This design comes from an exercise in tuning for small area, a short achievable clock period and few clock cycles per item on the open sky130 flow, not from production work.
At most, simulation tests tie the RTL to the original design; equivalence was not proved.
Some runs may be left out. An edit can pass the tests and still lose a function that they never use.
The RTL of runs 2 to 11 was laid out without a check of its function.

`design.v`:
```
module cordic #(parameter WIDTH = 32, ITER = 16)(
    input clk,
    input rst,
    input start,
    input mode,  
    input signed [WIDTH-1:0] x_in,
    input signed [WIDTH-1:0] y_in,
    input signed [WIDTH-1:0] z_in,
    output signed [WIDTH-1:0] x_out,
    output signed [WIDTH-1:0] y_out,
    output signed [WIDTH-1:0] z_out,
    output reg done
);
    localparam signed [WIDTH-1:0] K = 32'sd19898;   
    reg signed [WIDTH-1:0] x, y, z;
    reg [3:0] i;       
    reg busy;
    reg mode_r;        
    function signed [WIDTH-1:0] atan_table;
        input [3:0] idx;
        case (idx)
            4'd0:  atan_table = 32'sd25736;
            4'd1:  atan_table = 32'sd15192;
            4'd2:  atan_table = 32'sd8027;
            4'd3:  atan_table = 32'sd4074;
            4'd4:  atan_table = 32'sd2045;
            4'd5:  atan_table = 32'sd1023;
            4'd6:  atan_table = 32'sd511;
            4'd7:  atan_table = 32'sd256;
            4'd8:  atan_table = 32'sd128;
            4'd9:  atan_table = 32'sd64;
            4'd10: atan_table = 32'sd32;
            4'd11: atan_table = 32'sd16;
            4'd12: atan_table = 32'sd8;
            4'd13: atan_table = 32'sd4;
            4'd14: atan_table = 32'sd2;
            default: atan_table = 32'sd1;
        endcase
    endfunction
    wire m = busy ? mode_r : mode;
    wire signed [WIDTH-1:0] xa = busy ? x : (mode ? x_in : K);
    wire signed [WIDTH-1:0] ya = busy ? y : (mode ? y_in : {WIDTH{1'b0}});
    wire signed [WIDTH-1:0] za = busy ? z : (mode ? {WIDTH{1'b0}} : z_in);
    wire signed [WIDTH-1:0] xs = busy ? (x >>> i) : xa;
    wire signed [WIDTH-1:0] ys = busy ? (y >>> i) : ya;
    wire d = m ? ya[WIDTH-1] : ~za[WIDTH-1];
    wire signed [WIDTH-1:0] xn = d ? xa - ys : xa + ys;
    wire signed [WIDTH-1:0] yn = d ? ya + xs : ya - xs;
    wire signed [WIDTH-1:0] zn = d ? za - atan_table(i) : za + atan_table(i);
    wire step = busy | start;
    always @(posedge clk) begin
        if (step) begin
            x <= xn;
            y <= yn;
            z <= zn;
        end
    end
    always @(posedge clk or posedge rst) begin
        if (rst) begin
            busy <= 1'b0;
            done <= 1'b0;
            i <= 4'd0;
            mode_r <= 1'b0;
        end else begin
            done <= busy & (i == ITER - 1);
            if (step)
                i <= i + 4'd1;
            if (!busy && start) begin
                busy <= 1'b1;
                mode_r <= mode;
            end else if (i == ITER - 1) begin
                busy <= 1'b0;
            end
        end
    end
    assign x_out = x;
    assign y_out = y;
    assign z_out = z;
endmodule
```
`run.sh`:
```
#!/bin/bash
# synth_recipe.tcl (not shown) runs the flow's synth.tcl, then flattens the netlist and writes it again
# the make line also repeats each setting of config.mk as NAME=value (left out here)
make -C /OpenROAD-flow-scripts/flow DESIGN_CONFIG=/design/flow/config.mk WORK_HOME=/design/flow/orfs CLKGATE_MAP_FILE= SYNTH_SCRIPT=/design/flow/synth_recipe.tcl finish
```
`constraint.sdc`:
```
create_clock -name core_clock -period 7.0 [get_ports {clk}]
set_input_delay 1.4000 -clock core_clock [delete_from_list [all_inputs] [get_ports {clk}]]
set_output_delay 1.4000 -clock core_clock [all_outputs]
set_load 0.01 [all_outputs]
```
`config.mk`:
```
export PLATFORM = sky130hd
export DESIGN_NAME = cordic
export DESIGN_NICKNAME = cordic
export VERILOG_FILES = /design/flow/design.v
export SDC_FILE = /design/flow/constraint.sdc
export NUM_CORES = 4
export LEC_CHECK = 0
export CAP_MARGIN = 20
export CORE_MARGIN = 2
export CORE_UTILIZATION = 40
export SLEW_MARGIN = 20
```
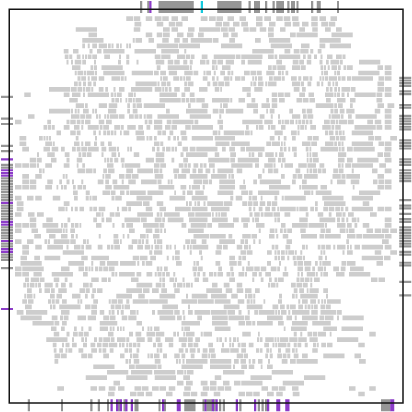
Run 1: I/O pins on the die edge
Scale: 2 px per um. Pins as bars across the die edge, other pins in gray.
| color | port | pins | direction | edge |
|---|---|---|---|---|
| cyan | `start` | 1 | input | top |
| purple | `x_in` | 32 | input | 20 bottom, 11 left, 1 top |
IO buf count: 196
die width: 196 um
die height: 196 um

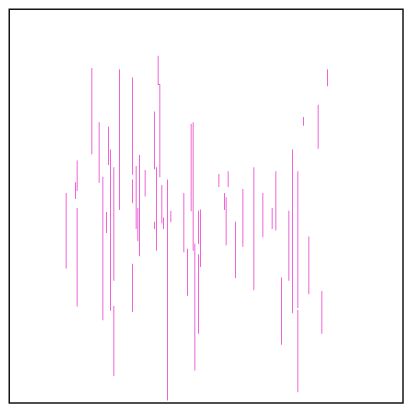
Run 1: the metal 4 layer
Scale: 2 px per um.
wire length on this layer: 1,870 um
nets with wire on the layer: 52
main direction: vertical
share of all routed wire: 3.4%
via count: 14,555
drt total wl: 54,800 um

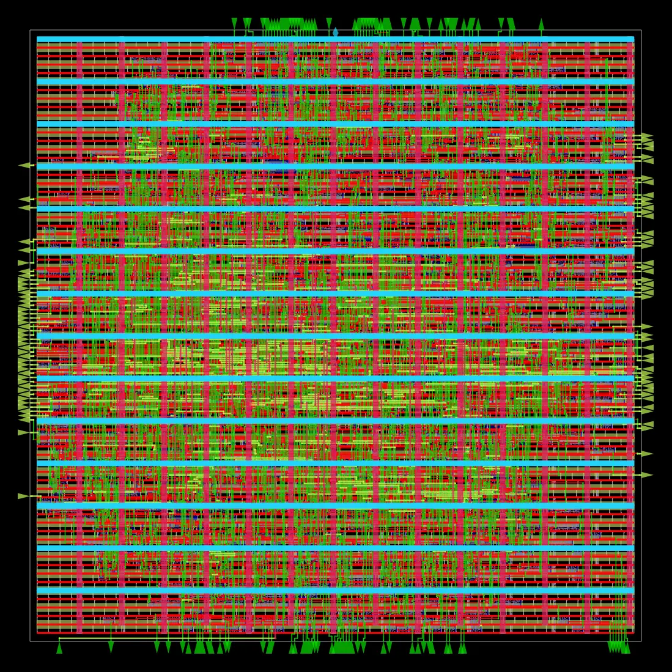
Run 1: top view of the die
Final Cell Area: 17,600 um^2
# rows: 70
post-layout util: 48.3%
Layout Cells excl Fill: 2,289
Die ar.: 38,400 um^2

==> impl_results.md, run 1 <==
* TritonCTS Buffers at 9
* CTS tree: built
* Worst Setup Path Type: in -> reg
* EDFF count, synth at 96
* CTS root buffer: clkbuf_16
* Hold Startpoint: mode_r
* Number of global-route vias before repair at 13,852
* Final Slew Violations at 0
* Clock-pin transition on the worst setup and hold timing paths at 0.09 ns
* Inst Count DP at 2,273
* Sequential area share after synthesis at 20.7%
* Remaining DRCs at 0
* Hold Buf Count CTS at 0
* Postcts setup bufs at 0
* Initial antenna violation count at 0
* Worst Skew at 0.0147 ns
* Clock latency at the later pin of the worst-skew pair at 0.39 ns
* I/O pins at 197
* Syn-to-layout area delta at 19.2%
* CTS max path bufs at 2
* Routed wire per std cell at 23.9 um
* CTS Sinks at 103
* Total track usage at 28.2%
* WP data required at 7.14 ns
* FF-to-FF Start: i[1]
* Post-synth cell types at 80
* Final hold viol count at 0
* Max-Cap Viols at 0
* Vias/cell at 6.36
* Nets at 2,031
* Status: complete, no violations
* Avg Inst Size Synth at 8.87 um^2
* CTS resizes at 0
* Final global-route overflow total at 0
* Flops & latches, synth at 103
* Share of cells above drive strength 1 at 10.0%
* RSZ-0062 raised after global routing: no
* Initial drt markers at 1,600
* Core Area at 36,400 um^2
* Setup crit start kind: primary input
* Post-Syn Area at 14,800 um^2
* Period utilisation layout at 91.2%
* Max Freq at 157 MHz
* Top_reg_cell synth: edfxtp_1
* Max H-tree Level at 3
* Post-Syn Nets at 1,879
* Final setup vio count at 0
* Slew margin rel. at 49.2%
* Synth area leaders: edfxtp_1 20%, mux4_2 12%, ha_1 9.5%, xnor2_1 5.9%, nand2_1 4.7%
* Final HPWL DP at 42,200 um
* Worst Setup End Kind: flip-flop
* YS warnings at 1
* Initial Util at 40.5%
* DP Area at 17,300 um^2
* Largest net degree at the start of global routing at 59
* Crit-path max FO at 40
* Mapped Cells at 1,664
* Remaining antenna violation count at 0
* First drt pass iteration count at 6
* Worst slew pin tran at 0.743 ns
* Most frequent cells in the layout: 196 x clkdlybuf4s50_1, 186 x nand2_1, 132 x a21oi_1
* Post-Route Setup TNS at 0 ns
* Post-route minimum period at 6.38 ns
* N_diodes at 0
* Global-route wire length before repair at 83,300 um
* Share of the synthesized area in the top cell type at 19.5%
* Most common cell after layout, fill and taps aside: clkdlybuf4s50_1
* Final Wtd Congestion at 0.990
* Fraction of registers with async set/reset at 6.80%
* Cell taking the most area after synthesis: edfxtp_1
* CP Launch Point: mode
* Critical Path AT at 6.53 ns
* HP Class: reg -> reg
Testbench counts for the RTL of run 1, summed over its fixed seeds: cycles 54,392, ops 3,200.
run 1: per-stage QoR:
| stage | util [%] | hold slack, ns | worst slack [ns] |
|---|---|---|---|
| final | 48.3 | 0.684 | 0.619 |
| after global routing | 48.3 | 0.768 | 0.212 |
| after CTS | 48.3 | 0.686 | 0.609 |
| after detailed placement | 47.4 | 0.667 | 0.221 |
| after global placement | 47.4 | 0.656 | 0.277 |
| after floorplan | - | 0.638 | 0.912 |
run 1: path summary, 6_finish.rpt:
kind	slack, ns	to	depth (start not counted)
min in group asynchronous	1.30	mode_r	2
min	0.68	mode_r	2
max in group asynchronous	5.46	i[1]	2
min reg2reg	0.68	mode_r	2
max reg2reg	0.62	x[29]	19
max	0.62	x[29]	20
run 1: cell type report:
cell class | instances | area (um^2)
Clock buffer | 10 | 239
Tap cell | 468 | 586
Sequential cell | 103 | 3070
Multi-Input combinational cell | 1415 | 11100
Timing Repair Buffer | 238 | 2330
Fill cell | 3540 | 18800
Inverter | 49 | 186
Clock inverter | 6 | 76.3
run 1: worst max-delay path: stages:
cell and delay [ns]:
clkdlybuf4s50_1 0.58, nor2b_4 0.23, buf_12 0.19, a22oi_1 0.20
o211ai_1 0.14, nor4_1 0.42, and3_1 0.26, nand2_1 0.15
or3_1 0.51, o31ai_1 0.30, xor2_1 0.19, ha_1 0.35
a21o_1 0.22, o21bai_1 0.17, nand2_1 0.07, o31ai_1 0.06
a31oi_1 0.24, a21oi_1 0.16, mux2i_1 0.14, or4_1 0.51
run 1: sequential cells by signal (all words and copies together), names as in the netlist:
signal	count
busy	1
i	4
done	1
z	32
y	32
x	32
mode_r	1
run 1: routing by layer:
metal | GRT usage (%) | vias to the layer above | part of all wire [%]
met4 | 10.7 | 0 | 3.4
met5 | 0.639 | - | 0
met1 | 37.8 | 7004 | 43
met2 | 46.3 | 738 | 46
li1 | - | 6691 | -
met3 | 3.87 | 122 | 7.2
run 1: kinds of logic after synthesis:
group                      after synthesis  share of synthesized area [%]
AOI/OAI and AO/OA                      547                           25.0
xor gates and xnor gates               155                           9.29
adders and majority gates              115                           9.90
buffers and inverters                  146                           4.19
DFF                                    103                           20.7
muxes                                  131                           16.0
and+or+nand+nor                        467                           14.8
run 1: Yosys cell counts, types with 6 or more instances:
| cell | count |
|---|---|
| buf_1 | 15 |
| nor2b_1 | 16 |
| a21o_1 | 43 |
| o21a_1 | 19 |
| or2_2 | 7 |
| mux4_2 | 77 |
| nand2_1 | 186 |
| a31oi_1 | 28 |
| xor2_1 | 55 |
| o221ai_1 | 9 |
| and2_1 | 9 |
| mux2_2 | 9 |
| clkbuf_1 | 58 |
| o22ai_1 | 7 |
| nor3_1 | 24 |
| a2111oi_0 | 7 |
| mux2i_1 | 40 |
| and3_1 | 18 |
| o21bai_1 | 9 |
| nand4_1 | 12 |
| o21ai_0 | 98 |
| or3_1 | 6 |
| nand2b_1 | 29 |
| nor2_1 | 105 |
| edfxtp_1 | 96 |
| ha_1 | 112 |
| inv_1 | 46 |
| xnor2_1 | 99 |
| a22oi_1 | 25 |
| a21oi_1 | 132 |
| buf_2 | 14 |
| a31o_2 | 11 |
| a221oi_1 | 6 |
| a211oi_1 | 10 |
| dfrtp_1 | 7 |
| buf_4 | 6 |
| nand3_1 | 25 |
| a22o_1 | 61 |
| o211ai_1 | 21 |
| o31ai_1 | 14 |
| a21boi_0 | 8 |
==> run 2, diff against run 1 <==
--- a/design.v
+++ b/design.v
@@ -50,9 +50,7 @@
     wire step = busy | start;
     always @(posedge clk) begin
-        if (step) begin
-            x <= xn;
-            y <= yn;
-            z <= zn;
-        end
+        x <= xn;
+        y <= yn;
+        z <= zn;
     end
     always @(posedge clk or posedge rst) begin
--- a/config.mk
+++ b/config.mk
@@ -9,3 +9,4 @@
 export CORE_MARGIN = 2
 export CORE_UTILIZATION = 40
+export SETUP_SLACK_MARGIN = 3
 export SLEW_MARGIN = 20
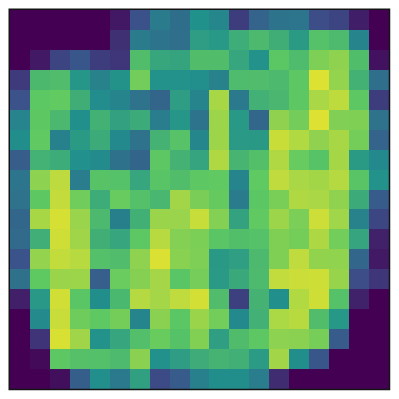
Run 2: cell density map
Scale: 2 px per um. The die is cut into 19 by 19 equal tiles; dark purple is low, yellow is high, 0 to 100% covered.
nearly empty tiles: 8.6%
emptiest ninth of the die: upper left
tiles over 75% full: 31%
fullest tile: 95%
mean over tiles: 57%
Core Area: 33,700 um^2
Initial Util: 40.8%
post-layout util: 61.9%

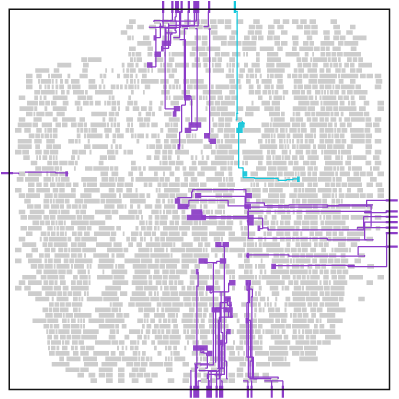
Run 2: nets reached from selected ports
Scale: 2 px per um.
| color | port | bits | direction | edge | end cells | buffers | wire |
|---|---|---|---|---|---|---|---|
| purple | `x_in` | 32 | input | 14 bottom, 10 top, 7 right, 1 left | 49 | 32 | 2,070 um |
| cyan | `start` | 1 | input | top | 4 | 1 | 119 um |
I/O pins: 197

==> run 2 against run 1 <==
  * Area after synthesis shrank 6.8%
  * Via count grew 7.9%
  * Synthesized cell count shrank 0.90%
  * Critical endpoint is now x[29]
==> impl_results.md, run 2 <==
* CP Capture Point: x[29]
* Register area at 2120 um^2 (-31%)
* Final global-route overflow total at 0 (unchanged)
* Critical Path AT at 5.70 ns (-0.83 ns)
* Sequential area share after synthesis at 15.3% (-5.5 points)
* Hold Buf Count CTS at 0 (unchanged)
* R2r endpoint: x[29]
* Max-Cap Viols at 0 (unchanged)
* CTS tree: built
* Largest regs: x (32), y (32), z (32)
* Flops & latches, synth at 103 (unchanged)
* Period utilisation layout at 76.7% (-14 points)
* RSZ-0062 raised after global routing: yes
* IO buf count at 196 (unchanged)
* Worst Setup Path Type: reg -> reg
* HP Class: reg -> reg
* CTS max path bufs at 2 (unchanged)
* Final Slew Violations at 0 (unchanged)
* WP data required at 7.33 ns (+0.19 ns)
* Largest net degree at the start of global routing at 42 (-29%)
* Syn-to-layout area delta at 51.6%
* Clock-pin transition on the worst setup and hold timing paths at 0.08 ns (about the same)
* Min Hold Slack at 0.639 ns (-0.0456 ns)
* Top_reg_cell synth: dfxtp_1
* Mapped Cells at 1,649 (-0.90%)
* Avg Inst Size Synth at 8.34 um^2 (-6.0%)
* Post-Syn Area at 13,700 um^2 (-6.8%)
* Vias/cell at 6.35 (-0.11%)
* Total track usage at 31.7% (+3.5 points)
* CTS root buffer: clkbuf_16
* Post-Syn Nets at 1,864 (-0.80%)
* Number of global-route vias before repair at 15,144 (+9.3%)
* Count leader, synth: nand2_1
* Clock latency at the later pin of the worst-skew pair at 0.40 ns (about the same)
* Status: complete, no violations
* Most frequent cells in the layout: 193 x clkdlybuf4s50_1, 176 x buf_4, 142 x nand2_1
* # fillers at 2,775 (-22%)
* Cell taking the most area after synthesis: dfxtp_1
* Initial antenna violation count at 0 (unchanged)
* Global-route wire length before repair at 87,700 um (+5.3%)
* EDFF count, synth at 0 (-100%)
* Commonest cells post-synth: 166 x nand2_1, 140 x a21oi_1, 121 x nor2_1
* Die ar. at 35,900 um^2 (-6.7%)
* Routed wire per std cell at 24.7 um (+3.0%)
* Nets at 2,234 (+10%)
* FF-to-FF Start: i[1]
* Fraction of registers with async set/reset at 6.80% (unchanged)
* CP Launch Point: i[1]
* Worst slew pin tran at 0.892 ns (+0.150 ns)
* Final Wtd Congestion at 0.961 (-2.9%)
* Post-synth cell types at 85 (+6.3%)
* Via count at 15,701 (+7.9%)
* CTS Sinks at 103 (unchanged)
* Crit-path max FO at 5 (-88%)
* Worst Setup End Kind: flip-flop
* Synth area leaders: dfxtp_1 14%, mux4_2 10%, ha_1 10%, xnor2_1 6.8%, a21oi_1 5.1%
* Die width at 189 um (-3.4%)
* First drt pass iteration count at 6 (unchanged)
* Post-route minimum period at 5.37 ns (-1.01 ns)
* N_diodes at 0 (unchanged)
* TritonCTS Buffers at 9 (unchanged)
* Initial drt markers at 1,982 (+24%)
* Multi-input gate area at 13,200 um^2 (+19%)
* Die height at 189 um (-3.4%)
* Reg2Reg Setup Slack at 1.63 ns (+1.01 ns)
* Setup crit start kind: flip-flop
* Max Freq at 186 MHz (+19%)
* Most common cell after layout, fill and taps aside: clkdlybuf4s50_1
* Drt total wl at 61,000 um (+11%)
* # rows at 67 (-4.3%)
* Max H-tree Level at 3 (unchanged)
* Share of the synthesized area in the top cell type at 14.0% (-5.6 points)
* YS warnings at 1 (unchanged)
* Share of cells above drive strength 1 at 35.4% (+25 points)
* Final hold viol count at 0 (unchanged)
* Remaining antenna violation count at 0 (unchanged)
* R2R depth at 23 (+4)
* Remaining DRCs at 0 (unchanged)
* Final setup vio count at 0 (unchanged)
* Final HPWL DP at 40,900 um (-3.2%)
* Slew margin rel. at 39.9% (-9.3 points)
* Post-Route Setup TNS at 0 ns (unchanged)
[run 2: how the worst min path moves through the flow]
stage | slack (ns) | depth (start not counted) | end | start
2_1_floorplan | 0.62 | 3 | y[0] | y[0]
3_3_place_gp | 0.62 | 3 | y[0] | y[0]
3_5_place_dp | 0.60 | 3 | y[0] | y[0]
4_1_cts | 0.63 | 3 | y[0] | y[0]
5_1_grt | 0.70 | 3 | y[0] | y[0]
6_report | 0.64 | 3 | y[0] | y[0]
[run 2: logic make-up after synthesis]
kind of cell    Yosys count  share of synthesized area [%]
compound gates          532                           26.5
simple gates            446                           15.2
xor+xnor                159                           10.1
buf+inv                 157                           5.08
mux                     137                           17.2
fa+ha+maj               115                           10.6
flops                   103                           15.3
[run 2: worst max-delay path, cell delays in order, from the launching register on]
cell and delay (ns):
dfrtp_4 0.53, buf_12 0.15, buf_12 0.15, buf_16 0.14, mux4_2 0.57, mux2i_4 0.23
o221a_2 0.26, nand2_1 0.15, nor2_4 0.18, nand4_1 0.12, buf_6 0.16, o31ai_4 0.20
xor2_2 0.28, ha_4 0.28, nand4_1 0.16, o21bai_1 0.11, o221ai_2 0.27, o2111ai_4 0.19
a31oi_4 0.31, o21ai_4 0.10, o41ai_4 0.34, o21bai_1 0.14, a21oi_2 0.15, xnor2_1 0.12
[run 2: cell type report]
class                           instances  share of cell area (%)
Multi-Input combinational cell       1389                    63.4
Timing Repair Buffer                  450                    21.1
Clock inverter                          4                   0.156
Inverter                               66                    1.33
Sequential cell                       103                    10.1
Clock buffer                           12                    1.18
Tap cell                              448                    2.69
[run 2: per-stage QoR]
step                      setup WS, ns  cell area, um^2  util [%]  instances
after CTS                         1.74            19400      57.7       2416
after detailed placement         0.517            16500      48.8       2236
final                             1.63            20800      61.9       2472
after floorplan                   1.90            14200         -       1649
after global routing              1.49            20800      61.9       2472
after global placement           0.588            16500      48.8       2236
[run 2: per-layer routing]
metal  GRT usage [%]  wire, um  share of wire, %  vias to the layer above
li1                -         -                 -                     6913
met1            41.6     24500                40                     7627
met2            50.5     27800                46                      965
met3            7.60      6090                10                      196
met4            12.2      2630               4.3                        0
met5               0         0                 0                        -
[run 2: what timing repair did]
| action | CTS | global route |
|---|---|---|
| setup endpoints to repair | 84 | 74 |
| resized for setup | 276 | 197 |
| gates cloned | 6 | 0 |
| pin swaps | 120 | 149 |
| buffers inserted | 158 | 56 |
==> run 3, diff against run 2 <==
--- a/config.mk
+++ b/config.mk
@@ -9,4 +9,4 @@
 export CORE_MARGIN = 2
 export CORE_UTILIZATION = 40
-export SETUP_SLACK_MARGIN = 3
+export SETUP_SLACK_MARGIN = 4
 export SLEW_MARGIN = 20
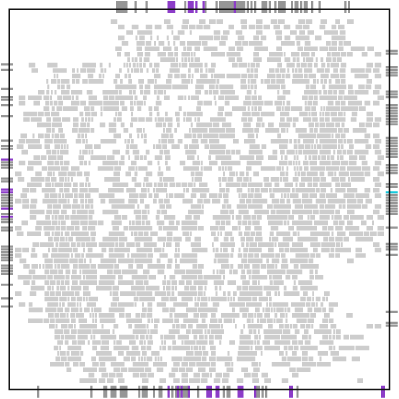
Run 3: I/O pins on the die edge
Scale: 2 px per um. Pins as bars across the die edge, other pins in gray.
| color | port | pins | direction | edge |
|---|---|---|---|---|
| purple | `x_in` | 32 | input | 17 bottom, 10 top, 5 left |
| cyan | `start` | 1 | input | right |
die width: 189 um
die height: 189 um

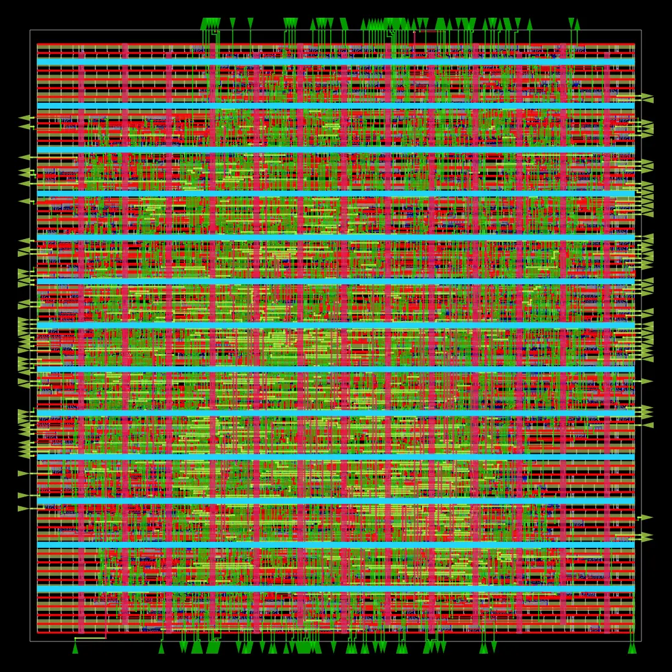
Run 3: top view of the die
Final Cell Area: 20,600 um^2
Layout Cells excl Fill: 2,457

==> run 3 against run 2 <==
  * Still clean
  * Via count shrank 1.8%
  * Global-route usage shrank 0.39 points
  * Non-clock buffer count shrank 15
  * Synthesized cell count is the same
  * First-iteration DRC count shrank 23%
  * Clock skew grew 0.0031 ns
  * Highest routed layer unchanged
==> impl_results.md, run 3 <==
* Status: complete, no violations
* Initial antenna violation count at 0 (unchanged)
* Core Area at 33,700 um^2 (unchanged)
* Max H-tree Level at 3 (unchanged)
* Most frequent cells in the layout: 192 x clkdlybuf4s50_1, 168 x buf_4, 143 x nand2_1
* Largest regs: x (32), y (32), z (32)
* Post-route minimum period at 5.35 ns (-0.0203 ns)
* Largest net degree at the start of global routing at 41 (-2.4%)
* Max-Cap Viols at 0 (unchanged)
* Gr busiest metal: met2
* Final hold viol count at 0 (unchanged)
* RSZ-0062 raised after global routing: yes
* CTS tree: built
* Final setup vio count at 0 (unchanged)
* Remaining DRCs at 0 (unchanged)
* R2R depth at 21 (-8.7%)
* Most common cell after layout, fill and taps aside: clkdlybuf4s50_1
* Post-synth cell types at 85 (unchanged)
* I/O pins at 197 (unchanged)
* Crit-path max FO at 5 (unchanged)
* CTS max path bufs at 2 (unchanged)
* Flops & latches, synth at 103 (unchanged)
* Clock-pin transition on the worst setup and hold timing paths at 0.09 ns (about the same)
* Sequential area share after synthesis at 15.3% (unchanged)
* Top_reg_cell synth: dfxtp_1
* Setup crit start kind: flip-flop
* Post-Route Setup TNS at 0 ns (unchanged)
* Syn-to-layout area delta at 50.0%
* Critical Path AT at 5.68 ns (-0.02 ns)
* TritonCTS Buffers at 9 (unchanged)
* Drt total wl at 59,600 um (-2.3%)
* Vias/cell at 6.27 (-1.2%)
* Initial Util at 40.8% (unchanged)
* Total track usage at 31.3% (-0.39 points)
* Via count at 15,415 (-1.8%)
* Final Wtd Congestion at 0.950 (-1.1%)
* Worst slew pin tran at 0.756 ns (-0.136 ns)
* Inst Count DP at 2,235 (-0.045%)
* First drt pass iteration count at 5 (-1)
* Share of cells above drive strength 1 at 35.5% (+0.11 points)
* # fillers at 2,851 (+2.7%)
* Period utilisation layout at 76.4% (-0.29 points)
* Final HPWL DP at 39,800 um (-2.6%)
* Post-Syn Area at 13,700 um^2 (unchanged)
* Met1 usage at 41.2% (-0.38 points)
* WP data required at 7.33 ns (about the same)
* Worst Skew at 0.0143 ns
* Max Freq at 187 MHz (+0.38%)
* Worst Setup End Kind: flip-flop
* Nets at 2,219 (-0.67%)
* # rows at 67 (unchanged)
* Number of global-route vias before repair at 14,892 (-1.7%)
* Worst Setup Path Type: reg -> reg
* Hold Buf Count CTS at 0 (unchanged)
* FF-to-FF Start: i[1]
* GR Util met3 at 5.41% (-2.2 points)
* Clock latency at the later pin of the worst-skew pair at 0.40 ns (about the same)
* Initial drt markers at 1,528 (-23%)
* Fraction of registers with async set/reset at 6.80% (unchanged)
* Remaining antenna violation count at 0 (unchanged)
* IO buf count at 196 (unchanged)
* CP Launch Point: i[1]
* Slew margin rel. at 49.0% (+9.2 points)
* CP Capture Point: y[30]
* Share of the synthesized area in the top cell type at 14.0% (unchanged)
* Global-route wire length before repair at 86,700 um (-1.2%)
* Mapped Cells at 1,649 (unchanged)
* N_diodes at 0 (unchanged)
* Post-Syn Nets at 1,864 (unchanged)
* Final global-route overflow total at 0 (unchanged)
* Die ar. at 35,900 um^2 (unchanged)
* Cell taking the most area after synthesis: dfxtp_1
* EDFF count, synth at 0 (unchanged)
* Routed wire per std cell at 24.3 um (-1.7%)
* HP Class: reg -> reg
* R2r endpoint: y[30]
* Final Slew Violations at 0 (unchanged)
* Avg Inst Size Synth at 8.34 um^2 (unchanged)
* Count leader, synth: nand2_1
* Grt met2 use at 51.4% (+0.80 points)
* Commonest cells post-synth: 166 x nand2_1, 140 x a21oi_1, 121 x nor2_1
* Reg2Reg Setup Slack at 1.65 ns (+0.02 ns)
* CTS Sinks at 103 (unchanged)
* Synth area leaders: dfxtp_1 14%, mux4_2 10%, ha_1 10%, xnor2_1 6.8%, a21oi_1 5.1%
* YS warnings at 1 (unchanged)
* CTS root buffer: clkbuf_16
[run 3: cell count changes in the layout (fill, tap and decap cells not counted), moves of 4 or more]
| cell | previous run | this run |
|---|---|---|
| buf_4 | 176 | 168 |
| ha_4 | 26 | 20 |
| dfxtp_1 | 96 | 77 |
| a21oi_4 | 9 | 4 |
| buf_6 | 56 | 43 |
| o21ai_2 | 22 | 18 |
| nor2_1 | 102 | 97 |
| a21oi_2 | 40 | 47 |
| clkbuf_16 | 9 | 14 |
| dfxtp_2 | 0 | 19 |
| ha_1 | 71 | 79 |
[run 3: per-stage QoR]
step | cell area (um^2) | hold slack, ns | utilization, % | worst slack [ns]
after floorplan | 14300 | 0.619 | - | 1.90
after global placement | 16500 | 0.587 | 49.0 | 0.497
after detailed placement | 16500 | 0.589 | 49.0 | 0.549
after CTS | 18900 | 0.616 | 56.1 | 1.73
after global routing | 20600 | 0.659 | 61.2 | 1.56
final | 20600 | 0.625 | 61.2 | 1.65
[run 3: logic make-up after synthesis]
| group | synth area share (%) |
|---|---|
| XOR/XNOR | 10.1 |
| buffers and inverters | 5.08 |
| adder cells (fa/ha/maj) | 10.6 |
| AND/OR/NAND/NOR | 15.2 |
| multiplexers | 17.2 |
| flip-flops | 15.3 |
| AO/OA/AOI/OAI | 26.5 |
[run 3: area by class of cell]
type | instances | area (um^2) | share of cell area, %
Inverter | 66 | 280 | 1.36
Multi-Input combinational cell | 1389 | 13000 | 63.0
Clock buffer | 11 | 254 | 1.23
Timing Repair Buffer | 435 | 4320 | 21.0
Sequential cell | 103 | 2140 | 10.4
Clock inverter | 5 | 70.1 | 0.340
Tap cell | 448 | 561 | 2.72
[run 3: worst min-delay path by stage]
stage,from,slack (ns),end,depth (start not counted)
2_1_floorplan,y[0],0.62,y[0],3
3_3_place_gp,y[0],0.59,y[0],3
3_5_place_dp,y[0],0.59,y[0],3
4_1_cts,y[0],0.62,y[0],3
5_1_grt,y[0],0.66,y[0],3
6_report,y[0],0.63,y[0],3
[run 3: worst max-delay path: stages, from the launching register on]
cell and delay, ns:
dfrtp_4 0.51, buf_12 0.16, mux4_2 0.51, mux4_2 0.53, a21oi_4 0.24, buf_6 0.14, and4_4 0.22, and3_4 0.25
nand2_2 0.09, o21ai_2 0.18, xnor2_2 0.13, ha_2 0.30, a21oi_2 0.16, o21bai_1 0.11, a21o_1 0.22, a221oi_4 0.33
o31ai_2 0.11, a21oi_2 0.18, a2111oi_2 0.09, or3_1 0.35, o31ai_2 0.30, xnor2_1 0.14
[run 3: layer usage]
layer	share of wire [%]	vias to the layer above
met3	9.2	163
met4	3.9	0
met5	0	-
met2	46	897
li1	-	6895
met1	40	7460
[run 3: repair_timing]
action	4_1_cts	5_1_grt
pin swaps	114	126
cloned	3	5
gates resized for setup	236	213
setup buffers	128	70
endpoints found under the setup margin	106	100
==> run 4, diff against run 3 <==
--- a/design.v
+++ b/design.v
@@ -38,19 +38,47 @@
         endcase
     endfunction
-    wire m = busy ? mode_r : mode;
-    wire signed [WIDTH-1:0] xa = busy ? x : (mode ? x_in : K);
-    wire signed [WIDTH-1:0] ya = busy ? y : (mode ? y_in : {WIDTH{1'b0}});
-    wire signed [WIDTH-1:0] za = busy ? z : (mode ? {WIDTH{1'b0}} : z_in);
-    wire signed [WIDTH-1:0] xs = busy ? (x >>> i) : xa;
-    wire signed [WIDTH-1:0] ys = busy ? (y >>> i) : ya;
-    wire d = m ? ya[WIDTH-1] : ~za[WIDTH-1];
-    wire signed [WIDTH-1:0] xn = d ? xa - ys : xa + ys;
-    wire signed [WIDTH-1:0] yn = d ? ya + xs : ya - xs;
-    wire signed [WIDTH-1:0] zn = d ? za - atan_table(i) : za + atan_table(i);
-    wire step = busy | start;
+    function [WIDTH-1:0] addsub;
+        input [WIDTH-1:0] a;
+        input [WIDTH-1:0] b;
+        input sub;
+        reg [WIDTH-1:0] bb, p, g, pp, gg, pn, gn;
+        integer l, k;
+        begin
+            bb = b ^ {WIDTH{sub}};
+            p = a ^ bb;
+            g = a & bb;
+            g[0] = g[0] | (p[0] & sub);
+            gg = g;
+            pp = p;
+            for (l = 1; l < WIDTH; l = l * 2) begin
+                gn = gg;
+                pn = pp;
+                for (k = l; k < WIDTH; k = k + 1) begin
+                    gn[k] = gg[k] | (pp[k] & gg[k-l]);
+                    pn[k] = pp[k] & pp[k-l];
+                end
+                gg = gn;
+                pp = pn;
+            end
+            addsub = p ^ {gg[WIDTH-2:0], sub};
+        end
+    endfunction
+    wire signed [WIDTH-1:0] xs = x >>> i;
+    wire signed [WIDTH-1:0] ys = y >>> i;
+    wire d = mode_r ? y[WIDTH-1] : ~z[WIDTH-1];
+    wire signed [WIDTH-1:0] xn = addsub(x, ys, d);
+    wire signed [WIDTH-1:0] yn = addsub(y, xs, ~d);
+    wire signed [WIDTH-1:0] zn = addsub(z, atan_table(i), d);
+    wire load = start & ~busy;
     always @(posedge clk) begin
-        x <= xn;
-        y <= yn;
-        z <= zn;
+        if (load) begin
+            x <= mode ? x_in : K;
+            y <= mode ? y_in : {WIDTH{1'b0}};
+            z <= mode ? {WIDTH{1'b0}} : z_in;
+        end else begin
+            x <= xn;
+            y <= yn;
+            z <= zn;
+        end
     end
     always @(posedge clk or posedge rst) begin
@@ -62,7 +90,7 @@
         end else begin
             done <= busy & (i == ITER - 1);
-            if (step)
+            if (busy)
                 i <= i + 4'd1;
-            if (!busy && start) begin
+            if (load) begin
                 busy <= 1'b1;
                 mode_r <= mode;
==> flow/run.sh (new file) <==
#!/bin/bash
# The standard layout, with plain buf_1 cells as the port buffers instead of
# the delay buffers buffer_ports picks by default. The make output goes to
# make.log in the work folder; each ORFS step keeps its own log under orfs/logs.
set -euo pipefail
export BUFFER_PORTS_ARGS="-buffer_cell sky130_fd_sc_hd__buf_1"
bash standard.sh finish > make.log 2>&1
==> standard.sh (new file) <==
#!/bin/bash
# synth_recipe.tcl (not shown) runs the flow's synth.tcl, then flattens the netlist and writes it again
# the make line also repeats each setting of config.mk as NAME=value (left out here)
make -C /OpenROAD-flow-scripts/flow DESIGN_CONFIG=/design/flow/config.mk WORK_HOME=/design/flow/orfs CLKGATE_MAP_FILE= SYNTH_SCRIPT=/design/flow/synth_recipe.tcl "${@:-finish}"
--- a/config.mk
+++ b/config.mk
@@ -6,7 +6,7 @@
 export NUM_CORES = 4
 export LEC_CHECK = 0
+export ABC_AREA = 1
 export CAP_MARGIN = 20
 export CORE_MARGIN = 2
 export CORE_UTILIZATION = 40
-export SETUP_SLACK_MARGIN = 4
 export SLEW_MARGIN = 20
removed: run.sh
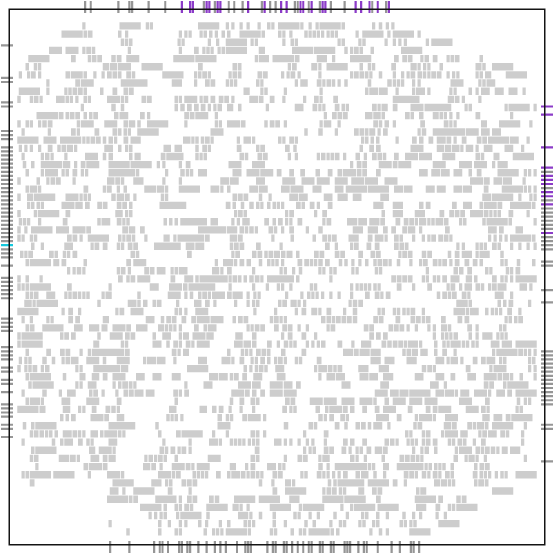
Run 4: I/O pins on the die edge
Scale: 3 px per um. Pins as bars across the die edge, other pins in gray.
| color | port | pins | direction | edge |
|---|---|---|---|---|
| cyan | `start` | 1 | input | left |
| purple | `x_in` | 32 | input | 21 top, 11 right |
all pins by edge: 63 left, 45 right, 45 bottom, 44 top
die width: 178 um
die height: 178 um

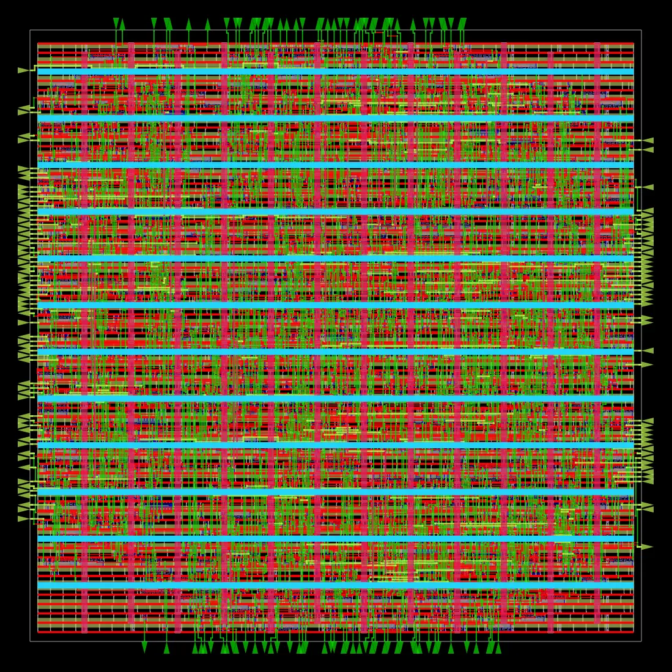
Run 4: top view of the die
post-layout util: 45.1%
Die ar.: 31,700 um^2
Final Cell Area: 13,400 um^2

==> run 4 against run 3 <==
  * Still clean on timing, DRC and antenna
  * First-iteration DRC count fell by 43%
  * Clock skew decreased by 0.0029 ns
  * Maximum frequency grew 8.8%
==> impl_results.md, run 4 <==
* Initial Util at 40.8% (about the same)
* Max Freq at 203 MHz (+8.8%)
* Final setup vio count at 0 (unchanged)
* DP Area at 13,100 um^2 (-21%)
* Setup crit start kind: flip-flop
* Top_reg_cell synth: dfxtp_1
* Avg Inst Size Synth at 6.07 um^2 (-27%)
* Crit-path max FO at 66 (+61)
* Drt total wl at 44,400 um (-25%)
* EDFF count, synth at 0 (unchanged)
* Number of global-route vias before repair at 12,735 (-14%)
* Initial drt markers at 878 (-43%)
* CTS tree: built
* Sequential area share after synthesis at 17.3% (+2.1 points)
* Initial antenna violation count at 0 (unchanged)
* Largest net degree at the start of global routing at 70 (+71%)
* Postcts setup bufs at 0 (-100%)
* Final hold viol count at 0 (unchanged)
* Period utilisation layout at 70.2% (-6.2 points)
* Clock-pin transition on the worst setup and hold timing paths at 0.08 ns (about the same)
* N_diodes at 0 (unchanged)
* Final HPWL DP at 35,300 um (-11%)
* Clock latency at the later pin of the worst-skew pair at 0.39 ns (about the same)
* WP data required at 7.28 ns (-0.05 ns)
* Remaining antenna violation count at 0 (unchanged)
* CP Capture Point: x[24]
* Count leader, synth: nand2_1
* Total track usage at 27.5% (-3.8 points)
* # rows at 63 (-6.0%)
* Worst Setup Path Type: reg -> reg
* Worst Setup End Kind: flip-flop
* HP Class: reg -> reg
* Worst slew pin tran at 1.08 ns (+0.324 ns)
* TritonCTS Buffers at 9 (unchanged)
* Worst Skew at 0.0114 ns (-0.00289 ns)
* CP Launch Point: i[1]
* Share of cells above drive strength 1 at 3.27% (-32 points)
* Post-route minimum period at 4.92 ns (-0.432 ns)
* CTS resizes at 0 (-100%)
* CTS max path bufs at 2 (unchanged)
* Share of the synthesized area in the top cell type at 18.7% (+4.8 points)
* Largest regs: x (32), y (32), z (32)
* Most common cell after layout, fill and taps aside: nand2_1
* CTS Sinks at 103 (unchanged)
* Via count at 13,658 (-11%)
* R2R depth at 15 (-29%)
* Max-Cap Viols at 0 (unchanged)
* Vias/cell at 5.40 (-14%)
* Post-Route Setup TNS at 0 ns (unchanged)
* FF-to-FF Start: i[1]
* Remaining DRCs at 0 (unchanged)
* Commonest cells post-synth: 605 x nand2_1, 217 x o21ai_0, 175 x a21oi_1
* Syn-to-layout area delta at 10.8%
* Post-synth cell types at 50 (-41%)
* Post-Syn Nets at 2,201 (+18%)
* Final global-route overflow total at 0 (unchanged)
* Final Wtd Congestion at 0.903 (-5.0%)
* # fillers at 3,363 (+18%)
* Routed wire per std cell at 17.6 um (-28%)
* Fraction of registers with async set/reset at 6.80% (unchanged)
* R2r endpoint: x[24]
* First drt pass iteration count at 7 (+2)
* Flops & latches, synth at 103 (unchanged)
* Mapped Cells at 1,996 (+21%)
* Cell taking the most area after synthesis: nand2_1
* Global-route wire length before repair at 67,700 um (-22%)
* Critical Path AT at 5.20 ns (-0.48 ns)
* Synth area leaders: nand2_1 19%, dfxtp_1 16%, ha_1 11%, o21ai_0 9.0%, a21oi_1 7.2%
* Status: complete, no violations
* RSZ-0062 raised after global routing: no
* IO buf count at 196 (unchanged)
* Most frequent cells in the layout: 604 x nand2_1, 217 x o21ai_0, 196 x buf_1
* Final Slew Violations at 0 (unchanged)
* Max H-tree Level at 3 (unchanged)
* CTS root buffer: clkbuf_16
* Slew margin rel. at 28.0% (-21 points)
* I/O pins at 197 (unchanged)
* YS warnings at 1 (unchanged)
* Nets at 2,339 (+5.4%)
* Core Area at 29,700 um^2 (-12%)
* Reg2Reg Setup Slack at 2.08 ns (+0.43 ns)
* Post-Syn Area at 12,100 um^2 (-12%)
* Hold Buf Count CTS at 0 (unchanged)
## run 4: how the worst min path moves through the flow
stage | slack, ns | end | depth (start not counted) | from
global placement | 0.55 | i[0] | 1 | busy
global route | 0.60 | i[0] | 1 | busy
finish | 0.56 | i[0] | 1 | busy
floorplan | 0.47 | mode_r | 2 | mode_r
CTS | 0.56 | i[0] | 1 | busy
detailed placement | 0.55 | i[0] | 1 | busy
## run 4: cells by family after synthesis
logic type,Yosys count,synth area share [%]
and+or+nand+nor,940,31.8
muxes,29,2.41
xor gates and xnor gates,101,7.30
DFF,103,17.3
buffers and inverters,227,7.54
AOI/OAI and AO/OA,491,22.6
adders and majority gates,105,11.0
## run 4: cell type report
type	instances	area, um^2	area share [%]
clock buffers	10	229	1.71
clock inverters	6	109	0.811
inverters	149	561	4.18
multi-input cells	1666	9130	68.0
flip-flops and latches	103	2100	15.6
well taps	390	488	3.64
repair buffers	205	803	5.99
## run 4: per-layer routing
metal | global-route usage, % | part of all wire (%) | vias up
met3 | 3.73 | 5.0 | 50
met2 | 48.1 | 48 | 389
met5 | 0 | 0 | -
li1 | - | - | 7007
met1 | 35.2 | 45 | 6212
met4 | 8.03 | 2.1 | 0
## run 4: worst max-delay path, stage by stage (launching register included)
cell and delay, ns:
dfrtp_2 1.05, inv_2 0.62, nand3_1 0.23, o21ai_0 0.16, o21ai_0 0.41, mux2i_1 0.17
xor2_1 0.17, ha_1 0.39, nand2_1 0.15, nor4_1 0.58, nand3_1 0.19, nand3_1 0.21
nand2_1 0.08, nand2_1 0.09, nand2_1 0.05, a32o_1 0.25
## run 4: per-stage QoR
step                setup slack (ns)  util [%]  std cells  hold slack [ns]
global placement                2.25      44.0       2513            0.553
detailed placement              2.19      44.0       2513            0.555
global route                    1.54      45.1       2529            0.601
finish                          2.08      45.1       2529            0.557
CTS                             2.19      45.1       2529            0.564
floorplan                       3.55         -       1996            0.474
==> run 5, diff against run 4 <==
--- a/config.mk
+++ b/config.mk
@@ -10,3 +10,4 @@
 export CORE_MARGIN = 2
 export CORE_UTILIZATION = 40
+export SETUP_SLACK_MARGIN = 3.5
 export SLEW_MARGIN = 20
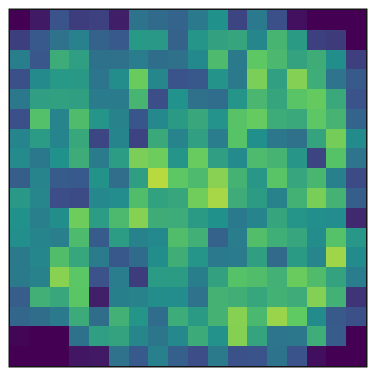
Run 5: cell density map
Scale: 2 px per um. The die is cut into 18 by 18 equal tiles; dark purple is low, yellow is high, 0 to 100% covered.
tiles over 75% full: 7.4%
nearly empty tiles: 4.3%
fullest tile: 89%
mean over tiles: 47%
densest ninth of the die: center
Core Area: 29,700 um^2
post-layout util: 51.8%
Initial Util: 40.8%

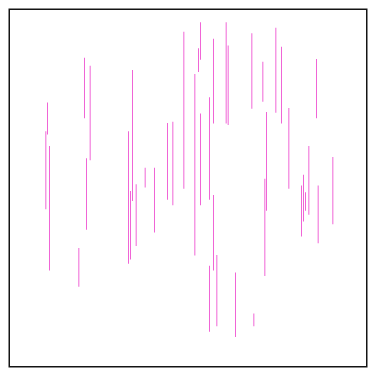
Run 5: the metal 4 layer
Scale: 2 px per um.
main direction: vertical
nets with wire on the layer: 37
wire length on this layer: 1,590 um
drt total wl: 47,900 um
via count: 14,420

==> run 5 against run 4 <==
  * Still clean
  * Final cell count up 3.6%
  * Area after synthesis unchanged
  * Critical path type unchanged
  * Register-to-register slack better by 1.3 ns
  * Wire length up 7.7%
  * Critical endpoint is now y[30]
  * Die area unchanged
  * Non-clock buffer count up 88
  * Highest routed layer unchanged
  * Flip-flop and latch count unchanged
  * Utilization up 6.6 points
  * Clock-buffer cell count unchanged
==> impl_results.md, run 5 <==
* Die ar. at 31,700 um^2 (unchanged)
* Cell taking the most area after synthesis: nand2_1
* Post-synth cell types at 50 (unchanged)
* Hold EP: i[0]
* Avg Inst Size Synth at 6.07 um^2 (unchanged)
* Post-Route Setup TNS at 0 ns (unchanged)
* Total track usage at 28.3% (+0.80 points)
* Post-Syn Nets at 2,201 (unchanged)
* Slew margin rel. at 52.9% (+25 points)
* Max Freq at 280 MHz (+37%)
* WP data required at 7.28 ns (about the same)
* Worst Setup End Kind: flip-flop
* Nets at 2,429 (+3.8%)
* Mapped Cells at 1,996 (unchanged)
* Remaining DRCs at 0 (unchanged)
* CTS max path bufs at 2 (unchanged)
* Final Slew Violations at 0 (unchanged)
* EDFF count, synth at 0 (unchanged)
* Initial drt markers at 990 (+13%)
* DP Area at 13,100 um^2 (unchanged)
* Final global-route overflow total at 0 (unchanged)
* IO buf count at 196 (unchanged)
* Post-Syn Area at 12,100 um^2 (unchanged)
* Die width at 178 um (unchanged)
* Syn-to-layout area delta at 27.0%
* Top_reg_cell synth: dfxtp_1
* Min Hold Slack at 0.563 ns (+0.00596 ns)
* Final Wtd Congestion at 0.903 (unchanged)
* Global-route wire length before repair at 69,600 um (+2.7%)
* Critical Path AT at 3.85 ns (-1.35 ns)
* Period utilisation layout at 51.1% (-19 points)
* Largest regs: x (32), y (32), z (32)
* Largest net degree at the start of global routing at 68 (-2.9%)
* Routed wire per std cell at 18.3 um (+4.0%)
* Max-Cap Viols at 0 (unchanged)
* Flops & latches, synth at 103 (unchanged)
* Status: complete, no violations
* # rows at 63 (unchanged)
* Max H-tree Level at 3 (unchanged)
* Post-route minimum period at 3.58 ns (-1.34 ns)
* Hold depth at 1 (unchanged)
* FF-to-FF Start: i[0]
* Worst slew pin tran at 0.705 ns (-0.375 ns)
* Setup crit start kind: flip-flop
* Final HPWL DP at 35,300 um (unchanged)
* Initial antenna violation count at 0 (unchanged)
* Worst Setup Path Type: reg -> reg
* Most frequent cells in the layout: 570 x nand2_1, 196 x buf_1, 139 x nand3_1
* Final hold viol count at 0 (unchanged)
* Vias/cell at 5.51 (+2.0%)
* Crit-path max FO at 18 (-73%)
* CTS root buffer: clkbuf_16
* N_diodes at 0 (unchanged)
* CTS tree: built
* Clock latency at the later pin of the worst-skew pair at 0.39 ns (about the same)
* HP Class: reg -> reg
* Number of global-route vias before repair at 13,065 (+2.6%)
* Final Cell Area at 15,400 um^2 (+15%)
* Clock-pin transition on the worst setup and hold timing paths at 0.08 ns (about the same)
* Hold Startpoint: busy
* Fraction of registers with async set/reset at 6.80% (unchanged)
* RSZ-0062 raised after global routing: yes
* Reg2Reg Setup Slack at 3.42 ns (+1.34 ns)
* Commonest cells post-synth: 605 x nand2_1, 217 x o21ai_0, 175 x a21oi_1
* TritonCTS Buffers at 9 (unchanged)
* Synth area leaders: nand2_1 19%, dfxtp_1 16%, ha_1 11%, o21ai_0 9.0%, a21oi_1 7.2%
* YS warnings at 1 (unchanged)
* CTS Sinks at 103 (unchanged)
* Final setup vio count at 0 (unchanged)
* Remaining antenna violation count at 0 (unchanged)
* Hold Buf Count CTS at 0 (unchanged)
* R2r endpoint: y[30]
* Die height at 178 um (unchanged)
* Worst Skew at 0.0120 ns (+0.000628 ns)
* First drt pass iteration count at 5 (-2)
* Count leader, synth: nand2_1
* Most common cell after layout, fill and taps aside: nand2_1
* Share of the synthesized area in the top cell type at 18.7% (unchanged)
* Sequential area share after synthesis at 17.3% (unchanged)
* Share of cells above drive strength 1 at 16.0% (+13 points)
* I/O pins at 197 (unchanged)
* R2R depth at 20 (+5)
## run 5: cell counts after synthesis
No cell type changed its count.
## run 5: how the worst max path moves through the flow
stage	startpoint	endpoint	depth (start not counted)
after detailed placement	i[1]	z[24]	16
after floorplan	i[1]	z[25]	21
after global routing	i[0]	y[30]	20
final	i[0]	y[30]	20
after global placement	i[1]	z[24]	16
after CTS	i[0]	x[24]	19
## run 5: cell families (layout without fill, tap and decap cells)
family / count (synthesis) / count (layout) / share of synthesized area (%)
flip-flops: 103 / 103 / 17.3
adder cells (fa/ha/maj): 105 / 105 / 11.0
buffers and inverters: 227 / 460 / 7.54
AND/OR/NAND/NOR: 940 / 940 / 31.8
AO/OA/AOI/OAI: 491 / 491 / 22.6
XOR/XNOR: 101 / 101 / 7.30
multiplexers: 29 / 29 / 2.41
## run 5: timing repair
item,CTS,global route
endpoints found under the setup margin,92,60
pin swaps,16,91
cloned,5,5
buffers inserted,16,64
resized for setup,92,286
## run 5: critical path, stage by stage, from the launching register on
cell      delay, ns
dfrtp_2        0.48
buf_4          0.17
buf_16         0.15
nand2_1        0.07
o21ai_1        0.08
o21ai_1        0.21
a21boi_0       0.15
nand2_1        0.10
o21ai_0        0.10
xor2_1         0.17
ha_1           0.37
nand2_2        0.10
nor2_2         0.15
nand2_1        0.13
nor4_2         0.16
nand2_1        0.11
o211ai_1       0.26
nand2_1        0.15
nand2_1        0.09
nand2_1        0.05
a32o_1         0.21
## run 5: cell type report
cell class	instances	area, um^2
inverters	149	622
repair buffers	293	1700
multi-input cells	1666	10100
fillers	3159	14300
well taps	390	488
clock buffers	10	229
flip-flops and latches	103	2100
repair inverters	2	36.3
clock inverters	6	109
## run 5: metrics by stage
step	std cells	utilization (%)	setup slack, ns
2_1_floorplan	1996	-	3.55
3_3_place_gp	2513	44.0	2.25
3_5_place_dp	2513	44.0	2.19
4_1_cts	2550	47.0	3.43
5_1_grt	2619	51.8	3.28
6_report	2619	51.8	3.42
## run 5: layer usage
layer / track usage [%] / wire length [um] / part of all wire (%)
met5: 0 / 0 / 0
met1: 36.2 / 20700 / 43
met2: 49.0 / 22700 / 47
met3: 3.69 / 2880 / 6.0
met4: 9.73 / 1590 / 3.3
--- run 6 (changed files replaced; the others as in run 5) ---
==> design.v <==
module cordic #(parameter WIDTH = 32, ITER = 16)(
    input clk,
    input rst,
    input start,
    input mode,  
    input signed [WIDTH-1:0] x_in,
    input signed [WIDTH-1:0] y_in,
    input signed [WIDTH-1:0] z_in,
    output signed [WIDTH-1:0] x_out,
    output signed [WIDTH-1:0] y_out,
    output signed [WIDTH-1:0] z_out,
    output reg done
);
    localparam signed [WIDTH-1:0] K = 32'sd19898;   
    reg signed [WIDTH-1:0] x, y, z;
    reg [3:0] i;       
    reg busy;
    reg mode_r;        
    function signed [WIDTH-1:0] atan_table;
        input [3:0] idx;
        case (idx)
            4'd0:  atan_table = 32'sd25736;
            4'd1:  atan_table = 32'sd15192;
            4'd2:  atan_table = 32'sd8027;
            4'd3:  atan_table = 32'sd4074;
            4'd4:  atan_table = 32'sd2045;
            4'd5:  atan_table = 32'sd1023;
            4'd6:  atan_table = 32'sd511;
            4'd7:  atan_table = 32'sd256;
            4'd8:  atan_table = 32'sd128;
            4'd9:  atan_table = 32'sd64;
            4'd10: atan_table = 32'sd32;
            4'd11: atan_table = 32'sd16;
            4'd12: atan_table = 32'sd8;
            4'd13: atan_table = 32'sd4;
            4'd14: atan_table = 32'sd2;
            default: atan_table = 32'sd1;
        endcase
    endfunction
    function [WIDTH-1:0] addsub;
        input [WIDTH-1:0] a;
        input [WIDTH-1:0] b;
        input sub;
        reg [WIDTH-1:0] bb, p, g, pp, gg, pn, gn;
        begin
            bb = b ^ {WIDTH{sub}};
            p = a ^ bb;
            g = a & bb;
            g[0] = g[0] | (p[0] & sub);
            gg = g; pp = p; gn = g; pn = p;
                gn[1] = gg[1] | (pp[1] & gg[0]); pn[1] = pp[1] & pp[0];
                gn[3] = gg[3] | (pp[3] & gg[2]); pn[3] = pp[3] & pp[2];
                gn[5] = gg[5] | (pp[5] & gg[4]); pn[5] = pp[5] & pp[4];
                gn[7] = gg[7] | (pp[7] & gg[6]); pn[7] = pp[7] & pp[6];
                gn[9] = gg[9] | (pp[9] & gg[8]); pn[9] = pp[9] & pp[8];
                gn[11] = gg[11] | (pp[11] & gg[10]); pn[11] = pp[11] & pp[10];
                gn[13] = gg[13] | (pp[13] & gg[12]); pn[13] = pp[13] & pp[12];
                gn[15] = gg[15] | (pp[15] & gg[14]); pn[15] = pp[15] & pp[14];
                gn[17] = gg[17] | (pp[17] & gg[16]); pn[17] = pp[17] & pp[16];
                gn[19] = gg[19] | (pp[19] & gg[18]); pn[19] = pp[19] & pp[18];
                gn[21] = gg[21] | (pp[21] & gg[20]); pn[21] = pp[21] & pp[20];
                gn[23] = gg[23] | (pp[23] & gg[22]); pn[23] = pp[23] & pp[22];
                gn[25] = gg[25] | (pp[25] & gg[24]); pn[25] = pp[25] & pp[24];
                gn[27] = gg[27] | (pp[27] & gg[26]); pn[27] = pp[27] & pp[26];
                gn[29] = gg[29] | (pp[29] & gg[28]); pn[29] = pp[29] & pp[28];
                gn[31] = gg[31] | (pp[31] & gg[30]); pn[31] = pp[31] & pp[30];
                gg = gn; pp = pn;
                gn[3] = gg[3] | (pp[3] & gg[1]); pn[3] = pp[3] & pp[1];
                gn[7] = gg[7] | (pp[7] & gg[5]); pn[7] = pp[7] & pp[5];
                gn[11] = gg[11] | (pp[11] & gg[9]); pn[11] = pp[11] & pp[9];
                gn[15] = gg[15] | (pp[15] & gg[13]); pn[15] = pp[15] & pp[13];
                gn[19] = gg[19] | (pp[19] & gg[17]); pn[19] = pp[19] & pp[17];
                gn[23] = gg[23] | (pp[23] & gg[21]); pn[23] = pp[23] & pp[21];
                gn[27] = gg[27] | (pp[27] & gg[25]); pn[27] = pp[27] & pp[25];
                gn[31] = gg[31] | (pp[31] & gg[29]); pn[31] = pp[31] & pp[29];
                gg = gn; pp = pn;
                gn[7] = gg[7] | (pp[7] & gg[3]); pn[7] = pp[7] & pp[3];
                gn[15] = gg[15] | (pp[15] & gg[11]); pn[15] = pp[15] & pp[11];
                gn[23] = gg[23] | (pp[23] & gg[19]); pn[23] = pp[23] & pp[19];
                gn[31] = gg[31] | (pp[31] & gg[27]); pn[31] = pp[31] & pp[27];
                gg = gn; pp = pn;
                gn[15] = gg[15] | (pp[15] & gg[7]); pn[15] = pp[15] & pp[7];
                gn[31] = gg[31] | (pp[31] & gg[23]); pn[31] = pp[31] & pp[23];
                gg = gn; pp = pn;
                gn[31] = gg[31] | (pp[31] & gg[15]); pn[31] = pp[31] & pp[15];
                gg = gn; pp = pn;
                gn[23] = gg[23] | (pp[23] & gg[15]); pn[23] = pp[23] & pp[15];
                gg = gn; pp = pn;
                gn[11] = gg[11] | (pp[11] & gg[7]); pn[11] = pp[11] & pp[7];
                gn[19] = gg[19] | (pp[19] & gg[15]); pn[19] = pp[19] & pp[15];
                gn[27] = gg[27] | (pp[27] & gg[23]); pn[27] = pp[27] & pp[23];
                gg = gn; pp = pn;
                gn[5] = gg[5] | (pp[5] & gg[3]); pn[5] = pp[5] & pp[3];
                gn[9] = gg[9] | (pp[9] & gg[7]); pn[9] = pp[9] & pp[7];
                gn[13] = gg[13] | (pp[13] & gg[11]); pn[13] = pp[13] & pp[11];
                gn[17] = gg[17] | (pp[17] & gg[15]); pn[17] = pp[17] & pp[15];
                gn[21] = gg[21] | (pp[21] & gg[19]); pn[21] = pp[21] & pp[19];
                gn[25] = gg[25] | (pp[25] & gg[23]); pn[25] = pp[25] & pp[23];
                gn[29] = gg[29] | (pp[29] & gg[27]); pn[29] = pp[29] & pp[27];
                gg = gn; pp = pn;
                gn[2] = gg[2] | (pp[2] & gg[1]); pn[2] = pp[2] & pp[1];
                gn[4] = gg[4] | (pp[4] & gg[3]); pn[4] = pp[4] & pp[3];
                gn[6] = gg[6] | (pp[6] & gg[5]); pn[6] = pp[6] & pp[5];
                gn[8] = gg[8] | (pp[8] & gg[7]); pn[8] = pp[8] & pp[7];
                gn[10] = gg[10] | (pp[10] & gg[9]); pn[10] = pp[10] & pp[9];
                gn[12] = gg[12] | (pp[12] & gg[11]); pn[12] = pp[12] & pp[11];
                gn[14] = gg[14] | (pp[14] & gg[13]); pn[14] = pp[14] & pp[13];
                gn[16] = gg[16] | (pp[16] & gg[15]); pn[16] = pp[16] & pp[15];
                gn[18] = gg[18] | (pp[18] & gg[17]); pn[18] = pp[18] & pp[17];
                gn[20] = gg[20] | (pp[20] & gg[19]); pn[20] = pp[20] & pp[19];
                gn[22] = gg[22] | (pp[22] & gg[21]); pn[22] = pp[22] & pp[21];
                gn[24] = gg[24] | (pp[24] & gg[23]); pn[24] = pp[24] & pp[23];
                gn[26] = gg[26] | (pp[26] & gg[25]); pn[26] = pp[26] & pp[25];
                gn[28] = gg[28] | (pp[28] & gg[27]); pn[28] = pp[28] & pp[27];
                gn[30] = gg[30] | (pp[30] & gg[29]); pn[30] = pp[30] & pp[29];
                gg = gn; pp = pn;
            addsub = p ^ {gg[WIDTH-2:0], sub};
        end
    endfunction
    wire signed [WIDTH-1:0] xs = x >>> i;
    wire signed [WIDTH-1:0] ys = y >>> i;
    wire d = mode_r ? y[WIDTH-1] : ~z[WIDTH-1];
    wire signed [WIDTH-1:0] xn = addsub(x, ys, d);
    wire signed [WIDTH-1:0] yn = addsub(y, xs, ~d);
    wire signed [WIDTH-1:0] zn = addsub(z, atan_table(i), d);
    wire load = start & ~busy;
    always @(posedge clk) begin
        if (load) begin
            x <= mode ? x_in : K;
            y <= mode ? y_in : {WIDTH{1'b0}};
            z <= mode ? {WIDTH{1'b0}} : z_in;
        end else begin
            x <= xn;
            y <= yn;
            z <= zn;
        end
    end
    always @(posedge clk or posedge rst) begin
        if (rst) begin
            busy <= 1'b0;
            done <= 1'b0;
            i <= 4'd0;
            mode_r <= 1'b0;
        end else begin
            done <= busy & (i == ITER - 1);
            if (busy)
                i <= i + 4'd1;
            if (load) begin
                busy <= 1'b1;
                mode_r <= mode;
            end else if (i == ITER - 1) begin
                busy <= 1'b0;
            end
        end
    end
    assign x_out = x;
    assign y_out = y;
    assign z_out = z;
endmodule
==> flow/run.sh <==
#!/bin/bash
# The standard layout with two changes: plain buf_1 cells as the port buffers
# (buffer_ports otherwise picks delay buffers), and no adder-cell mapping in
# synthesis (ADDER_MAP_FILE empty), so abc maps the adders' prefix logic from
# gates instead of ha/fa cells. Registers and their names are unchanged.
# make's output goes to make.log here; each ORFS step keeps its own log under orfs/logs.
set -euo pipefail
export BUFFER_PORTS_ARGS="-buffer_cell sky130_fd_sc_hd__buf_1"
bash standard.sh ADDER_MAP_FILE= finish > make.log 2>&1
==> config.mk <==
export PLATFORM = sky130hd
export DESIGN_NAME = cordic
export DESIGN_NICKNAME = cordic
export VERILOG_FILES = /design/flow/design.v
export SDC_FILE = /design/flow/constraint.sdc
export NUM_CORES = 4
export LEC_CHECK = 0
export ABC_AREA = 1
export CAP_MARGIN = 20
export CORE_MARGIN = 2
export CORE_UTILIZATION = 40
export SETUP_SLACK_MARGIN = 4
export SLEW_MARGIN = 20
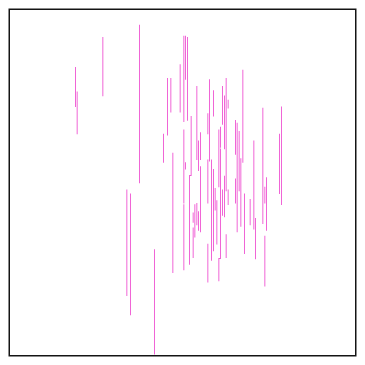
Run 6: the metal 4 layer
Scale: 2 px per um.
share of all routed wire: 4.1%
longest straight run: 78.9 um
nets with wire on the layer: 54
main direction: vertical
wire length on this layer: 1,860 um
via count: 14,770
drt total wl: 45,300 um

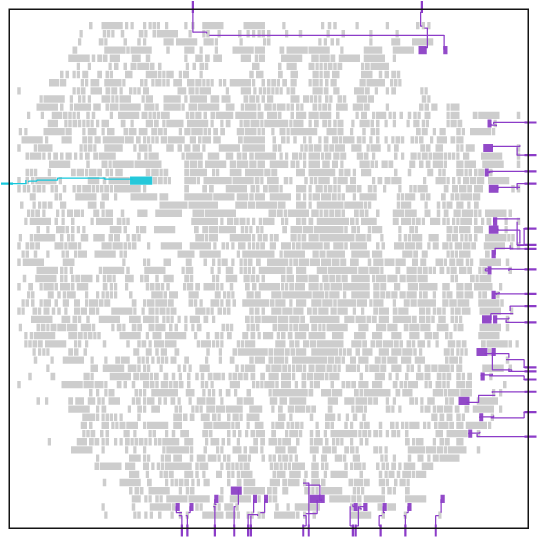
Run 6: nets reached from selected ports
Scale: 3 px per um.
| color | port | bits | direction | edge | end cells | buffers | wire |
|---|---|---|---|---|---|---|---|
| purple | `x_in` | 32 | input | 17 right, 13 bottom, 2 top | 32 | 32 | 540 um |
| cyan | `start` | 1 | input | left | 1 | 1 | 42.6 um |

==> run 6 against run 5 <==
  * Still clean
  * Register-to-register slack better by 0.36 ns
  * Wire length is 5.3% lower
  * Critical path depth is 4 higher
  * Highest routed layer unchanged
==> impl_results.md, run 6 <==
* Share of the synthesized area in the top cell type at 27.5% (+8.8 points)
* Sequential area share after synthesis at 18.5% (+1.2 points)
* CTS root buffer: clkbuf_16
* Largest net degree at the start of global routing at 61 (-10%)
* Final global-route overflow total at 0 (unchanged)
* Mapped Cells at 2,081 (+4.3%)
* Cell taking the most area after synthesis: nand2_1
* # rows at 61 (-3.2%)
* Max-Cap Viols at 0 (unchanged)
* Slew margin rel. at 52.3% (-0.60 points)
* Final setup vio count at 0 (unchanged)
* Synth area leaders: nand2_1 28%, nand3_1 17%, dfxtp_1 17%, inv_1 5.3%, nor2_1 3.9%
* Die height at 172 um (-3.1%)
* Remaining antenna violation count at 0 (unchanged)
* First drt pass iteration count at 6 (+1)
* Share of cells above drive strength 1 at 26.9% (+11 points)
* Remaining DRCs at 0 (unchanged)
* Post-Syn Nets at 2,181 (-0.91%)
* Final Wtd Congestion at 0.874 (-3.3%)
* YS warnings at 1 (unchanged)
* Count leader, synth: nand2_1
* Setup crit start kind: flip-flop
* HP Class: reg -> reg
* Vias/cell at 5.51 (about the same)
* Syn-to-layout area delta at 38.7%
* Avg Inst Size Synth at 5.46 um^2 (-10%)
* Top_reg_cell synth: dfxtp_1
* Number of global-route vias before repair at 12,812 (-1.9%)
* TritonCTS Buffers at 9 (unchanged)
* Commonest cells post-synth: 833 x nand2_1, 385 x nand3_1, 160 x inv_1
* Core Area at 27,900 um^2 (-6.3%)
* Routed wire per std cell at 16.9 um (-7.6%)
* Final HPWL DP at 28,400 um (-19%)
* Critical Path AT at 3.48 ns (-0.37 ns)
* Post-Syn Area at 11,400 um^2 (-6.3%)
* Register area at 2110 um^2 (+0.12%)
* Worst Setup End Kind: flip-flop
* Clock-pin transition on the worst setup and hold timing paths at 0.09 ns (about the same)
* Slowest stage delay, CP at 0.52 ns (+0.04 ns)
* IO buf count at 196 (unchanged)
* Period utilisation layout at 45.9% (-5.2 points)
* RSZ-0062 raised after global routing: yes
* Flops & latches, synth at 103 (unchanged)
* Worst Setup Path Type: reg -> reg
* CTS tree: built
* Die width at 172 um (-3.1%)
* Initial drt markers at 1,209 (+22%)
* WP data required at 7.26 ns (-0.02 ns)
* Final Slew Violations at 0 (unchanged)
* # fillers at 2,801 (-11%)
* Most frequent cells in the layout: 660 x nand2_1, 218 x nand3_1, 196 x buf_1
* Crit-path most repeated cell: nand2_2
* Post-route minimum period at 3.21 ns (-0.361 ns)
* Initial antenna violation count at 2 (+2)
* I/O pins at 197 (unchanged)
* CTS max path bufs at 2 (unchanged)
* Slowest cell on crit path: dfrtp_2
* Fraction of registers with async set/reset at 6.80% (unchanged)
* Total track usage at 27.3% (-1.0 points)
* Worst Skew at 0.0154 ns (+0.00339 ns)
* Initial Util at 40.8% (about the same)
* Global-route wire length before repair at 64,000 um (-8.0%)
* CTS Sinks at 103 (unchanged)
* Nets at 2,398 (-1.3%)
* Status: complete, no violations
* Most common cell after layout, fill and taps aside: nand2_1
* Max Freq at 311 MHz (+11%)
* Crit-path max FO at 5 (-13)
* Final hold viol count at 0 (unchanged)
* Multi-input gate area at 10,100 um^2 (about the same)
* Worst slew pin tran at 0.713 ns (+0.00735 ns)
* Post-synth cell types at 54 (+8.0%)
* Max H-tree Level at 3 (unchanged)
* Post-layout util at 56.5% (+4.8 points)
* Largest regs: x (32), y (32), z (32)
* EDFF count, synth at 0 (unchanged)
* Post-Route Setup TNS at 0 ns (unchanged)
* Clock latency at the later pin of the worst-skew pair at 0.38 ns (about the same)
* CP cell instances: buf_12, buf_16, buf_4, nand2_2, nand3_2, nand3_2, nand3_1, nand2_2, nand2_2, nand2_2, nor2_1, inv_2, nand2_2, nor2_4, nand2_1, nor2_2, nand2_4, nand2_4, nand2_4, nand2_4, buf_4, inv_2, or2_0, a32o_1
* Die ar. at 29,700 um^2 (-6.1%)
-- run 6: cell types whose count changed after synthesis, sizes merged, moves of 30 or more --
cell / before / now
xor2: 94 / 43
nand3: 147 / 393
ha: 102 / 0
o21ai: 227 / 113
nand2: 613 / 845
buf: 38 / 74
a21oi: 176 / 59
inv: 148 / 178
-- run 6: layer usage --
| metal | track usage (%) | vias up | wire length (um) |
|---|---|---|---|
| met5 | 0 | - | 0 |
| met4 | 9.32 | 0 | 1860 |
| met3 | 5.77 | 142 | 4160 |
| met2 | 43.4 | 692 | 20100 |
| met1 | 36.7 | 6701 | 19200 |
| li1 | - | 7235 | - |
-- run 6: metrics by stage --
step | instances | hold WS, ns | area [um^2] | worst slack (ns)
floorplan | 2081 | 0.560 | 11400 | 4.37
global placement | 2574 | 0.588 | 12100 | 2.48
detailed placement | 2574 | 0.602 | 12100 | 2.45
CTS | 2634 | 0.616 | 13600 | 3.85
global route | 2681 | 0.643 | 15700 | 3.60
finish | 2682 | 0.622 | 15800 | 3.79
-- run 6: worst max-delay path: cells and delay by family (launching register included) --
kind                   cells  cell delay [ns]
AO/OA/AOI/OAI              1             0.22
buffers and inverters      6             0.71
flip-flops                 1             0.52
AND/OR/NAND/NOR           17             1.63
-- run 6: what timing repair did --
action	4_1_cts	5_1_grt
buffers inserted	32	35
gates cloned	12	12
hold buffers	0	0
resized for setup	161	451
pin swaps	9	119
setup endpoints to repair	94	72
-- run 6: logic make-up (layout without fill, tap and decap cells) --
group	Yosys count	after routing	share of synthesized area, %
AOI/OAI and AO/OA	242	243	13.1
xor gates and xnor gates	56	56	4.51
adders and majority gates	1	1	0.0882
buffers and inverters	271	492	11.0
DFF	103	103	18.5
other	0	1	0
and+or+nand+nor	1408	1408	52.9
-- run 6: layout make-up --
cell class              instances  area share (%)
flip-flops and latches        103            13.4
repair buffers                287            12.0
multi-input cells            1708            64.1
repair inverters                7           0.620
diodes                          1          0.0159
clock buffers                   9            1.43
inverters                     182            4.97
clock inverters                 7           0.516
well taps                     378            3.00
-- run 6: final timing paths --
kind	start	to	slack (ns)	depth (start not counted)
min	busy	i[0]	0.62	1
max	i[0]	x[24]	3.79	24
min reg2reg	busy	i[0]	0.62	1
max reg2reg	i[0]	x[24]	3.79	24
max in group asynchronous	rst	i[2]	5.83	2
min in group asynchronous	rst	done	0.94	2
==> run 7, diff against run 6 <==
--- a/config.mk
+++ b/config.mk
@@ -10,4 +10,4 @@
 export CORE_MARGIN = 2
 export CORE_UTILIZATION = 40
-export SETUP_SLACK_MARGIN = 4
+export SETUP_SLACK_MARGIN = 4.5
 export SLEW_MARGIN = 20
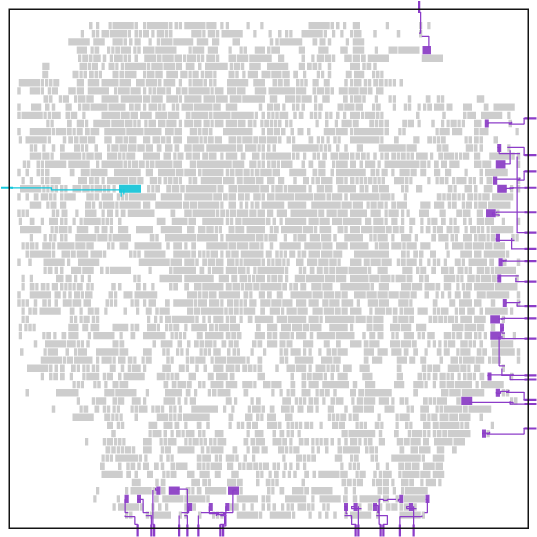
Run 7: nets reached from selected ports
Scale: 3 px per um.
| color | port | bits | direction | edge | end cells | buffers | wire |
|---|---|---|---|---|---|---|---|
| purple | `x_in` | 32 | input | 17 right, 14 bottom, 1 top | 32 | 32 | 473 um |
| cyan | `start` | 1 | input | left | 1 | 1 | 41.2 um |

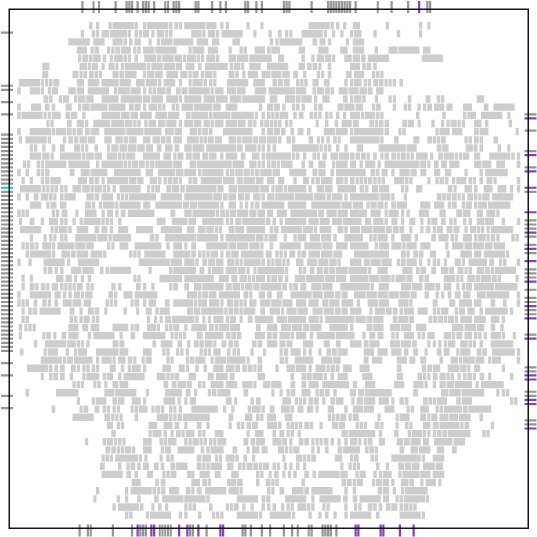
Run 7: I/O pins on the die edge
Scale: 3 px per um. Pins as bars across the die edge, other pins in gray.
| color | port | pins | direction | edge |
|---|---|---|---|---|
| purple | `x_in` | 32 | input | 17 right, 14 bottom, 1 top |
| cyan | `start` | 1 | input | left |
die height: 172 um
die width: 172 um

==> run 7 against run 6 <==
  * Via count increased by 5.2%
  * Register-to-register slack got worse by 0.15 ns
  * Global-route usage increased by 3.6 points
  * Clock-buffer cell count unchanged
==> impl_results.md, run 7 <==
* N_diodes at 0 (-1)
* CTS max path bufs at 2 (unchanged)
* RSZ-0062 raised after global routing: yes
* Synth area leaders: nand2_1 28%, nand3_1 17%, dfxtp_1 17%, inv_1 5.3%, nor2_1 3.9%
* IO buf count at 196 (unchanged)
* Post-Route Setup TNS at 0 ns (unchanged)
* Fraction of registers with async set/reset at 6.80% (unchanged)
* Core Area at 27,900 um^2 (unchanged)
* Share of cells above drive strength 1 at 35.4% (+8.4 points)
* Share of the synthesized area in the top cell type at 27.5% (unchanged)
* Sequential area share after synthesis at 18.5% (unchanged)
* Final HPWL DP at 29,100 um (+2.2%)
* Multi-input gate area at 10,600 um^2 (+5.2%)
* Final global-route overflow total at 0 (unchanged)
* EDFF count, synth at 0 (unchanged)
* Worst slew pin tran at 0.624 ns (-0.0890 ns)
* CTS root buffer: clkbuf_16
* Max-Cap Viols at 0 (unchanged)
* Clock-pin transition on the worst setup and hold timing paths at 0.10 ns (about the same)
* R2R depth at 29 (+21%)
* Commonest cells post-synth: 833 x nand2_1, 385 x nand3_1, 160 x inv_1
* Mapped Cells at 2,081 (unchanged)
* YS warnings at 1 (unchanged)
* Slowest cell on crit path: dfrtp_4
* Global-route wire length before repair at 73,000 um (+14%)
* R2r endpoint: y[31]
* Hold Buf Count CTS at 0 (unchanged)
* Via count at 15,533 (+5.2%)
* Reg2Reg Setup Slack at 3.63 ns (-0.15 ns)
* Final hold viol count at 0 (unchanged)
* Initial Util at 40.8% (unchanged)
* Most common cell after layout, fill and taps aside: nand2_1
* Cell taking the most area after synthesis: nand2_1
* WP data required at 7.27 ns (about the same)
* Largest net degree at the start of global routing at 64 (+4.9%)
* Initial antenna violation count at 2 (unchanged)
* Nets at 2,513 (+4.8%)
* CTS tree: built
* CTS Sinks at 103 (unchanged)
* Final Wtd Congestion at 0.929 (+6.4%)
* Status: complete, no violations
* Worst Setup End Kind: flip-flop
* Vias/cell at 5.56 (+0.88%)
* Avg Inst Size Synth at 5.46 um^2 (unchanged)
* Drt total wl at 49,700 um (+9.6%)
* CP Launch Point: i[0]
* Syn-to-layout area delta at 52.6%
* Remaining antenna violation count at 0 (unchanged)
* First drt pass iteration count at 8 (+2)
* Post-route minimum period at 3.37 ns (+0.154 ns)
* Largest regs: x (32), y (32), z (32)
* HP Class: reg -> reg
* # rows at 61 (unchanged)
* Die ar. at 29,700 um^2 (unchanged)
* Post-Syn Area at 11,400 um^2 (unchanged)
* Final Slew Violations at 0 (unchanged)
* TritonCTS Buffers at 9 (unchanged)
* Inst Count DP at 2,575 (+0.039%)
* Most frequent cells in the layout: 627 x nand2_1, 198 x nand3_1, 196 x buf_1
* Post-synth cell types at 54 (unchanged)
* Final setup vio count at 0 (unchanged)
* Post-layout util at 62.2% (+5.6 points)
* FF-to-FF Start: i[0]
* Flops & latches, synth at 103 (unchanged)
* Initial drt markers at 1,234 (+2.1%)
* Count leader, synth: nand2_1
run 7: cell families (layout without fill, tap and decap cells):
logic type | count (synthesis) | after routing | synth area share (%)
XOR/XNOR | 56 | 56 | 4.51
buffers and inverters | 271 | 608 | 11.0
flip-flops | 103 | 103 | 18.5
adder cells (fa/ha/maj) | 1 | 1 | 0.0882
AO/OA/AOI/OAI | 242 | 242 | 13.1
AND/OR/NAND/NOR | 1408 | 1408 | 52.9
run 7: worst max-delay path: cells and delay by family, from the launching register on:
family	cells	cell delay, ns
flip-flops	1	0.53
AND/OR/NAND/NOR	25	2.17
buffers and inverters	4	0.53
run 7: how the worst min path moves through the flow:
stage                 from      to  slack, ns  cells past startpoint
global route        mode_r  mode_r       0.66                      2
finish                busy    i[2]       0.63                      1
floorplan           mode_r  mode_r       0.56                      2
global placement      busy    i[0]       0.60                      1
CTS                   busy    i[0]       0.61                      1
detailed placement    busy    i[0]       0.60                      1
run 7: layer usage:
layer | wire, um | track usage (%) | up-vias
li1 | - | - | 7471
met1 | 20100 | 39.6 | 7178
met2 | 23000 | 50.8 | 722
met3 | 4610 | 6.36 | 160
met4 | 1990 | 11.9 | 2
met5 | 13 | 0 | -
run 7: area by class of cell:
class                   instances  share of cell area (%)
multi-input cells            1707                    61.3
repair inverters                8                   0.600
repair buffers                402                    16.7
flip-flops and latches        103                    12.4
clock inverters                 7                   0.506
inverters                     182                    4.44
well taps                     378                    2.73
clock buffers                   9                    1.30
run 7: through the flow:
| stage | setup slack (ns) | hold slack [ns] | cell area [um^2] |
|---|---|---|---|
| floorplan | 4.39 | 0.560 | 11400 |
| global placement | 2.66 | 0.600 | 12100 |
| detailed placement | 2.56 | 0.596 | 12100 |
| CTS | 3.84 | 0.608 | 16100 |
| global route | 3.43 | 0.661 | 17300 |
| finish | 3.63 | 0.632 | 17300 |
run 7: timing repair:
action	in CTS	in global routing
resized for setup	601	219
buffers inserted	133	51
cloned	18	3
pin swaps	122	91
endpoints found under the setup margin	105	117
==> run 8, diff against run 7 <==
--- a/config.mk
+++ b/config.mk
@@ -10,4 +10,4 @@
 export CORE_MARGIN = 2
 export CORE_UTILIZATION = 40
-export SETUP_SLACK_MARGIN = 4.5
+export SETUP_SLACK_MARGIN = 3.5
 export SLEW_MARGIN = 20
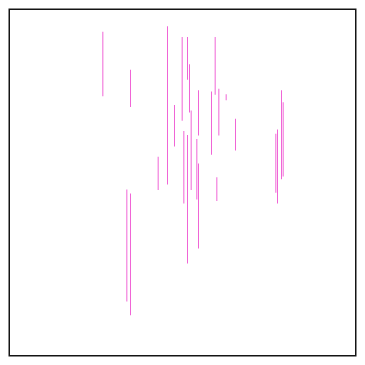
Run 8: the metal 4 layer
Scale: 2 px per um.
share of all routed wire: 2.1%
nets with wire on the layer: 24
wire length on this layer: 862 um
main direction: vertical
longest straight run: 78.9 um
via count: 13,932
drt total wl: 40,600 um

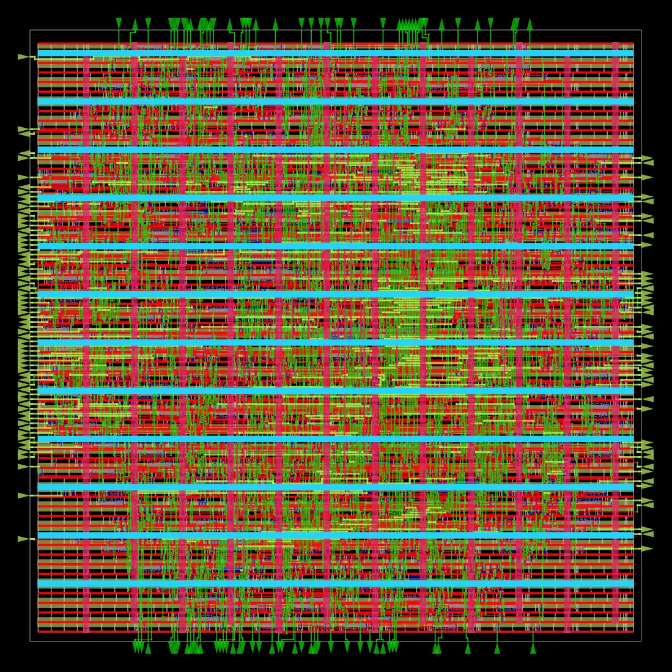
Run 8: top view of the die
post-layout util: 47.0%
Layout Cells excl Fill: 2,622
Die ar.: 29,700 um^2
# rows: 61
Final Cell Area: 13,100 um^2

==> run 8 against run 7 <==
  * Still clean on timing, DRC and antenna
  * Via count fell by 10%
  * First-iteration DRC count shrank 0.73%
  * Synthesized cell count is the same
  * Setup slack gained 0.060 ns
  * Clock skew about the same
  * Area after synthesis unchanged
  * Worst hold slack got worse by 0.029 ns
  * Maximum frequency rose by 1.8%
  * Critical path type unchanged
==> impl_results.md, run 8 <==
* Status: complete, no violations
* Worst Setup End Kind: flip-flop
* WP data required at 7.27 ns (about the same)
* Hold depth at 1 (unchanged)
* Worst Skew at 0.0171 ns
* CTS Sinks at 103 (unchanged)
* Max-Cap Viols at 0 (unchanged)
* Most common cell after layout, fill and taps aside: nand2_1
* Max H-tree Level at 3
* Commonest cells post-synth: 833 x nand2_1, 385 x nand3_1, 160 x inv_1
* Final Wtd Congestion at 0.874 (-6.0%)
* Inst Count DP at 2,574 (-0.039%)
* IO buf count at 196 (unchanged)
* Max Freq at 302 MHz
* Synth area leaders: nand2_1 28%, nand3_1 17%, dfxtp_1 17%, inv_1 5.3%, nor2_1 3.9%
* Initial Util at 40.8% (unchanged)
* Flops & latches, synth at 103 (unchanged)
* Worst Setup Path Type: reg -> reg
* Largest net degree at the start of global routing at 81 (+27%)
* Mapped Cells at 2,081 (unchanged)
* EDFF count, synth at 0 (unchanged)
* Slowest stage delay, CP at 0.47 ns
* Syn-to-layout area delta at 15.2%
* Global-route wire length before repair at 60,200 um (-18%)
* Nets at 2,338 (-7.0%)
* Fraction of registers with async set/reset at 6.80% (unchanged)
* HP Class: reg -> reg
* Final hold viol count at 0 (unchanged)
* TritonCTS Buffers at 9 (unchanged)
* Critical Path AT at 3.58 ns
* # fillers at 3,110
* Initial drt markers at 1,225 (-0.73%)
* Post-Syn Nets at 2,181
* Total track usage at 25.5%
* Initial antenna violation count at 2 (unchanged)
* Slowest cell on crit path: dfrtp_2
* R2r endpoint: y[31]
* Register area at 2110 um^2
* RSZ-0062 raised after global routing: yes
* Reg2Reg Setup Slack at 3.69 ns (+0.06 ns)
* Clock-pin transition on the worst setup and hold timing paths at 0.09 ns (about the same)
* Setup crit start kind: flip-flop
* Share of cells above drive strength 1 at 6.73% (-29 points)
* Slew margin rel. at 37.9%
* Period utilisation layout at 47.3%
* CTS max path bufs at 2 (unchanged)
* R2R depth at 30 (+3.4%)
* Final HPWL DP at 28,400 um (-2.1%)
* First drt pass iteration count at 7 (-1)
* Crit-path most repeated cell: nand2_1
* Number of global-route vias before repair at 12,231
* DP Area at 12,100 um^2 (-0.34%)
* Hold EP: i[0]
* Final global-route overflow total at 0 (unchanged)
* Final Slew Violations at 0 (unchanged)
* I/O pins at 197
* Post-route minimum period at 3.31 ns (-0.0605 ns)
* Remaining DRCs at 0
* Post-Syn Area at 11,400 um^2 (unchanged)
* Cell taking the most area after synthesis: nand2_1
* Largest regs: x (32), y (32), z (32)
* Post-Route Setup TNS at 0 ns (unchanged)
* Core Area at 27,900 um^2 (unchanged)
* Remaining antenna violation count at 0 (unchanged)
* YS warnings at 1 (unchanged)
* Hold Startpoint: busy
* Hold Buf Count CTS at 0 (unchanged)
* Routed wire per std cell at 15.5 um
* Setup WS pre-CTS at 2.45 ns (-0.104 ns)
* Share of the synthesized area in the top cell type at 27.5% (unchanged)
* Most frequent cells in the layout: 825 x nand2_1, 377 x nand3_1, 196 x buf_1
* Post-synth cell types at 54 (unchanged)
* Multi-input gate area at 8180 um^2 (-23%)
* Count leader, synth: nand2_1
* Sequential area share after synthesis at 18.5% (unchanged)
* Final setup vio count at 0 (unchanged)
* Setup WS post-layout at 3.69 ns (+0.0605 ns)
* Top_reg_cell synth: dfxtp_1
* Crit-path max FO at 20
* Worst slew pin tran at 0.926 ns (+0.302 ns)
* Die width at 172 um (unchanged)
* Die height at 172 um (unchanged)
* Vias/cell at 5.31 (-4.4%)
* Min Hold Slack at 0.603 ns (-0.0292 ns)
* CP Launch Point: i[0]
* Avg Inst Size Synth at 5.46 um^2 (unchanged)
* Clock latency at the later pin of the worst-skew pair at 0.38 ns
* CTS tree: built
* CTS root buffer: clkbuf_16
* FF-to-FF Start: i[0]
[run 8: cell count changes in the layout (fill, tap and decap cells not counted), moves of 32 or more]
cell	previous run	this run
nand2_4	38	2
nand2_1	627	825
o21ai_0	25	68
buf_4	141	20
nand2_2	176	18
buf_6	36	1
nor2_1	81	113
nand3_1	198	377
nand3_2	168	16
[run 8: cell families (layout without fill, tap and decap cells)]
group                      count (synthesis)  count (layout)  synth area share [%]
DFF                                      103             103                  18.5
xor gates and xnor gates                  56              56                  4.51
and+or+nand+nor                         1408            1408                  52.9
buffers and inverters                    271             432                  11.0
AOI/OAI and AO/OA                        242             243                  13.1
other                                      0               1                     0
adders and majority gates                  1               1                0.0882
[run 8: worst max path at each step]
stage | end | depth (start not counted)
finish | y[31] | 30
global route | x[31] | 30
CTS | y[31] | 27
detailed placement | y[31] | 27
global placement | y[31] | 27
floorplan | x[31] | 27
[run 8: what timing repair did]
action / 4_1_cts / 5_1_grt
gates resized for setup: 23 / 57
cloned: 1 / 8
pin swaps: 1 / 8
buffers inserted: 4 / 18
setup endpoints to repair: 83 / 62
[run 8: metal layers]
metal  global-route usage [%]  vias to the layer above  wire length [um]
met3                     5.20                       55              3530
met2                     40.0                      520             17500
met5                        0                        -                 0
met4                     7.71                        0               862
li1                         -                     7119                 -
met1                     35.1                     6238             18700
[run 8: per-stage QoR]
stage / utilization, %
floorplan: -
global placement: 43.4
detailed placement: 43.4
CTS: 44.9
global route: 47.0
finish: 47.0
[run 8: cell type report]
| type | instances | area share [%] |
|---|---|---|
| clock buffer | 9 | 1.72 |
| antenna | 1 | 0.0191 |
| inverter | 182 | 6.03 |
| timing repair inverter | 2 | 0.153 |
| multi-input combinational | 1708 | 62.5 |
| tap | 378 | 3.62 |
| clock inverter | 7 | 0.622 |
| sequential | 103 | 16.1 |
| timing repair buffer | 232 | 9.25 |
[run 8: critical path, delay by kind of cell, from the launching register on]
family        cells  cell delay [ns]
flops             1             0.47
buf+inv           2             0.39
simple gates     28             2.31
==> run 9, diff against run 8 <==
--- a/config.mk
+++ b/config.mk
@@ -10,4 +10,4 @@
 export CORE_MARGIN = 2
 export CORE_UTILIZATION = 40
-export SETUP_SLACK_MARGIN = 3.5
+export SETUP_SLACK_MARGIN = 3
 export SLEW_MARGIN = 20
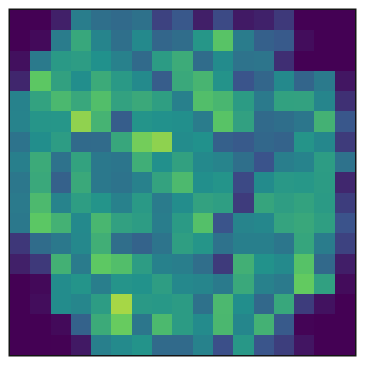
Run 9: cell density map
Scale: 2 px per um. The die is cut into 17 by 17 equal tiles; dark purple is low, yellow is high, 0 to 100% covered.
nearly empty tiles: 8.3%
mean over tiles: 41%
fullest tile: 86%
post-layout util: 45.1%
Core Area: 27,900 um^2

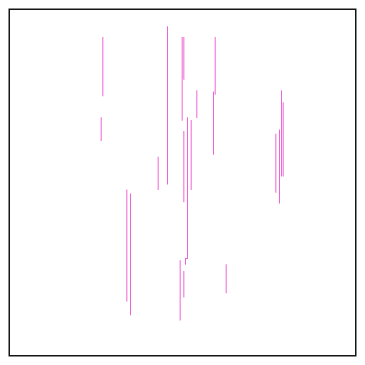
Run 9: the metal 4 layer
Scale: 2 px per um.
longest straight run: 78.9 um
nets with wire on the layer: 18
drt total wl: 38,800 um
via count: 13,621

==> run 9 against run 8 <==
  * Still clean on timing, DRC and antenna
  * Non-clock buffer count shrank 22
  * Global-route usage shrank 0.13 points
  * Critical path depth is the same
==> impl_results.md, run 9 <==
* Most frequent cells in the layout: 832 x nand2_1, 385 x nand3_1, 196 x buf_1
* Worst Setup End Kind: flip-flop
* Crit-path most repeated cell: nand2_1
* Status: complete, no violations
* Setup crit start kind: flip-flop
* # rows at 61 (unchanged)
* Clock latency at the later pin of the worst-skew pair at 0.38 ns (about the same)
* Cell family with most CP delay: simple AND/OR/NAND/NOR gates
* Initial Util at 40.8% (unchanged)
* Routed wire per std cell at 14.9 um (-3.6%)
* Remaining DRCs at 0 (unchanged)
* CTS root buffer: clkbuf_16
* Largest regs: x (32), y (32), z (32)
* Cell taking the most area after synthesis: nand2_1
* Commonest cells post-synth: 833 x nand2_1, 385 x nand3_1, 160 x inv_1
* Die width at 172 um (unchanged)
* Post-route minimum period at 3.60 ns (+0.293 ns)
* Period utilisation layout at 51.4% (+4.2 points)
* Die height at 172 um (unchanged)
* Slowest stage delay, CP at 0.47 ns (about the same)
* CTS tree: built
* CTS max path bufs at 2 (unchanged)
* Worst Setup Path Type: reg -> reg
* Synth area leaders: nand2_1 28%, nand3_1 17%, dfxtp_1 17%, inv_1 5.3%, nor2_1 3.9%
* Final global-route overflow total at 0 (unchanged)
* Slowest cell on crit path: dfrtp_2
* Global-route wire length before repair at 59,900 um (-0.43%)
* Clock-pin transition on the worst setup and hold timing paths at 0.09 ns (about the same)
* Max Freq at 278 MHz (-8.1%)
* Worst slew pin tran at 0.959 ns (+0.0327 ns)
* First drt pass iteration count at 7 (unchanged)
* Inst Count DP at 2,574 (unchanged)
* Share of the synthesized area in the top cell type at 27.5% (unchanged)
* Max-Cap Viols at 0 (unchanged)
* Die ar. at 29,700 um^2 (unchanged)
* Avg Inst Size Synth at 5.46 um^2 (unchanged)
* Slew margin rel. at 36.1% (-1.8 points)
* Top_reg_cell synth: dfxtp_1
* Final hold viol count at 0 (unchanged)
* Post-Route Setup TNS at 0 ns (unchanged)
* RSZ-0062 raised after global routing: no
* Post-Syn Nets at 2,181 (unchanged)
* Layout Cells excl Fill at 2,598 (-0.92%)
* Largest net degree at the start of global routing at 81 (unchanged)
* Final HPWL DP at 28,400 um (unchanged)
* Final Wtd Congestion at 0.874 (unchanged)
* Final setup vio count at 0 (unchanged)
* Initial drt markers at 1,068 (-13%)
* I/O pins at 197 (unchanged)
* Post-Syn Area at 11,400 um^2 (unchanged)
* # fillers at 3,178 (+2.2%)
* CP Buf/Inv Count at 2 (unchanged)
* Vias/cell at 5.24 (-1.3%)
* Number of global-route vias before repair at 12,180 (-0.42%)
* TritonCTS Buffers at 9 (unchanged)
* Flops & latches, synth at 103 (unchanged)
* Total track usage at 25.4% (-0.13 points)
* Fraction of registers with async set/reset at 6.80% (unchanged)
* Count leader, synth: nand2_1
* Sequential area share after synthesis at 18.5% (unchanged)
* Final Slew Violations at 0 (unchanged)
* Post-synth cell types at 54 (unchanged)
* IO buf count at 196 (unchanged)
* Syn-to-layout area delta at 10.6%
* Share of cells above drive strength 1 at 4.33% (-2.4 points)
* Most common cell after layout, fill and taps aside: nand2_1
* Mapped Cells at 2,081 (unchanged)
* HP Class: reg -> reg
* Initial antenna violation count at 2 (unchanged)
* EDFF count, synth at 0 (unchanged)
* Critical Path AT at 3.87 ns (+0.29 ns)
* CTS Sinks at 103 (unchanged)
* Min Hold Slack at 0.608 ns (+0.00568 ns)
* WP data required at 7.27 ns (about the same)
* YS warnings at 1 (unchanged)
* Worst Skew at 0.0157 ns (-0.00136 ns)
* Reg2Reg Setup Slack at 3.40 ns (-0.29 ns)
* Remaining antenna violation count at 0 (unchanged)
* Max H-tree Level at 3 (unchanged)
* Nets at 2,314 (-1.0%)
* Crit-path max FO at 51 (+160%)
## run 9: cell counts after synthesis
Identical to the previous run, type by type.
## run 9: metrics by stage
stage | utilization, % | cell area, um^2 | worst slack, ns
final | 45.1 | 12600 | 3.40
after CTS | 44.6 | 12400 | 3.01
after floorplan | - | 11400 | 4.37
after global routing | 45.1 | 12600 | 3.02
after detailed placement | 43.4 | 12100 | 2.45
after global placement | 43.4 | 12100 | 2.48
## run 9: routing by layer
metal,vias to the layer above,share of wire [%],GRT usage [%]
met5,-,0,0
met4,0,1.9,7.23
met3,45,7.5,5.04
met2,412,43,39.9
met1,6105,48,35.1
li1,7059,-,-
## run 9: path summary, 6_finish.rpt
| kind | from | endpoint | depth (start not counted) |
|---|---|---|---|
| max reg2reg | i[0] | y[31] | 30 |
| max in group asynchronous | rst | i[2] | 2 |
| max | i[0] | y[31] | 30 |
| min reg2reg | busy | i[0] | 1 |
| min | busy | i[0] | 1 |
| min in group asynchronous | rst | done | 2 |
## run 9: cell type report
class                      count  area (um^2)  share of cell area, %
multi-input combinational   1708         8040                   64.1
inverter                     182          718                   5.72
timing repair buffer         210          910                   7.24
sequential                   103         2100                   16.8
tap                          378          473                   3.77
antenna                        1         2.50                 0.0199
clock buffer                   9          225                   1.79
clock inverter                 7         81.3                  0.648
## run 9: worst reg2reg max path: cells and delay by family (launching register included)
kind	cells	cell delay, ns
simple gates	28	2.50
buf+inv	2	0.51
flops	1	0.47
## run 9: what timing repair did
item,in CTS,in global routing
endpoints found under the setup margin,62,45
hold buffers,0,0
gates cloned,1,1
buffers inserted,0,5
resized for setup,5,20
pin swaps,1,0
## run 9: kinds of logic after synthesis
family / share of synthesized area, %
adder cells (fa/ha/maj): 0.0882
AND/OR/NAND/NOR: 52.9
buffers and inverters: 11.0
AO/OA/AOI/OAI: 13.1
XOR/XNOR: 4.51
flip-flops: 18.5
==> run 10, diff against run 9 <==
--- a/config.mk
+++ b/config.mk
@@ -9,5 +9,5 @@
 export CAP_MARGIN = 20
 export CORE_MARGIN = 2
-export CORE_UTILIZATION = 40
-export SETUP_SLACK_MARGIN = 3
+export CORE_UTILIZATION = 65
+export SETUP_SLACK_MARGIN = 4
 export SLEW_MARGIN = 20
==> run 10 against run 9 <==
  * The run now fails in global routing
  * Area after synthesis unchanged
  * Synthesized cell count did not move
==> impl_results.md, run 10 <==
* Stop err: [ERROR GRT-0232] Routing congestion too high. Check the congestion heatmap in the GUI.
* Top_reg_cell synth: dfxtp_1
* Initial Util at 66.1% (+25 points)
* Total track usage at 76.3%
* CTS root buffer: clkbuf_16
* # rows at 48 (-21%)
* Synth area leaders: nand2_1 28%, nand3_1 17%, dfxtp_1 17%, inv_1 5.3%, nor2_1 3.9%
* Final Wtd Congestion at 0.933 (+6.8%)
* Fraction of registers with async set/reset at 6.80% (unchanged)
* Post-synthesis xor/xnor area fraction at 4.51% (unchanged)
* Inst Count DP at 2,421 (-5.9%)
* Last stage: global routing
* CTS max path bufs at 2 (unchanged)
* Largest net degree at the start of global routing at 84
* YS warnings at 1 (unchanged)
* Post-Synth Simple-Gate Area at 52.9% (unchanged)
* GRT repair_timing worst endpoint: y[8]$_DFF_P_/D
* Post-Syn Nets at 2,181 (unchanged)
* Status: did not finish
* Compound-cell area share of the yosys netlist at 13.1% (unchanged)
* IO buf count at 196 (unchanged)
* CTS Sinks at 103 (unchanged)
* Die width at 136 um (-21%)
* Adder-cell share of the synthesized area at 0.0882% (unchanged)
* Multiplexer area fraction after synthesis at 0% (unchanged)
* Share of the synthesized area in the top cell type at 27.5% (unchanged)
* Largest family of logic cells by synthesized area: simple AND/OR/NAND/NOR gates
* Commonest cells post-synth: 833 x nand2_1, 385 x nand3_1, 160 x inv_1
* Max H-tree Level at 3 (unchanged)
* TritonCTS Buffers at 9 (unchanged)
* Setup WS pre-CTS at 2.70 ns (+0.243 ns)
* Post-Syn Area at 11,400 um^2 (unchanged)
* Die height at 136 um (-21%)
* Avg Inst Size Synth at 5.46 um^2 (unchanged)
* I/O pins at 197 (unchanged)
* Post-synth cell types at 54 (unchanged)
* EDFF count, synth at 0 (unchanged)
* DP Area at 11,900 um^2 (-1.6%)
* Sequential area share after synthesis at 18.5% (unchanged)
* Cell taking the most area after synthesis: nand2_1
* Mapped Cells at 2,081 (unchanged)
* WEP type: register data pin
* Flops & latches, synth at 103 (unchanged)
* Count leader, synth: nand2_1
* Final global-route overflow total at 20
* Final HPWL DP at 26,300 um (-7.5%)
* Hold Buf Count CTS at 0 (unchanged)
## run 10: logic make-up after synthesis
family / after synthesis
xor+xnor: 56
flops: 103
compound gates: 242
buf+inv: 271
fa+ha+maj: 1
simple gates: 1408
## run 10: how the worst max path moves through the flow
stage | end | cells after the start | start | slack [ns]
after CTS | z[31] | 26 | i[1] | 3.96
after detailed placement | y[31] | 27 | i[2] | 2.70
after global placement | y[31] | 27 | i[2] | 2.81
after floorplan | x[31] | 27 | i[0] | 4.37
## run 10: layer usage
| layer | overflow | global-route usage (%) |
|---|---|---|
| met5 | 0 | 35.0 |
| met4 | 10 | 74.8 |
| met3 | 0 | 60.4 |
| met2 | 10 | 92.8 |
| met1 | 0 | 76.5 |
## run 10: repair_timing
item / 4_1_cts
gates cloned: 14
setup endpoints to repair: 95
pin swaps: 87
gates resized for setup: 247
buffers inserted: 82
hold endpoints to repair: 0
==> run 11, diff against run 10 <==
--- a/design.v
+++ b/design.v
@@ -126,12 +126,12 @@
     wire load = start & ~busy;
     always @(posedge clk) begin
-        if (load) begin
+        if (busy) begin
+            x <= xn;
+            y <= yn;
+            z <= zn;
+        end else begin
             x <= mode ? x_in : K;
             y <= mode ? y_in : {WIDTH{1'b0}};
             z <= mode ? {WIDTH{1'b0}} : z_in;
-        end else begin
-            x <= xn;
-            y <= yn;
-            z <= zn;
         end
     end
--- a/config.mk
+++ b/config.mk
@@ -9,5 +9,5 @@
 export CAP_MARGIN = 20
 export CORE_MARGIN = 2
-export CORE_UTILIZATION = 65
-export SETUP_SLACK_MARGIN = 4
+export CORE_UTILIZATION = 50
+export SETUP_SLACK_MARGIN = 3.5
 export SLEW_MARGIN = 20
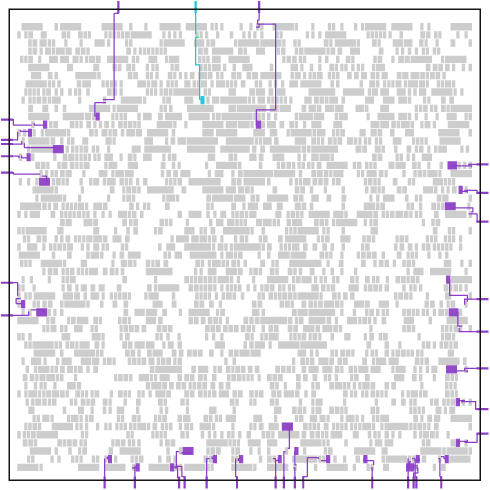
Run 11: nets reached from selected ports
Scale: 3 px per um.
| color | port | bits | direction | edge | end cells | buffers | wire |
|---|---|---|---|---|---|---|---|
| purple | `x_in` | 32 | input | 15 bottom, 8 right, 7 left, 2 top | 32 | 32 | 424 um |
| cyan | `start` | 1 | input | top | 1 | 1 | 31.1 um |

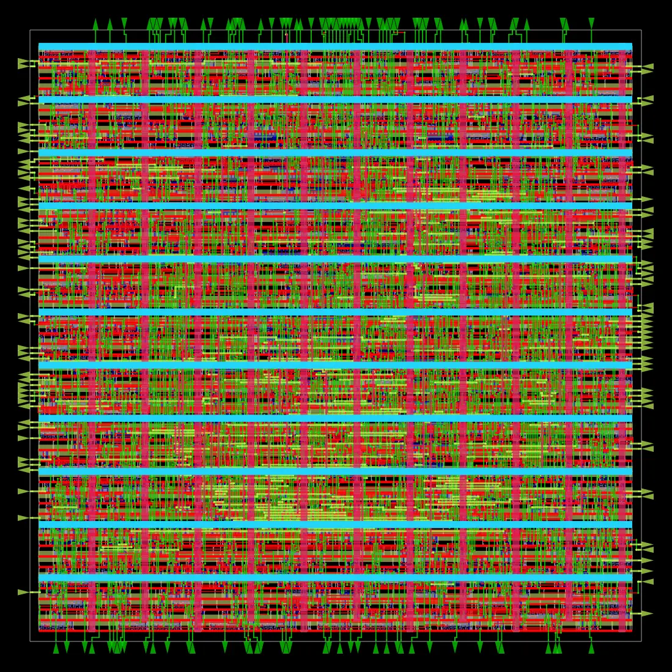
Run 11: top view of the die
die height: 157 um
# rows: 55

==> run 11 against run 10 <==
  * Now clean on timing, DRC and antenna
  * Area after synthesis grew 2.5%
  * Synthesized cell count decreased by 0.48%
==> impl_results.md, run 11 <==
* Status: complete, no violations
* Cell taking the most area after synthesis: nand2_1
* Multi-input gate area at 8420 um^2
* Clock-pin transition on the worst setup and hold timing paths at 0.09 ns
* CTS tree: built
* CTS Sinks at 103 (unchanged)
* Total track usage at 31.6%
* Routed wire per std cell at 16.2 um
* Die ar. at 24,500 um^2
* Worst slew pin tran at 0.948 ns
* Final setup vio count at 0
* Nets at 2,320
* First drt pass iteration count at 6
* Register area at 2110 um^2
* Post-Route Setup TNS at 0 ns
* Top_reg_cell synth: dfxtp_1
* Remaining DRCs at 0
* Via count at 13,950
* Vias/cell at 5.56
* Post-route minimum period at 3.29 ns
* Clock latency at the later pin of the worst-skew pair at 0.38 ns
* Largest regs: x (32), y (32), z (32)
* Slew margin rel. at 36.8%
* Most frequent cells in the layout: 757 x nand2_1, 364 x nand3_1, 196 x buf_1
* Mapped Cells at 2,071 (-0.48%)
* CTS root buffer: clkbuf_16
* Core Area at 22,700 um^2
* Slowest cell on crit path: dfrtp_4
* Largest net degree at the start of global routing at 64
* Drt total wl at 40,700 um
* Final HPWL DP at 29,200 um (+11%)
* Synth area leaders: nand2_1 24%, nand3_1 17%, dfxtp_1 17%, inv_1 5.3%, nor2_1 3.3%
* WP data required at 7.26 ns
* Slowest stage delay, CP at 0.54 ns
* # fillers at 2,363
* Hold Buf Count CTS at 0 (unchanged)
* IO buf count at 196 (unchanged)
* Worst Setup End Kind: flip-flop
* Final hold viol count at 0
* Post-Syn Nets at 2,171 (-0.46%)
* Initial drt markers at 1,329
* EDFF count, synth at 0 (unchanged)
* Worst Skew at 0.0133 ns
* Worst Setup Path Type: reg -> reg
* Crit-path max FO at 14
* Syn-to-layout area delta at 13.5%
* HP Class: reg -> reg
* Die width at 157 um (+15%)
* Global-route wire length before repair at 61,800 um
* Min Hold Slack at 0.541 ns
* Fraction of registers with async set/reset at 6.80% (unchanged)
* Flops & latches, synth at 103 (unchanged)
* Count leader, synth: nand2_1
* Commonest cells post-synth: 759 x nand2_1, 387 x nand3_1, 164 x inv_1
* Share of cells above drive strength 1 at 10.8%
* Final global-route overflow total at 0
* Reg2Reg Setup Slack at 3.71 ns
* Sequential area share after synthesis at 18.0% (-0.44 points)
* Final Wtd Congestion at 0.906 (-2.9%)
* TritonCTS Buffers at 9 (unchanged)
* Number of global-route vias before repair at 12,257
* Avg Inst Size Synth at 5.62 um^2 (+3.0%)
* I/O pins at 197 (unchanged)
* Max Freq at 304 MHz
* Remaining antenna violation count at 0
* Max-Cap Viols at 0
* Post-Syn Area at 11,600 um^2 (+2.5%)
* Setup crit start kind: flip-flop
* Final Slew Violations at 0
* Max H-tree Level at 3 (unchanged)
* Post-synth cell types at 54 (unchanged)
* YS warnings at 1 (unchanged)
* Share of the synthesized area in the top cell type at 24.5% (-3.0 points)
* Critical Path AT at 3.56 ns
* CTS max path bufs at 2 (unchanged)
* RSZ-0062 raised after global routing: yes
* Most common cell after layout, fill and taps aside: nand2_1
* Initial antenna violation count at 0
* Period utilisation layout at 47.1%
* Initial Util at 51.2% (-15 points)
## run 11: worst paths after layout
kind,from,endpoint,depth (start not counted)
hold / removal,mode_r,mode_r,2
setup / recovery,i[0],y[31],28
min in group asynchronous,rst,i[3],2
setup reg to reg,i[0],y[31],28
max in group asynchronous,rst,i[0],2
hold reg to reg,mode_r,mode_r,2
## run 11: per-stage QoR
stage               instances  setup WS, ns  cell area [um^2]  util [%]
finish                   2511          3.71             13200      58.1
global route             2510          3.45             13200      58.1
CTS                      2490          3.53             12600      55.6
detailed placement       2472          2.95             12200      53.9
global placement         2472          3.01             12200      53.9
floorplan                2071          4.38             11600         -
## run 11: critical path: cells and delay by family (launching register included)
kind | cells | cell delay (ns)
buf+inv | 2 | 0.33
simple gates | 26 | 2.32
flops | 1 | 0.54
## run 11: cells by family after synthesis
group / share of synthesized area [%]
AND/OR/NAND/NOR: 52.8
buffers and inverters: 11.3
AO/OA/AOI/OAI: 13.8
flip-flops: 18.0
XOR/XNOR: 3.95
adder cells (fa/ha/maj): 0.0968
## run 11: cell type report
cell class | count | area share [%]
Multi-Input combinational cell | 1687 | 63.7
Sequential cell | 103 | 16.0
Timing Repair Buffer | 226 | 9.12
Inverter | 190 | 5.90
Tap cell | 285 | 2.70
Clock buffer | 10 | 1.81
Clock inverter | 6 | 0.474
Timing Repair inverter | 3 | 0.256
Antenna cell | 1 | 0.0190
## run 11: timing repair
item	CTS	global route
pin swaps	0	10
setup endpoints to repair	66	43
setup buffers	2	12
gates cloned	0	8
resized for setup	20	71
## run 11: layer usage
| layer | vias to the layer above | wire [um] | track usage, % |
|---|---|---|---|
| met5 | - | 0 | 0 |
| met1 | 6242 | 18100 | 42.6 |
| met2 | 541 | 18600 | 52.4 |
| li1 | 7088 | - | - |
| met4 | 0 | 1090 | 10.1 |
| met3 | 79 | 2940 | 3.90 |
==> run 12, diff against run 11 <==
--- a/design.v
+++ b/design.v
@@ -15,4 +15,5 @@
     reg signed [WIDTH-1:0] x, y, z;
     reg [3:0] i;       
+    reg [3:0] ix, iy;  
     reg busy;
     reg mode_r;        
@@ -118,6 +119,6 @@
         end
     endfunction
-    wire signed [WIDTH-1:0] xs = x >>> i;
-    wire signed [WIDTH-1:0] ys = y >>> i;
+    wire signed [WIDTH-1:0] xs = x >>> ix;
+    wire signed [WIDTH-1:0] ys = y >>> iy;
     wire d = mode_r ? y[WIDTH-1] : ~z[WIDTH-1];
     wire signed [WIDTH-1:0] xn = addsub(x, ys, d);
@@ -141,9 +142,14 @@
             done <= 1'b0;
             i <= 4'd0;
+            ix <= 4'd0;
+            iy <= 4'd0;
             mode_r <= 1'b0;
         end else begin
             done <= busy & (i == ITER - 1);
-            if (busy)
+            if (busy) begin
                 i <= i + 4'd1;
+                ix <= ix + 4'd1;
+                iy <= iy + 4'd1;
+            end
             if (load) begin
                 busy <= 1'b1;
--- a/config.mk
+++ b/config.mk
@@ -9,5 +9,5 @@
 export CAP_MARGIN = 20
 export CORE_MARGIN = 2
-export CORE_UTILIZATION = 50
+export CORE_UTILIZATION = 40
 export SETUP_SLACK_MARGIN = 3.5
 export SLEW_MARGIN = 20
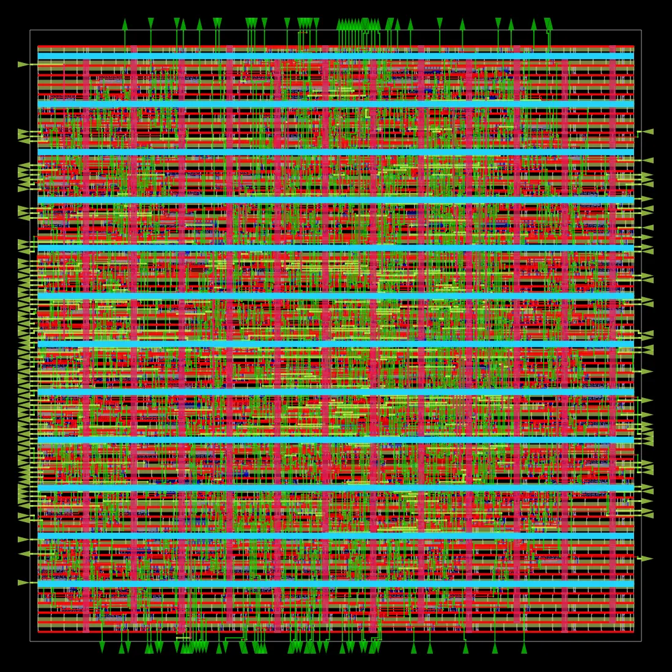
Run 12: top view of the die
die width: 173 um
Layout Cells excl Fill: 2,620
drt total wl: 39,100 um
die height: 173 um
Final Cell Area: 13,100 um^2

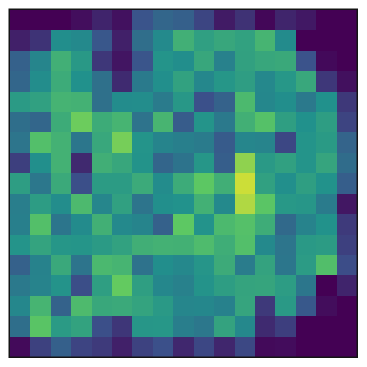
Run 12: cell density map
Scale: 2 px per um. The die is cut into 17 by 17 equal tiles; dark purple is low, yellow is high, 0 to 100% covered.
emptiest ninth of the die: lower right
nearly empty tiles: 6.2%
fullest tile: 92%
tiles over 75% full: 2.1%
mean over tiles: 42%
Core Area: 28,000 um^2
post-layout util: 46.8%
Initial Util: 40.9%

==> run 12 against run 11 <==
  * Area after synthesis down 1.4%
  * Die area grew 23%
  * Sequential share of layout area is 1.7 points higher
  * Maximum frequency up 3.3%
  * Setup slack better by 0.10 ns
  * Worst hold slack barely moved
  * Clock-buffer cell count stayed put
  * Final cell count grew 4.3%
  * Synthesized cell count up 0.14%
==> impl_results.md, run 12 <==
* DP Area at 12,300 um^2 (+0.32%)
* Slew margin rel. at 43.2% (+6.5 points)
* Period utilisation layout at 45.6% (-1.5 points)
* # rows at 61 (+11%)
* CTS Sinks at 111 (+7.8%)
* Most common cell after layout, fill and taps aside: nand2_1
* YS warnings at 1 (unchanged)
* Global-route wire length before repair at 60,500 um (-2.1%)
* Initial antenna violation count at 0 (unchanged)
* # fillers at 3,120 (+32%)
* Setup crit start kind: flip-flop
* I/O pins at 197 (unchanged)
* Cell taking the most area after synthesis: nand2_1
* CTS root buffer: clkbuf_16
* Max-Cap Viols at 0 (unchanged)
* Post-Syn Area at 11,500 um^2 (-1.4%)
* EDFF count, synth at 0 (unchanged)
* Hold depth at 1 (-1)
* Post-route minimum period at 3.19 ns (-0.104 ns)
* Critical Path AT at 3.46 ns (-0.10 ns)
* Flops & latches, synth at 111 (+7.8%)
* Final setup vio count at 0 (unchanged)
* Post-Route Setup TNS at 0 ns (unchanged)
* Share of cells above drive strength 1 at 6.51% (-4.3 points)
* Worst Skew at 0.0135 ns (+0.000225 ns)
* WP data required at 7.27 ns (about the same)
* Worst slew pin tran at 0.851 ns (-0.0970 ns)
* Vias/cell at 5.25 (-5.6%)
* Hold EP: i[0]
* Largest net degree at the start of global routing at 66 (+3.1%)
* Largest regs: x (32), y (32), z (32)
* RSZ-0062 raised after global routing: yes
* Post-synth cell types at 53 (-1.9%)
* Reg2Reg Setup Slack at 3.81 ns (+0.10 ns)
* Final hold viol count at 0 (unchanged)
* FF-to-FF Start: ix[0]
* HP Class: reg -> reg
* R2R depth at 27 (-3.6%)
* Post-Syn Nets at 2,174 (+0.14%)
* Final Wtd Congestion at 0.888 (-2.0%)
* Nets at 2,337 (+0.73%)
* Total track usage at 24.3% (-7.3 points)
* Clock latency at the later pin of the worst-skew pair at 0.38 ns (about the same)
* Top_reg_cell synth: dfxtp_1
* IO buf count at 196 (unchanged)
* Final global-route overflow total at 0 (unchanged)
* Remaining DRCs at 0 (unchanged)
* Final HPWL DP at 28,800 um (-1.5%)
* Share of the synthesized area in the top cell type at 25.5% (+1.0 points)
* Worst Setup End Kind: flip-flop
* Worst Setup Path Type: reg -> reg
* Crit-path max FO at 11 (-3)
* N_diodes at 0 (-1)
* Via count at 13,746 (-1.5%)
* Number of global-route vias before repair at 12,432 (+1.4%)
* Final Slew Violations at 0 (unchanged)
* Avg Inst Size Synth at 5.53 um^2 (-1.6%)
* Status: complete, no violations
* Sequential area share after synthesis at 20.0% (+2.0 points)
* Count leader, synth: nand2_1
* Remaining antenna violation count at 0 (unchanged)
* Clock-pin transition on the worst setup and hold timing paths at 0.09 ns (about the same)
* Max H-tree Level at 3 (unchanged)
* R2r endpoint: y[31]
* Synth area leaders: nand2_1 26%, nand3_1 19%, dfxtp_1 17%, inv_1 5.5%, xor2_1 3.8%
* Mapped Cells at 2,074 (+0.14%)
* Most frequent cells in the layout: 777 x nand2_1, 434 x nand3_1, 196 x buf_1
* Die ar. at 30,000 um^2 (+23%)
* First drt pass iteration count at 5 (-1)
* Max Freq at 314 MHz (+3.3%)
* Commonest cells post-synth: 779 x nand2_1, 437 x nand3_1, 167 x inv_1
* Initial drt markers at 1,181 (-11%)
* CTS max path bufs at 2 (unchanged)
* TritonCTS Buffers at 9 (unchanged)
* Routed wire per std cell at 14.9 um (-7.8%)
* Hold Startpoint: i[0]
* Hold Buf Count CTS at 0 (unchanged)
* Fraction of registers with async set/reset at 13.5% (+6.7 points)
* Syn-to-layout area delta at 14.4%
* CTS tree: built
Testbench counts for the RTL of run 12, summed over its fixed seeds: cycles 57,592, ops 3,200.
[run 12: cell count changes in the layout (fill, tap and decap cells not counted), sizes merged, moves of 5 or more]
cell      previous run  this run
buf                221       231
nand2              804       799
a32o                24        17
xor2                41        50
clkinvlp             0         8
inv                192       178
a21oi               71        61
nand3              421       442
dfrtp                7        15
a31oi                7         2
[run 12: final cells by class]
class / instances / area, um^2 / area share, %
clock inverters: 6 / 72.6 / 0.553
flip-flops and latches: 111 / 2320 / 17.7
repair buffers: 236 / 1230 / 9.40
inverters: 180 / 721 / 5.49
repair inverters: 4 / 30.0 / 0.229
multi-input cells: 1695 / 8030 / 61.2
clock buffers: 10 / 239 / 1.82
well taps: 378 / 473 / 3.61
[run 12: cells by family (layout without fill, tap and decap cells)]
| group | count (synthesis) | in the layout | synth area share, % |
|---|---|---|---|
| simple gates | 1398 | 1398 | 52.4 |
| buf+inv | 268 | 436 | 10.3 |
| compound gates | 237 | 237 | 12.5 |
| flops | 111 | 111 | 20.0 |
| xor+xnor | 59 | 59 | 4.69 |
| fa+ha+maj | 1 | 1 | 0.0873 |
[run 12: worst max path at each step]
stage | depth (start not counted) | startpoint | to | slack [ns]
finish | 27 | ix[0] | y[31] | 3.81
global route | 27 | ix[0] | y[31] | 3.49
CTS | 26 | ix[0] | y[31] | 3.50
detailed placement | 25 | iy[2] | x[31] | 2.78
global placement | 25 | iy[2] | x[31] | 2.82
floorplan | 25 | ix[0] | y[31] | 4.42
[run 12: layer usage]
| layer | up-vias | global-route usage, % | routed length, um | share of wire (%) |
|---|---|---|---|---|
| met5 | - | 0 | 0 | 0 |
| met4 | 0 | 7.24 | 1220 | 3.1 |
| met3 | 77 | 4.87 | 3020 | 7.7 |
| met2 | 466 | 41.0 | 17800 | 45 |
| met1 | 6092 | 31.2 | 17100 | 44 |
| li1 | 7111 | - | - | - |
[run 12: stage by stage]
stage               util (%)  setup WS [ns]  cells  hold slack [ns]
global route            46.8           3.49   2620            0.583
finish                  46.8           3.81   2620            0.541
detailed placement      43.8           2.78   2571            0.529
CTS                     45.2           3.50   2590            0.543
floorplan                  -           4.42   2074            0.453
global placement        43.8           2.82   2571            0.533
[run 12: what timing repair did]
item / CTS / global route
gates cloned: 2 / 7
buffers inserted: 1 / 23
gates resized for setup: 20 / 44
setup endpoints to repair: 51 / 38
[run 12: critical path: stages, from the launching register on]
cell and delay, ns:
dfrtp_4 0.58, buf_4 0.22, nand2_1 0.10, nand3_1 0.09
nand3_1 0.10, nand3_1 0.19, nand2_1 0.15, nand2_1 0.05
nand2_1 0.06, inv_1 0.05, nand3_1 0.11, nand2_1 0.08
nand2_1 0.09, nand2_1 0.07, nand2_1 0.10, nand2_2 0.08
nand2_1 0.12, nand2_2 0.09, nand2_2 0.09, nand2_2 0.06
nand2_1 0.09, nand2_1 0.07, nand2_1 0.06, nand2_1 0.06
nand2_1 0.09, nand3_1 0.08, nand3_1 0.09, nand2_1 0.06

==> screenshots <==
Nets reached from selected ports.
picture 1
Scale: 3 px per um.
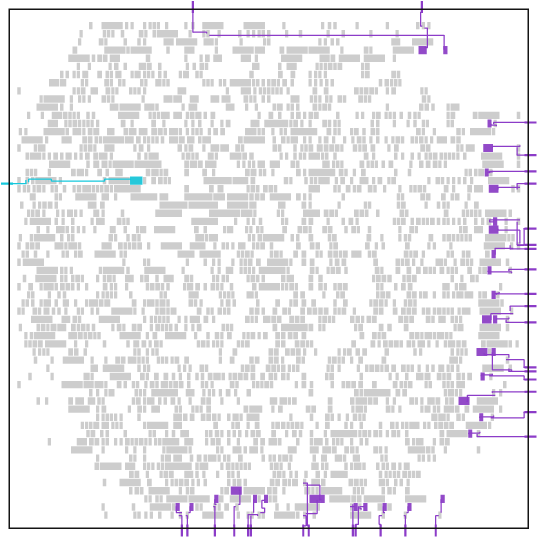
picture 2
Scale: 2 px per um.
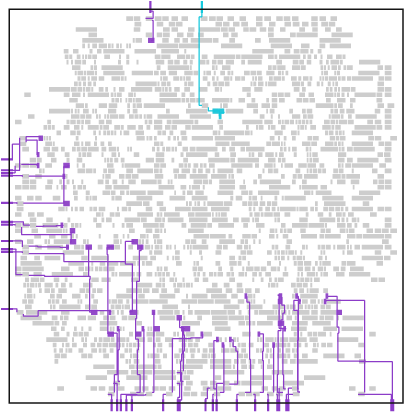
picture 3
Scale: 3 px per um.
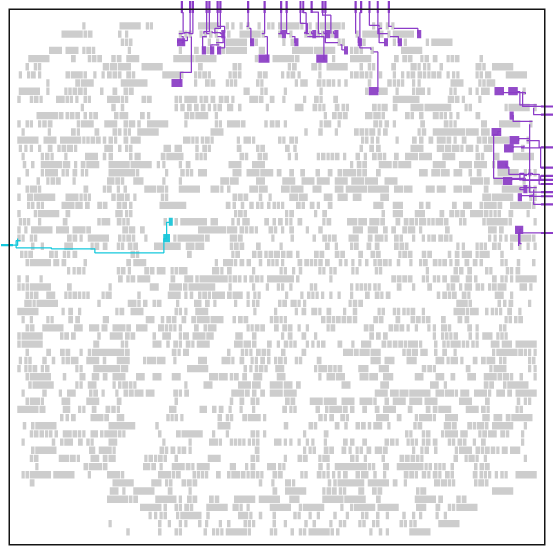
picture 4
Scale: 2 px per um.
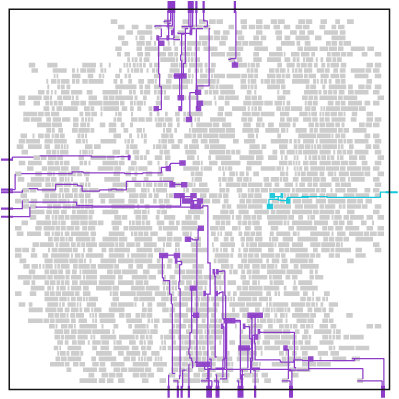
picture 5
Scale: 3 px per um.
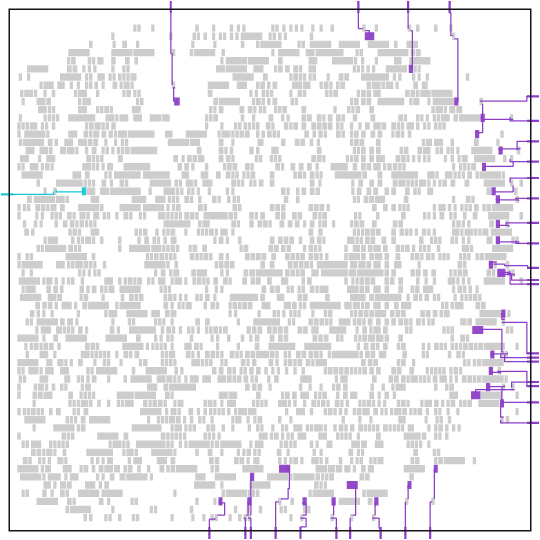
run 3 -> picture 4
run 9 -> picture 1
run 4 -> picture 3
run 1 -> picture 2
run 12 -> picture 5

Key to picture 4:
| color | port | bits | direction | edge | end cells | buffers | wire |
|---|---|---|---|---|---|---|---|
| cyan | `start` | 1 | input | right | 4 | 1 | 77.1 um |
| purple | `x_in` | 32 | input | 17 bottom, 10 top, 5 left | 49 | 32 | 1,900 um |


## Gallery

Top view of the die.
Plate I
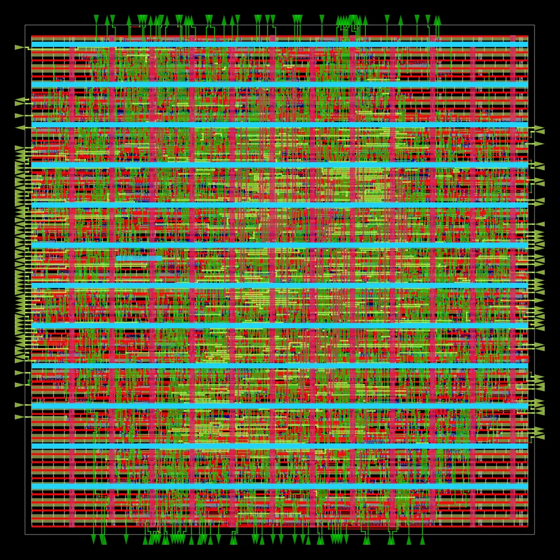
Plate II
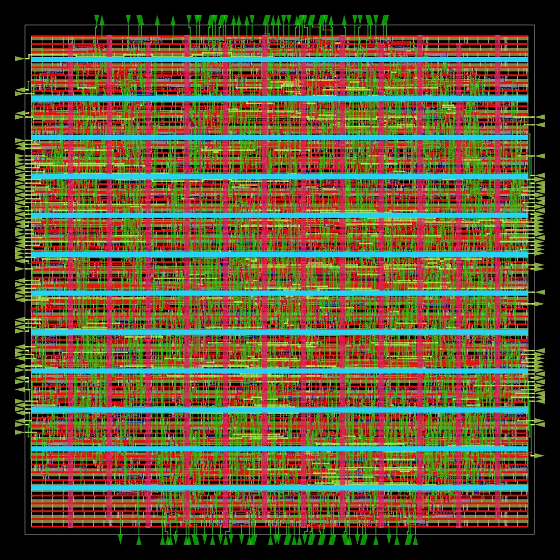
Plate III
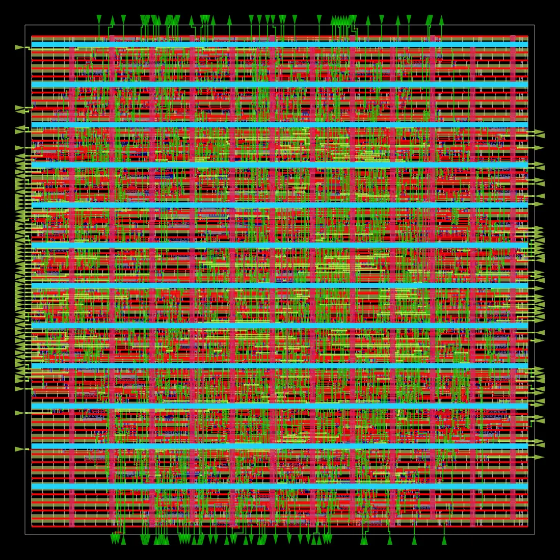
Plate IV
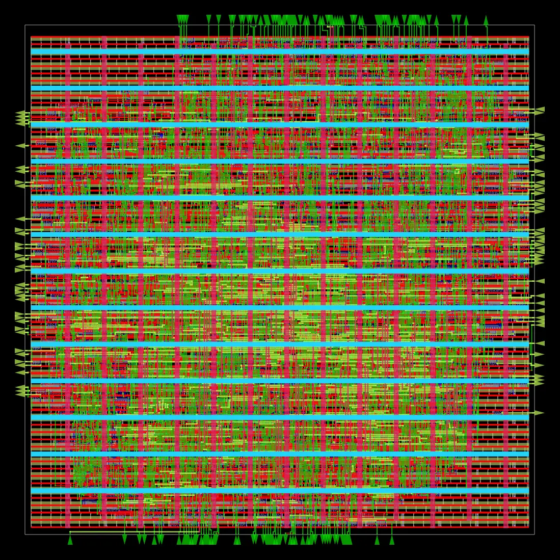
Plate IV: run 2
Plate I: run 7
Plate II: run 5
Plate III: run 9
The one with the least wire is Plate III.
The one with the most wire is Plate IV.

port drivers added, routing unchanged:
In the flow no input, the clock included, has a driving cell. The finished layouts below were timed again as built, in two steps.
Step 1 sets driving cells, clkbuf_16 on the clock port and buf_2 on the other inputs (assumed; they add their load-dependent delay and slew).
Step 2 adds t to the input delays and takes it off the output delays; t is the mean of the earliest and latest rising clock arrival at the registers after step 1. Input paths then give back, and output paths get back, about the clock's delay inside the block.
Three values: no drivers, after step 1, after step 2; two values: the first two.
run	shift t [ns]	setup WS [ns]	latest minus earliest clock arrival (ns)
run 1	0.441	0.619 / 0.624 / 0.204	0.015 / 0.014
run 2	0.444	1.631 / 1.631 / 1.263	0.012 / 0.012
run 3	0.451	1.651 / 1.651 / 1.268	0.015 / 0.014
run 4	0.437	2.084 / 2.084 / 2.084	0.012 / 0.012
run 5	0.436	3.424 / 3.424 / 3.424	0.014 / 0.013
run 6	0.426	3.786 / 3.786 / 3.786	0.015 / 0.016
run 7	0.427	3.632 / 3.632 / 3.632	0.017 / 0.017
run 8	0.424	3.692 / 3.692 / 3.379	0.017 / 0.017
run 9	0.423	3.399 / 3.399 / 3.233	0.015 / 0.016
run 11	0.419	3.706 / 3.706 / 3.706	0.014 / 0.013
run 12	0.419	3.811 / 3.811 / 3.811	0.015 / 0.015
After both steps setup and hold are still met in every run listed. For run 1, which loses most, drivers alone change the setup slack by +0.005 ns; drivers and shift together by -0.415 ns.
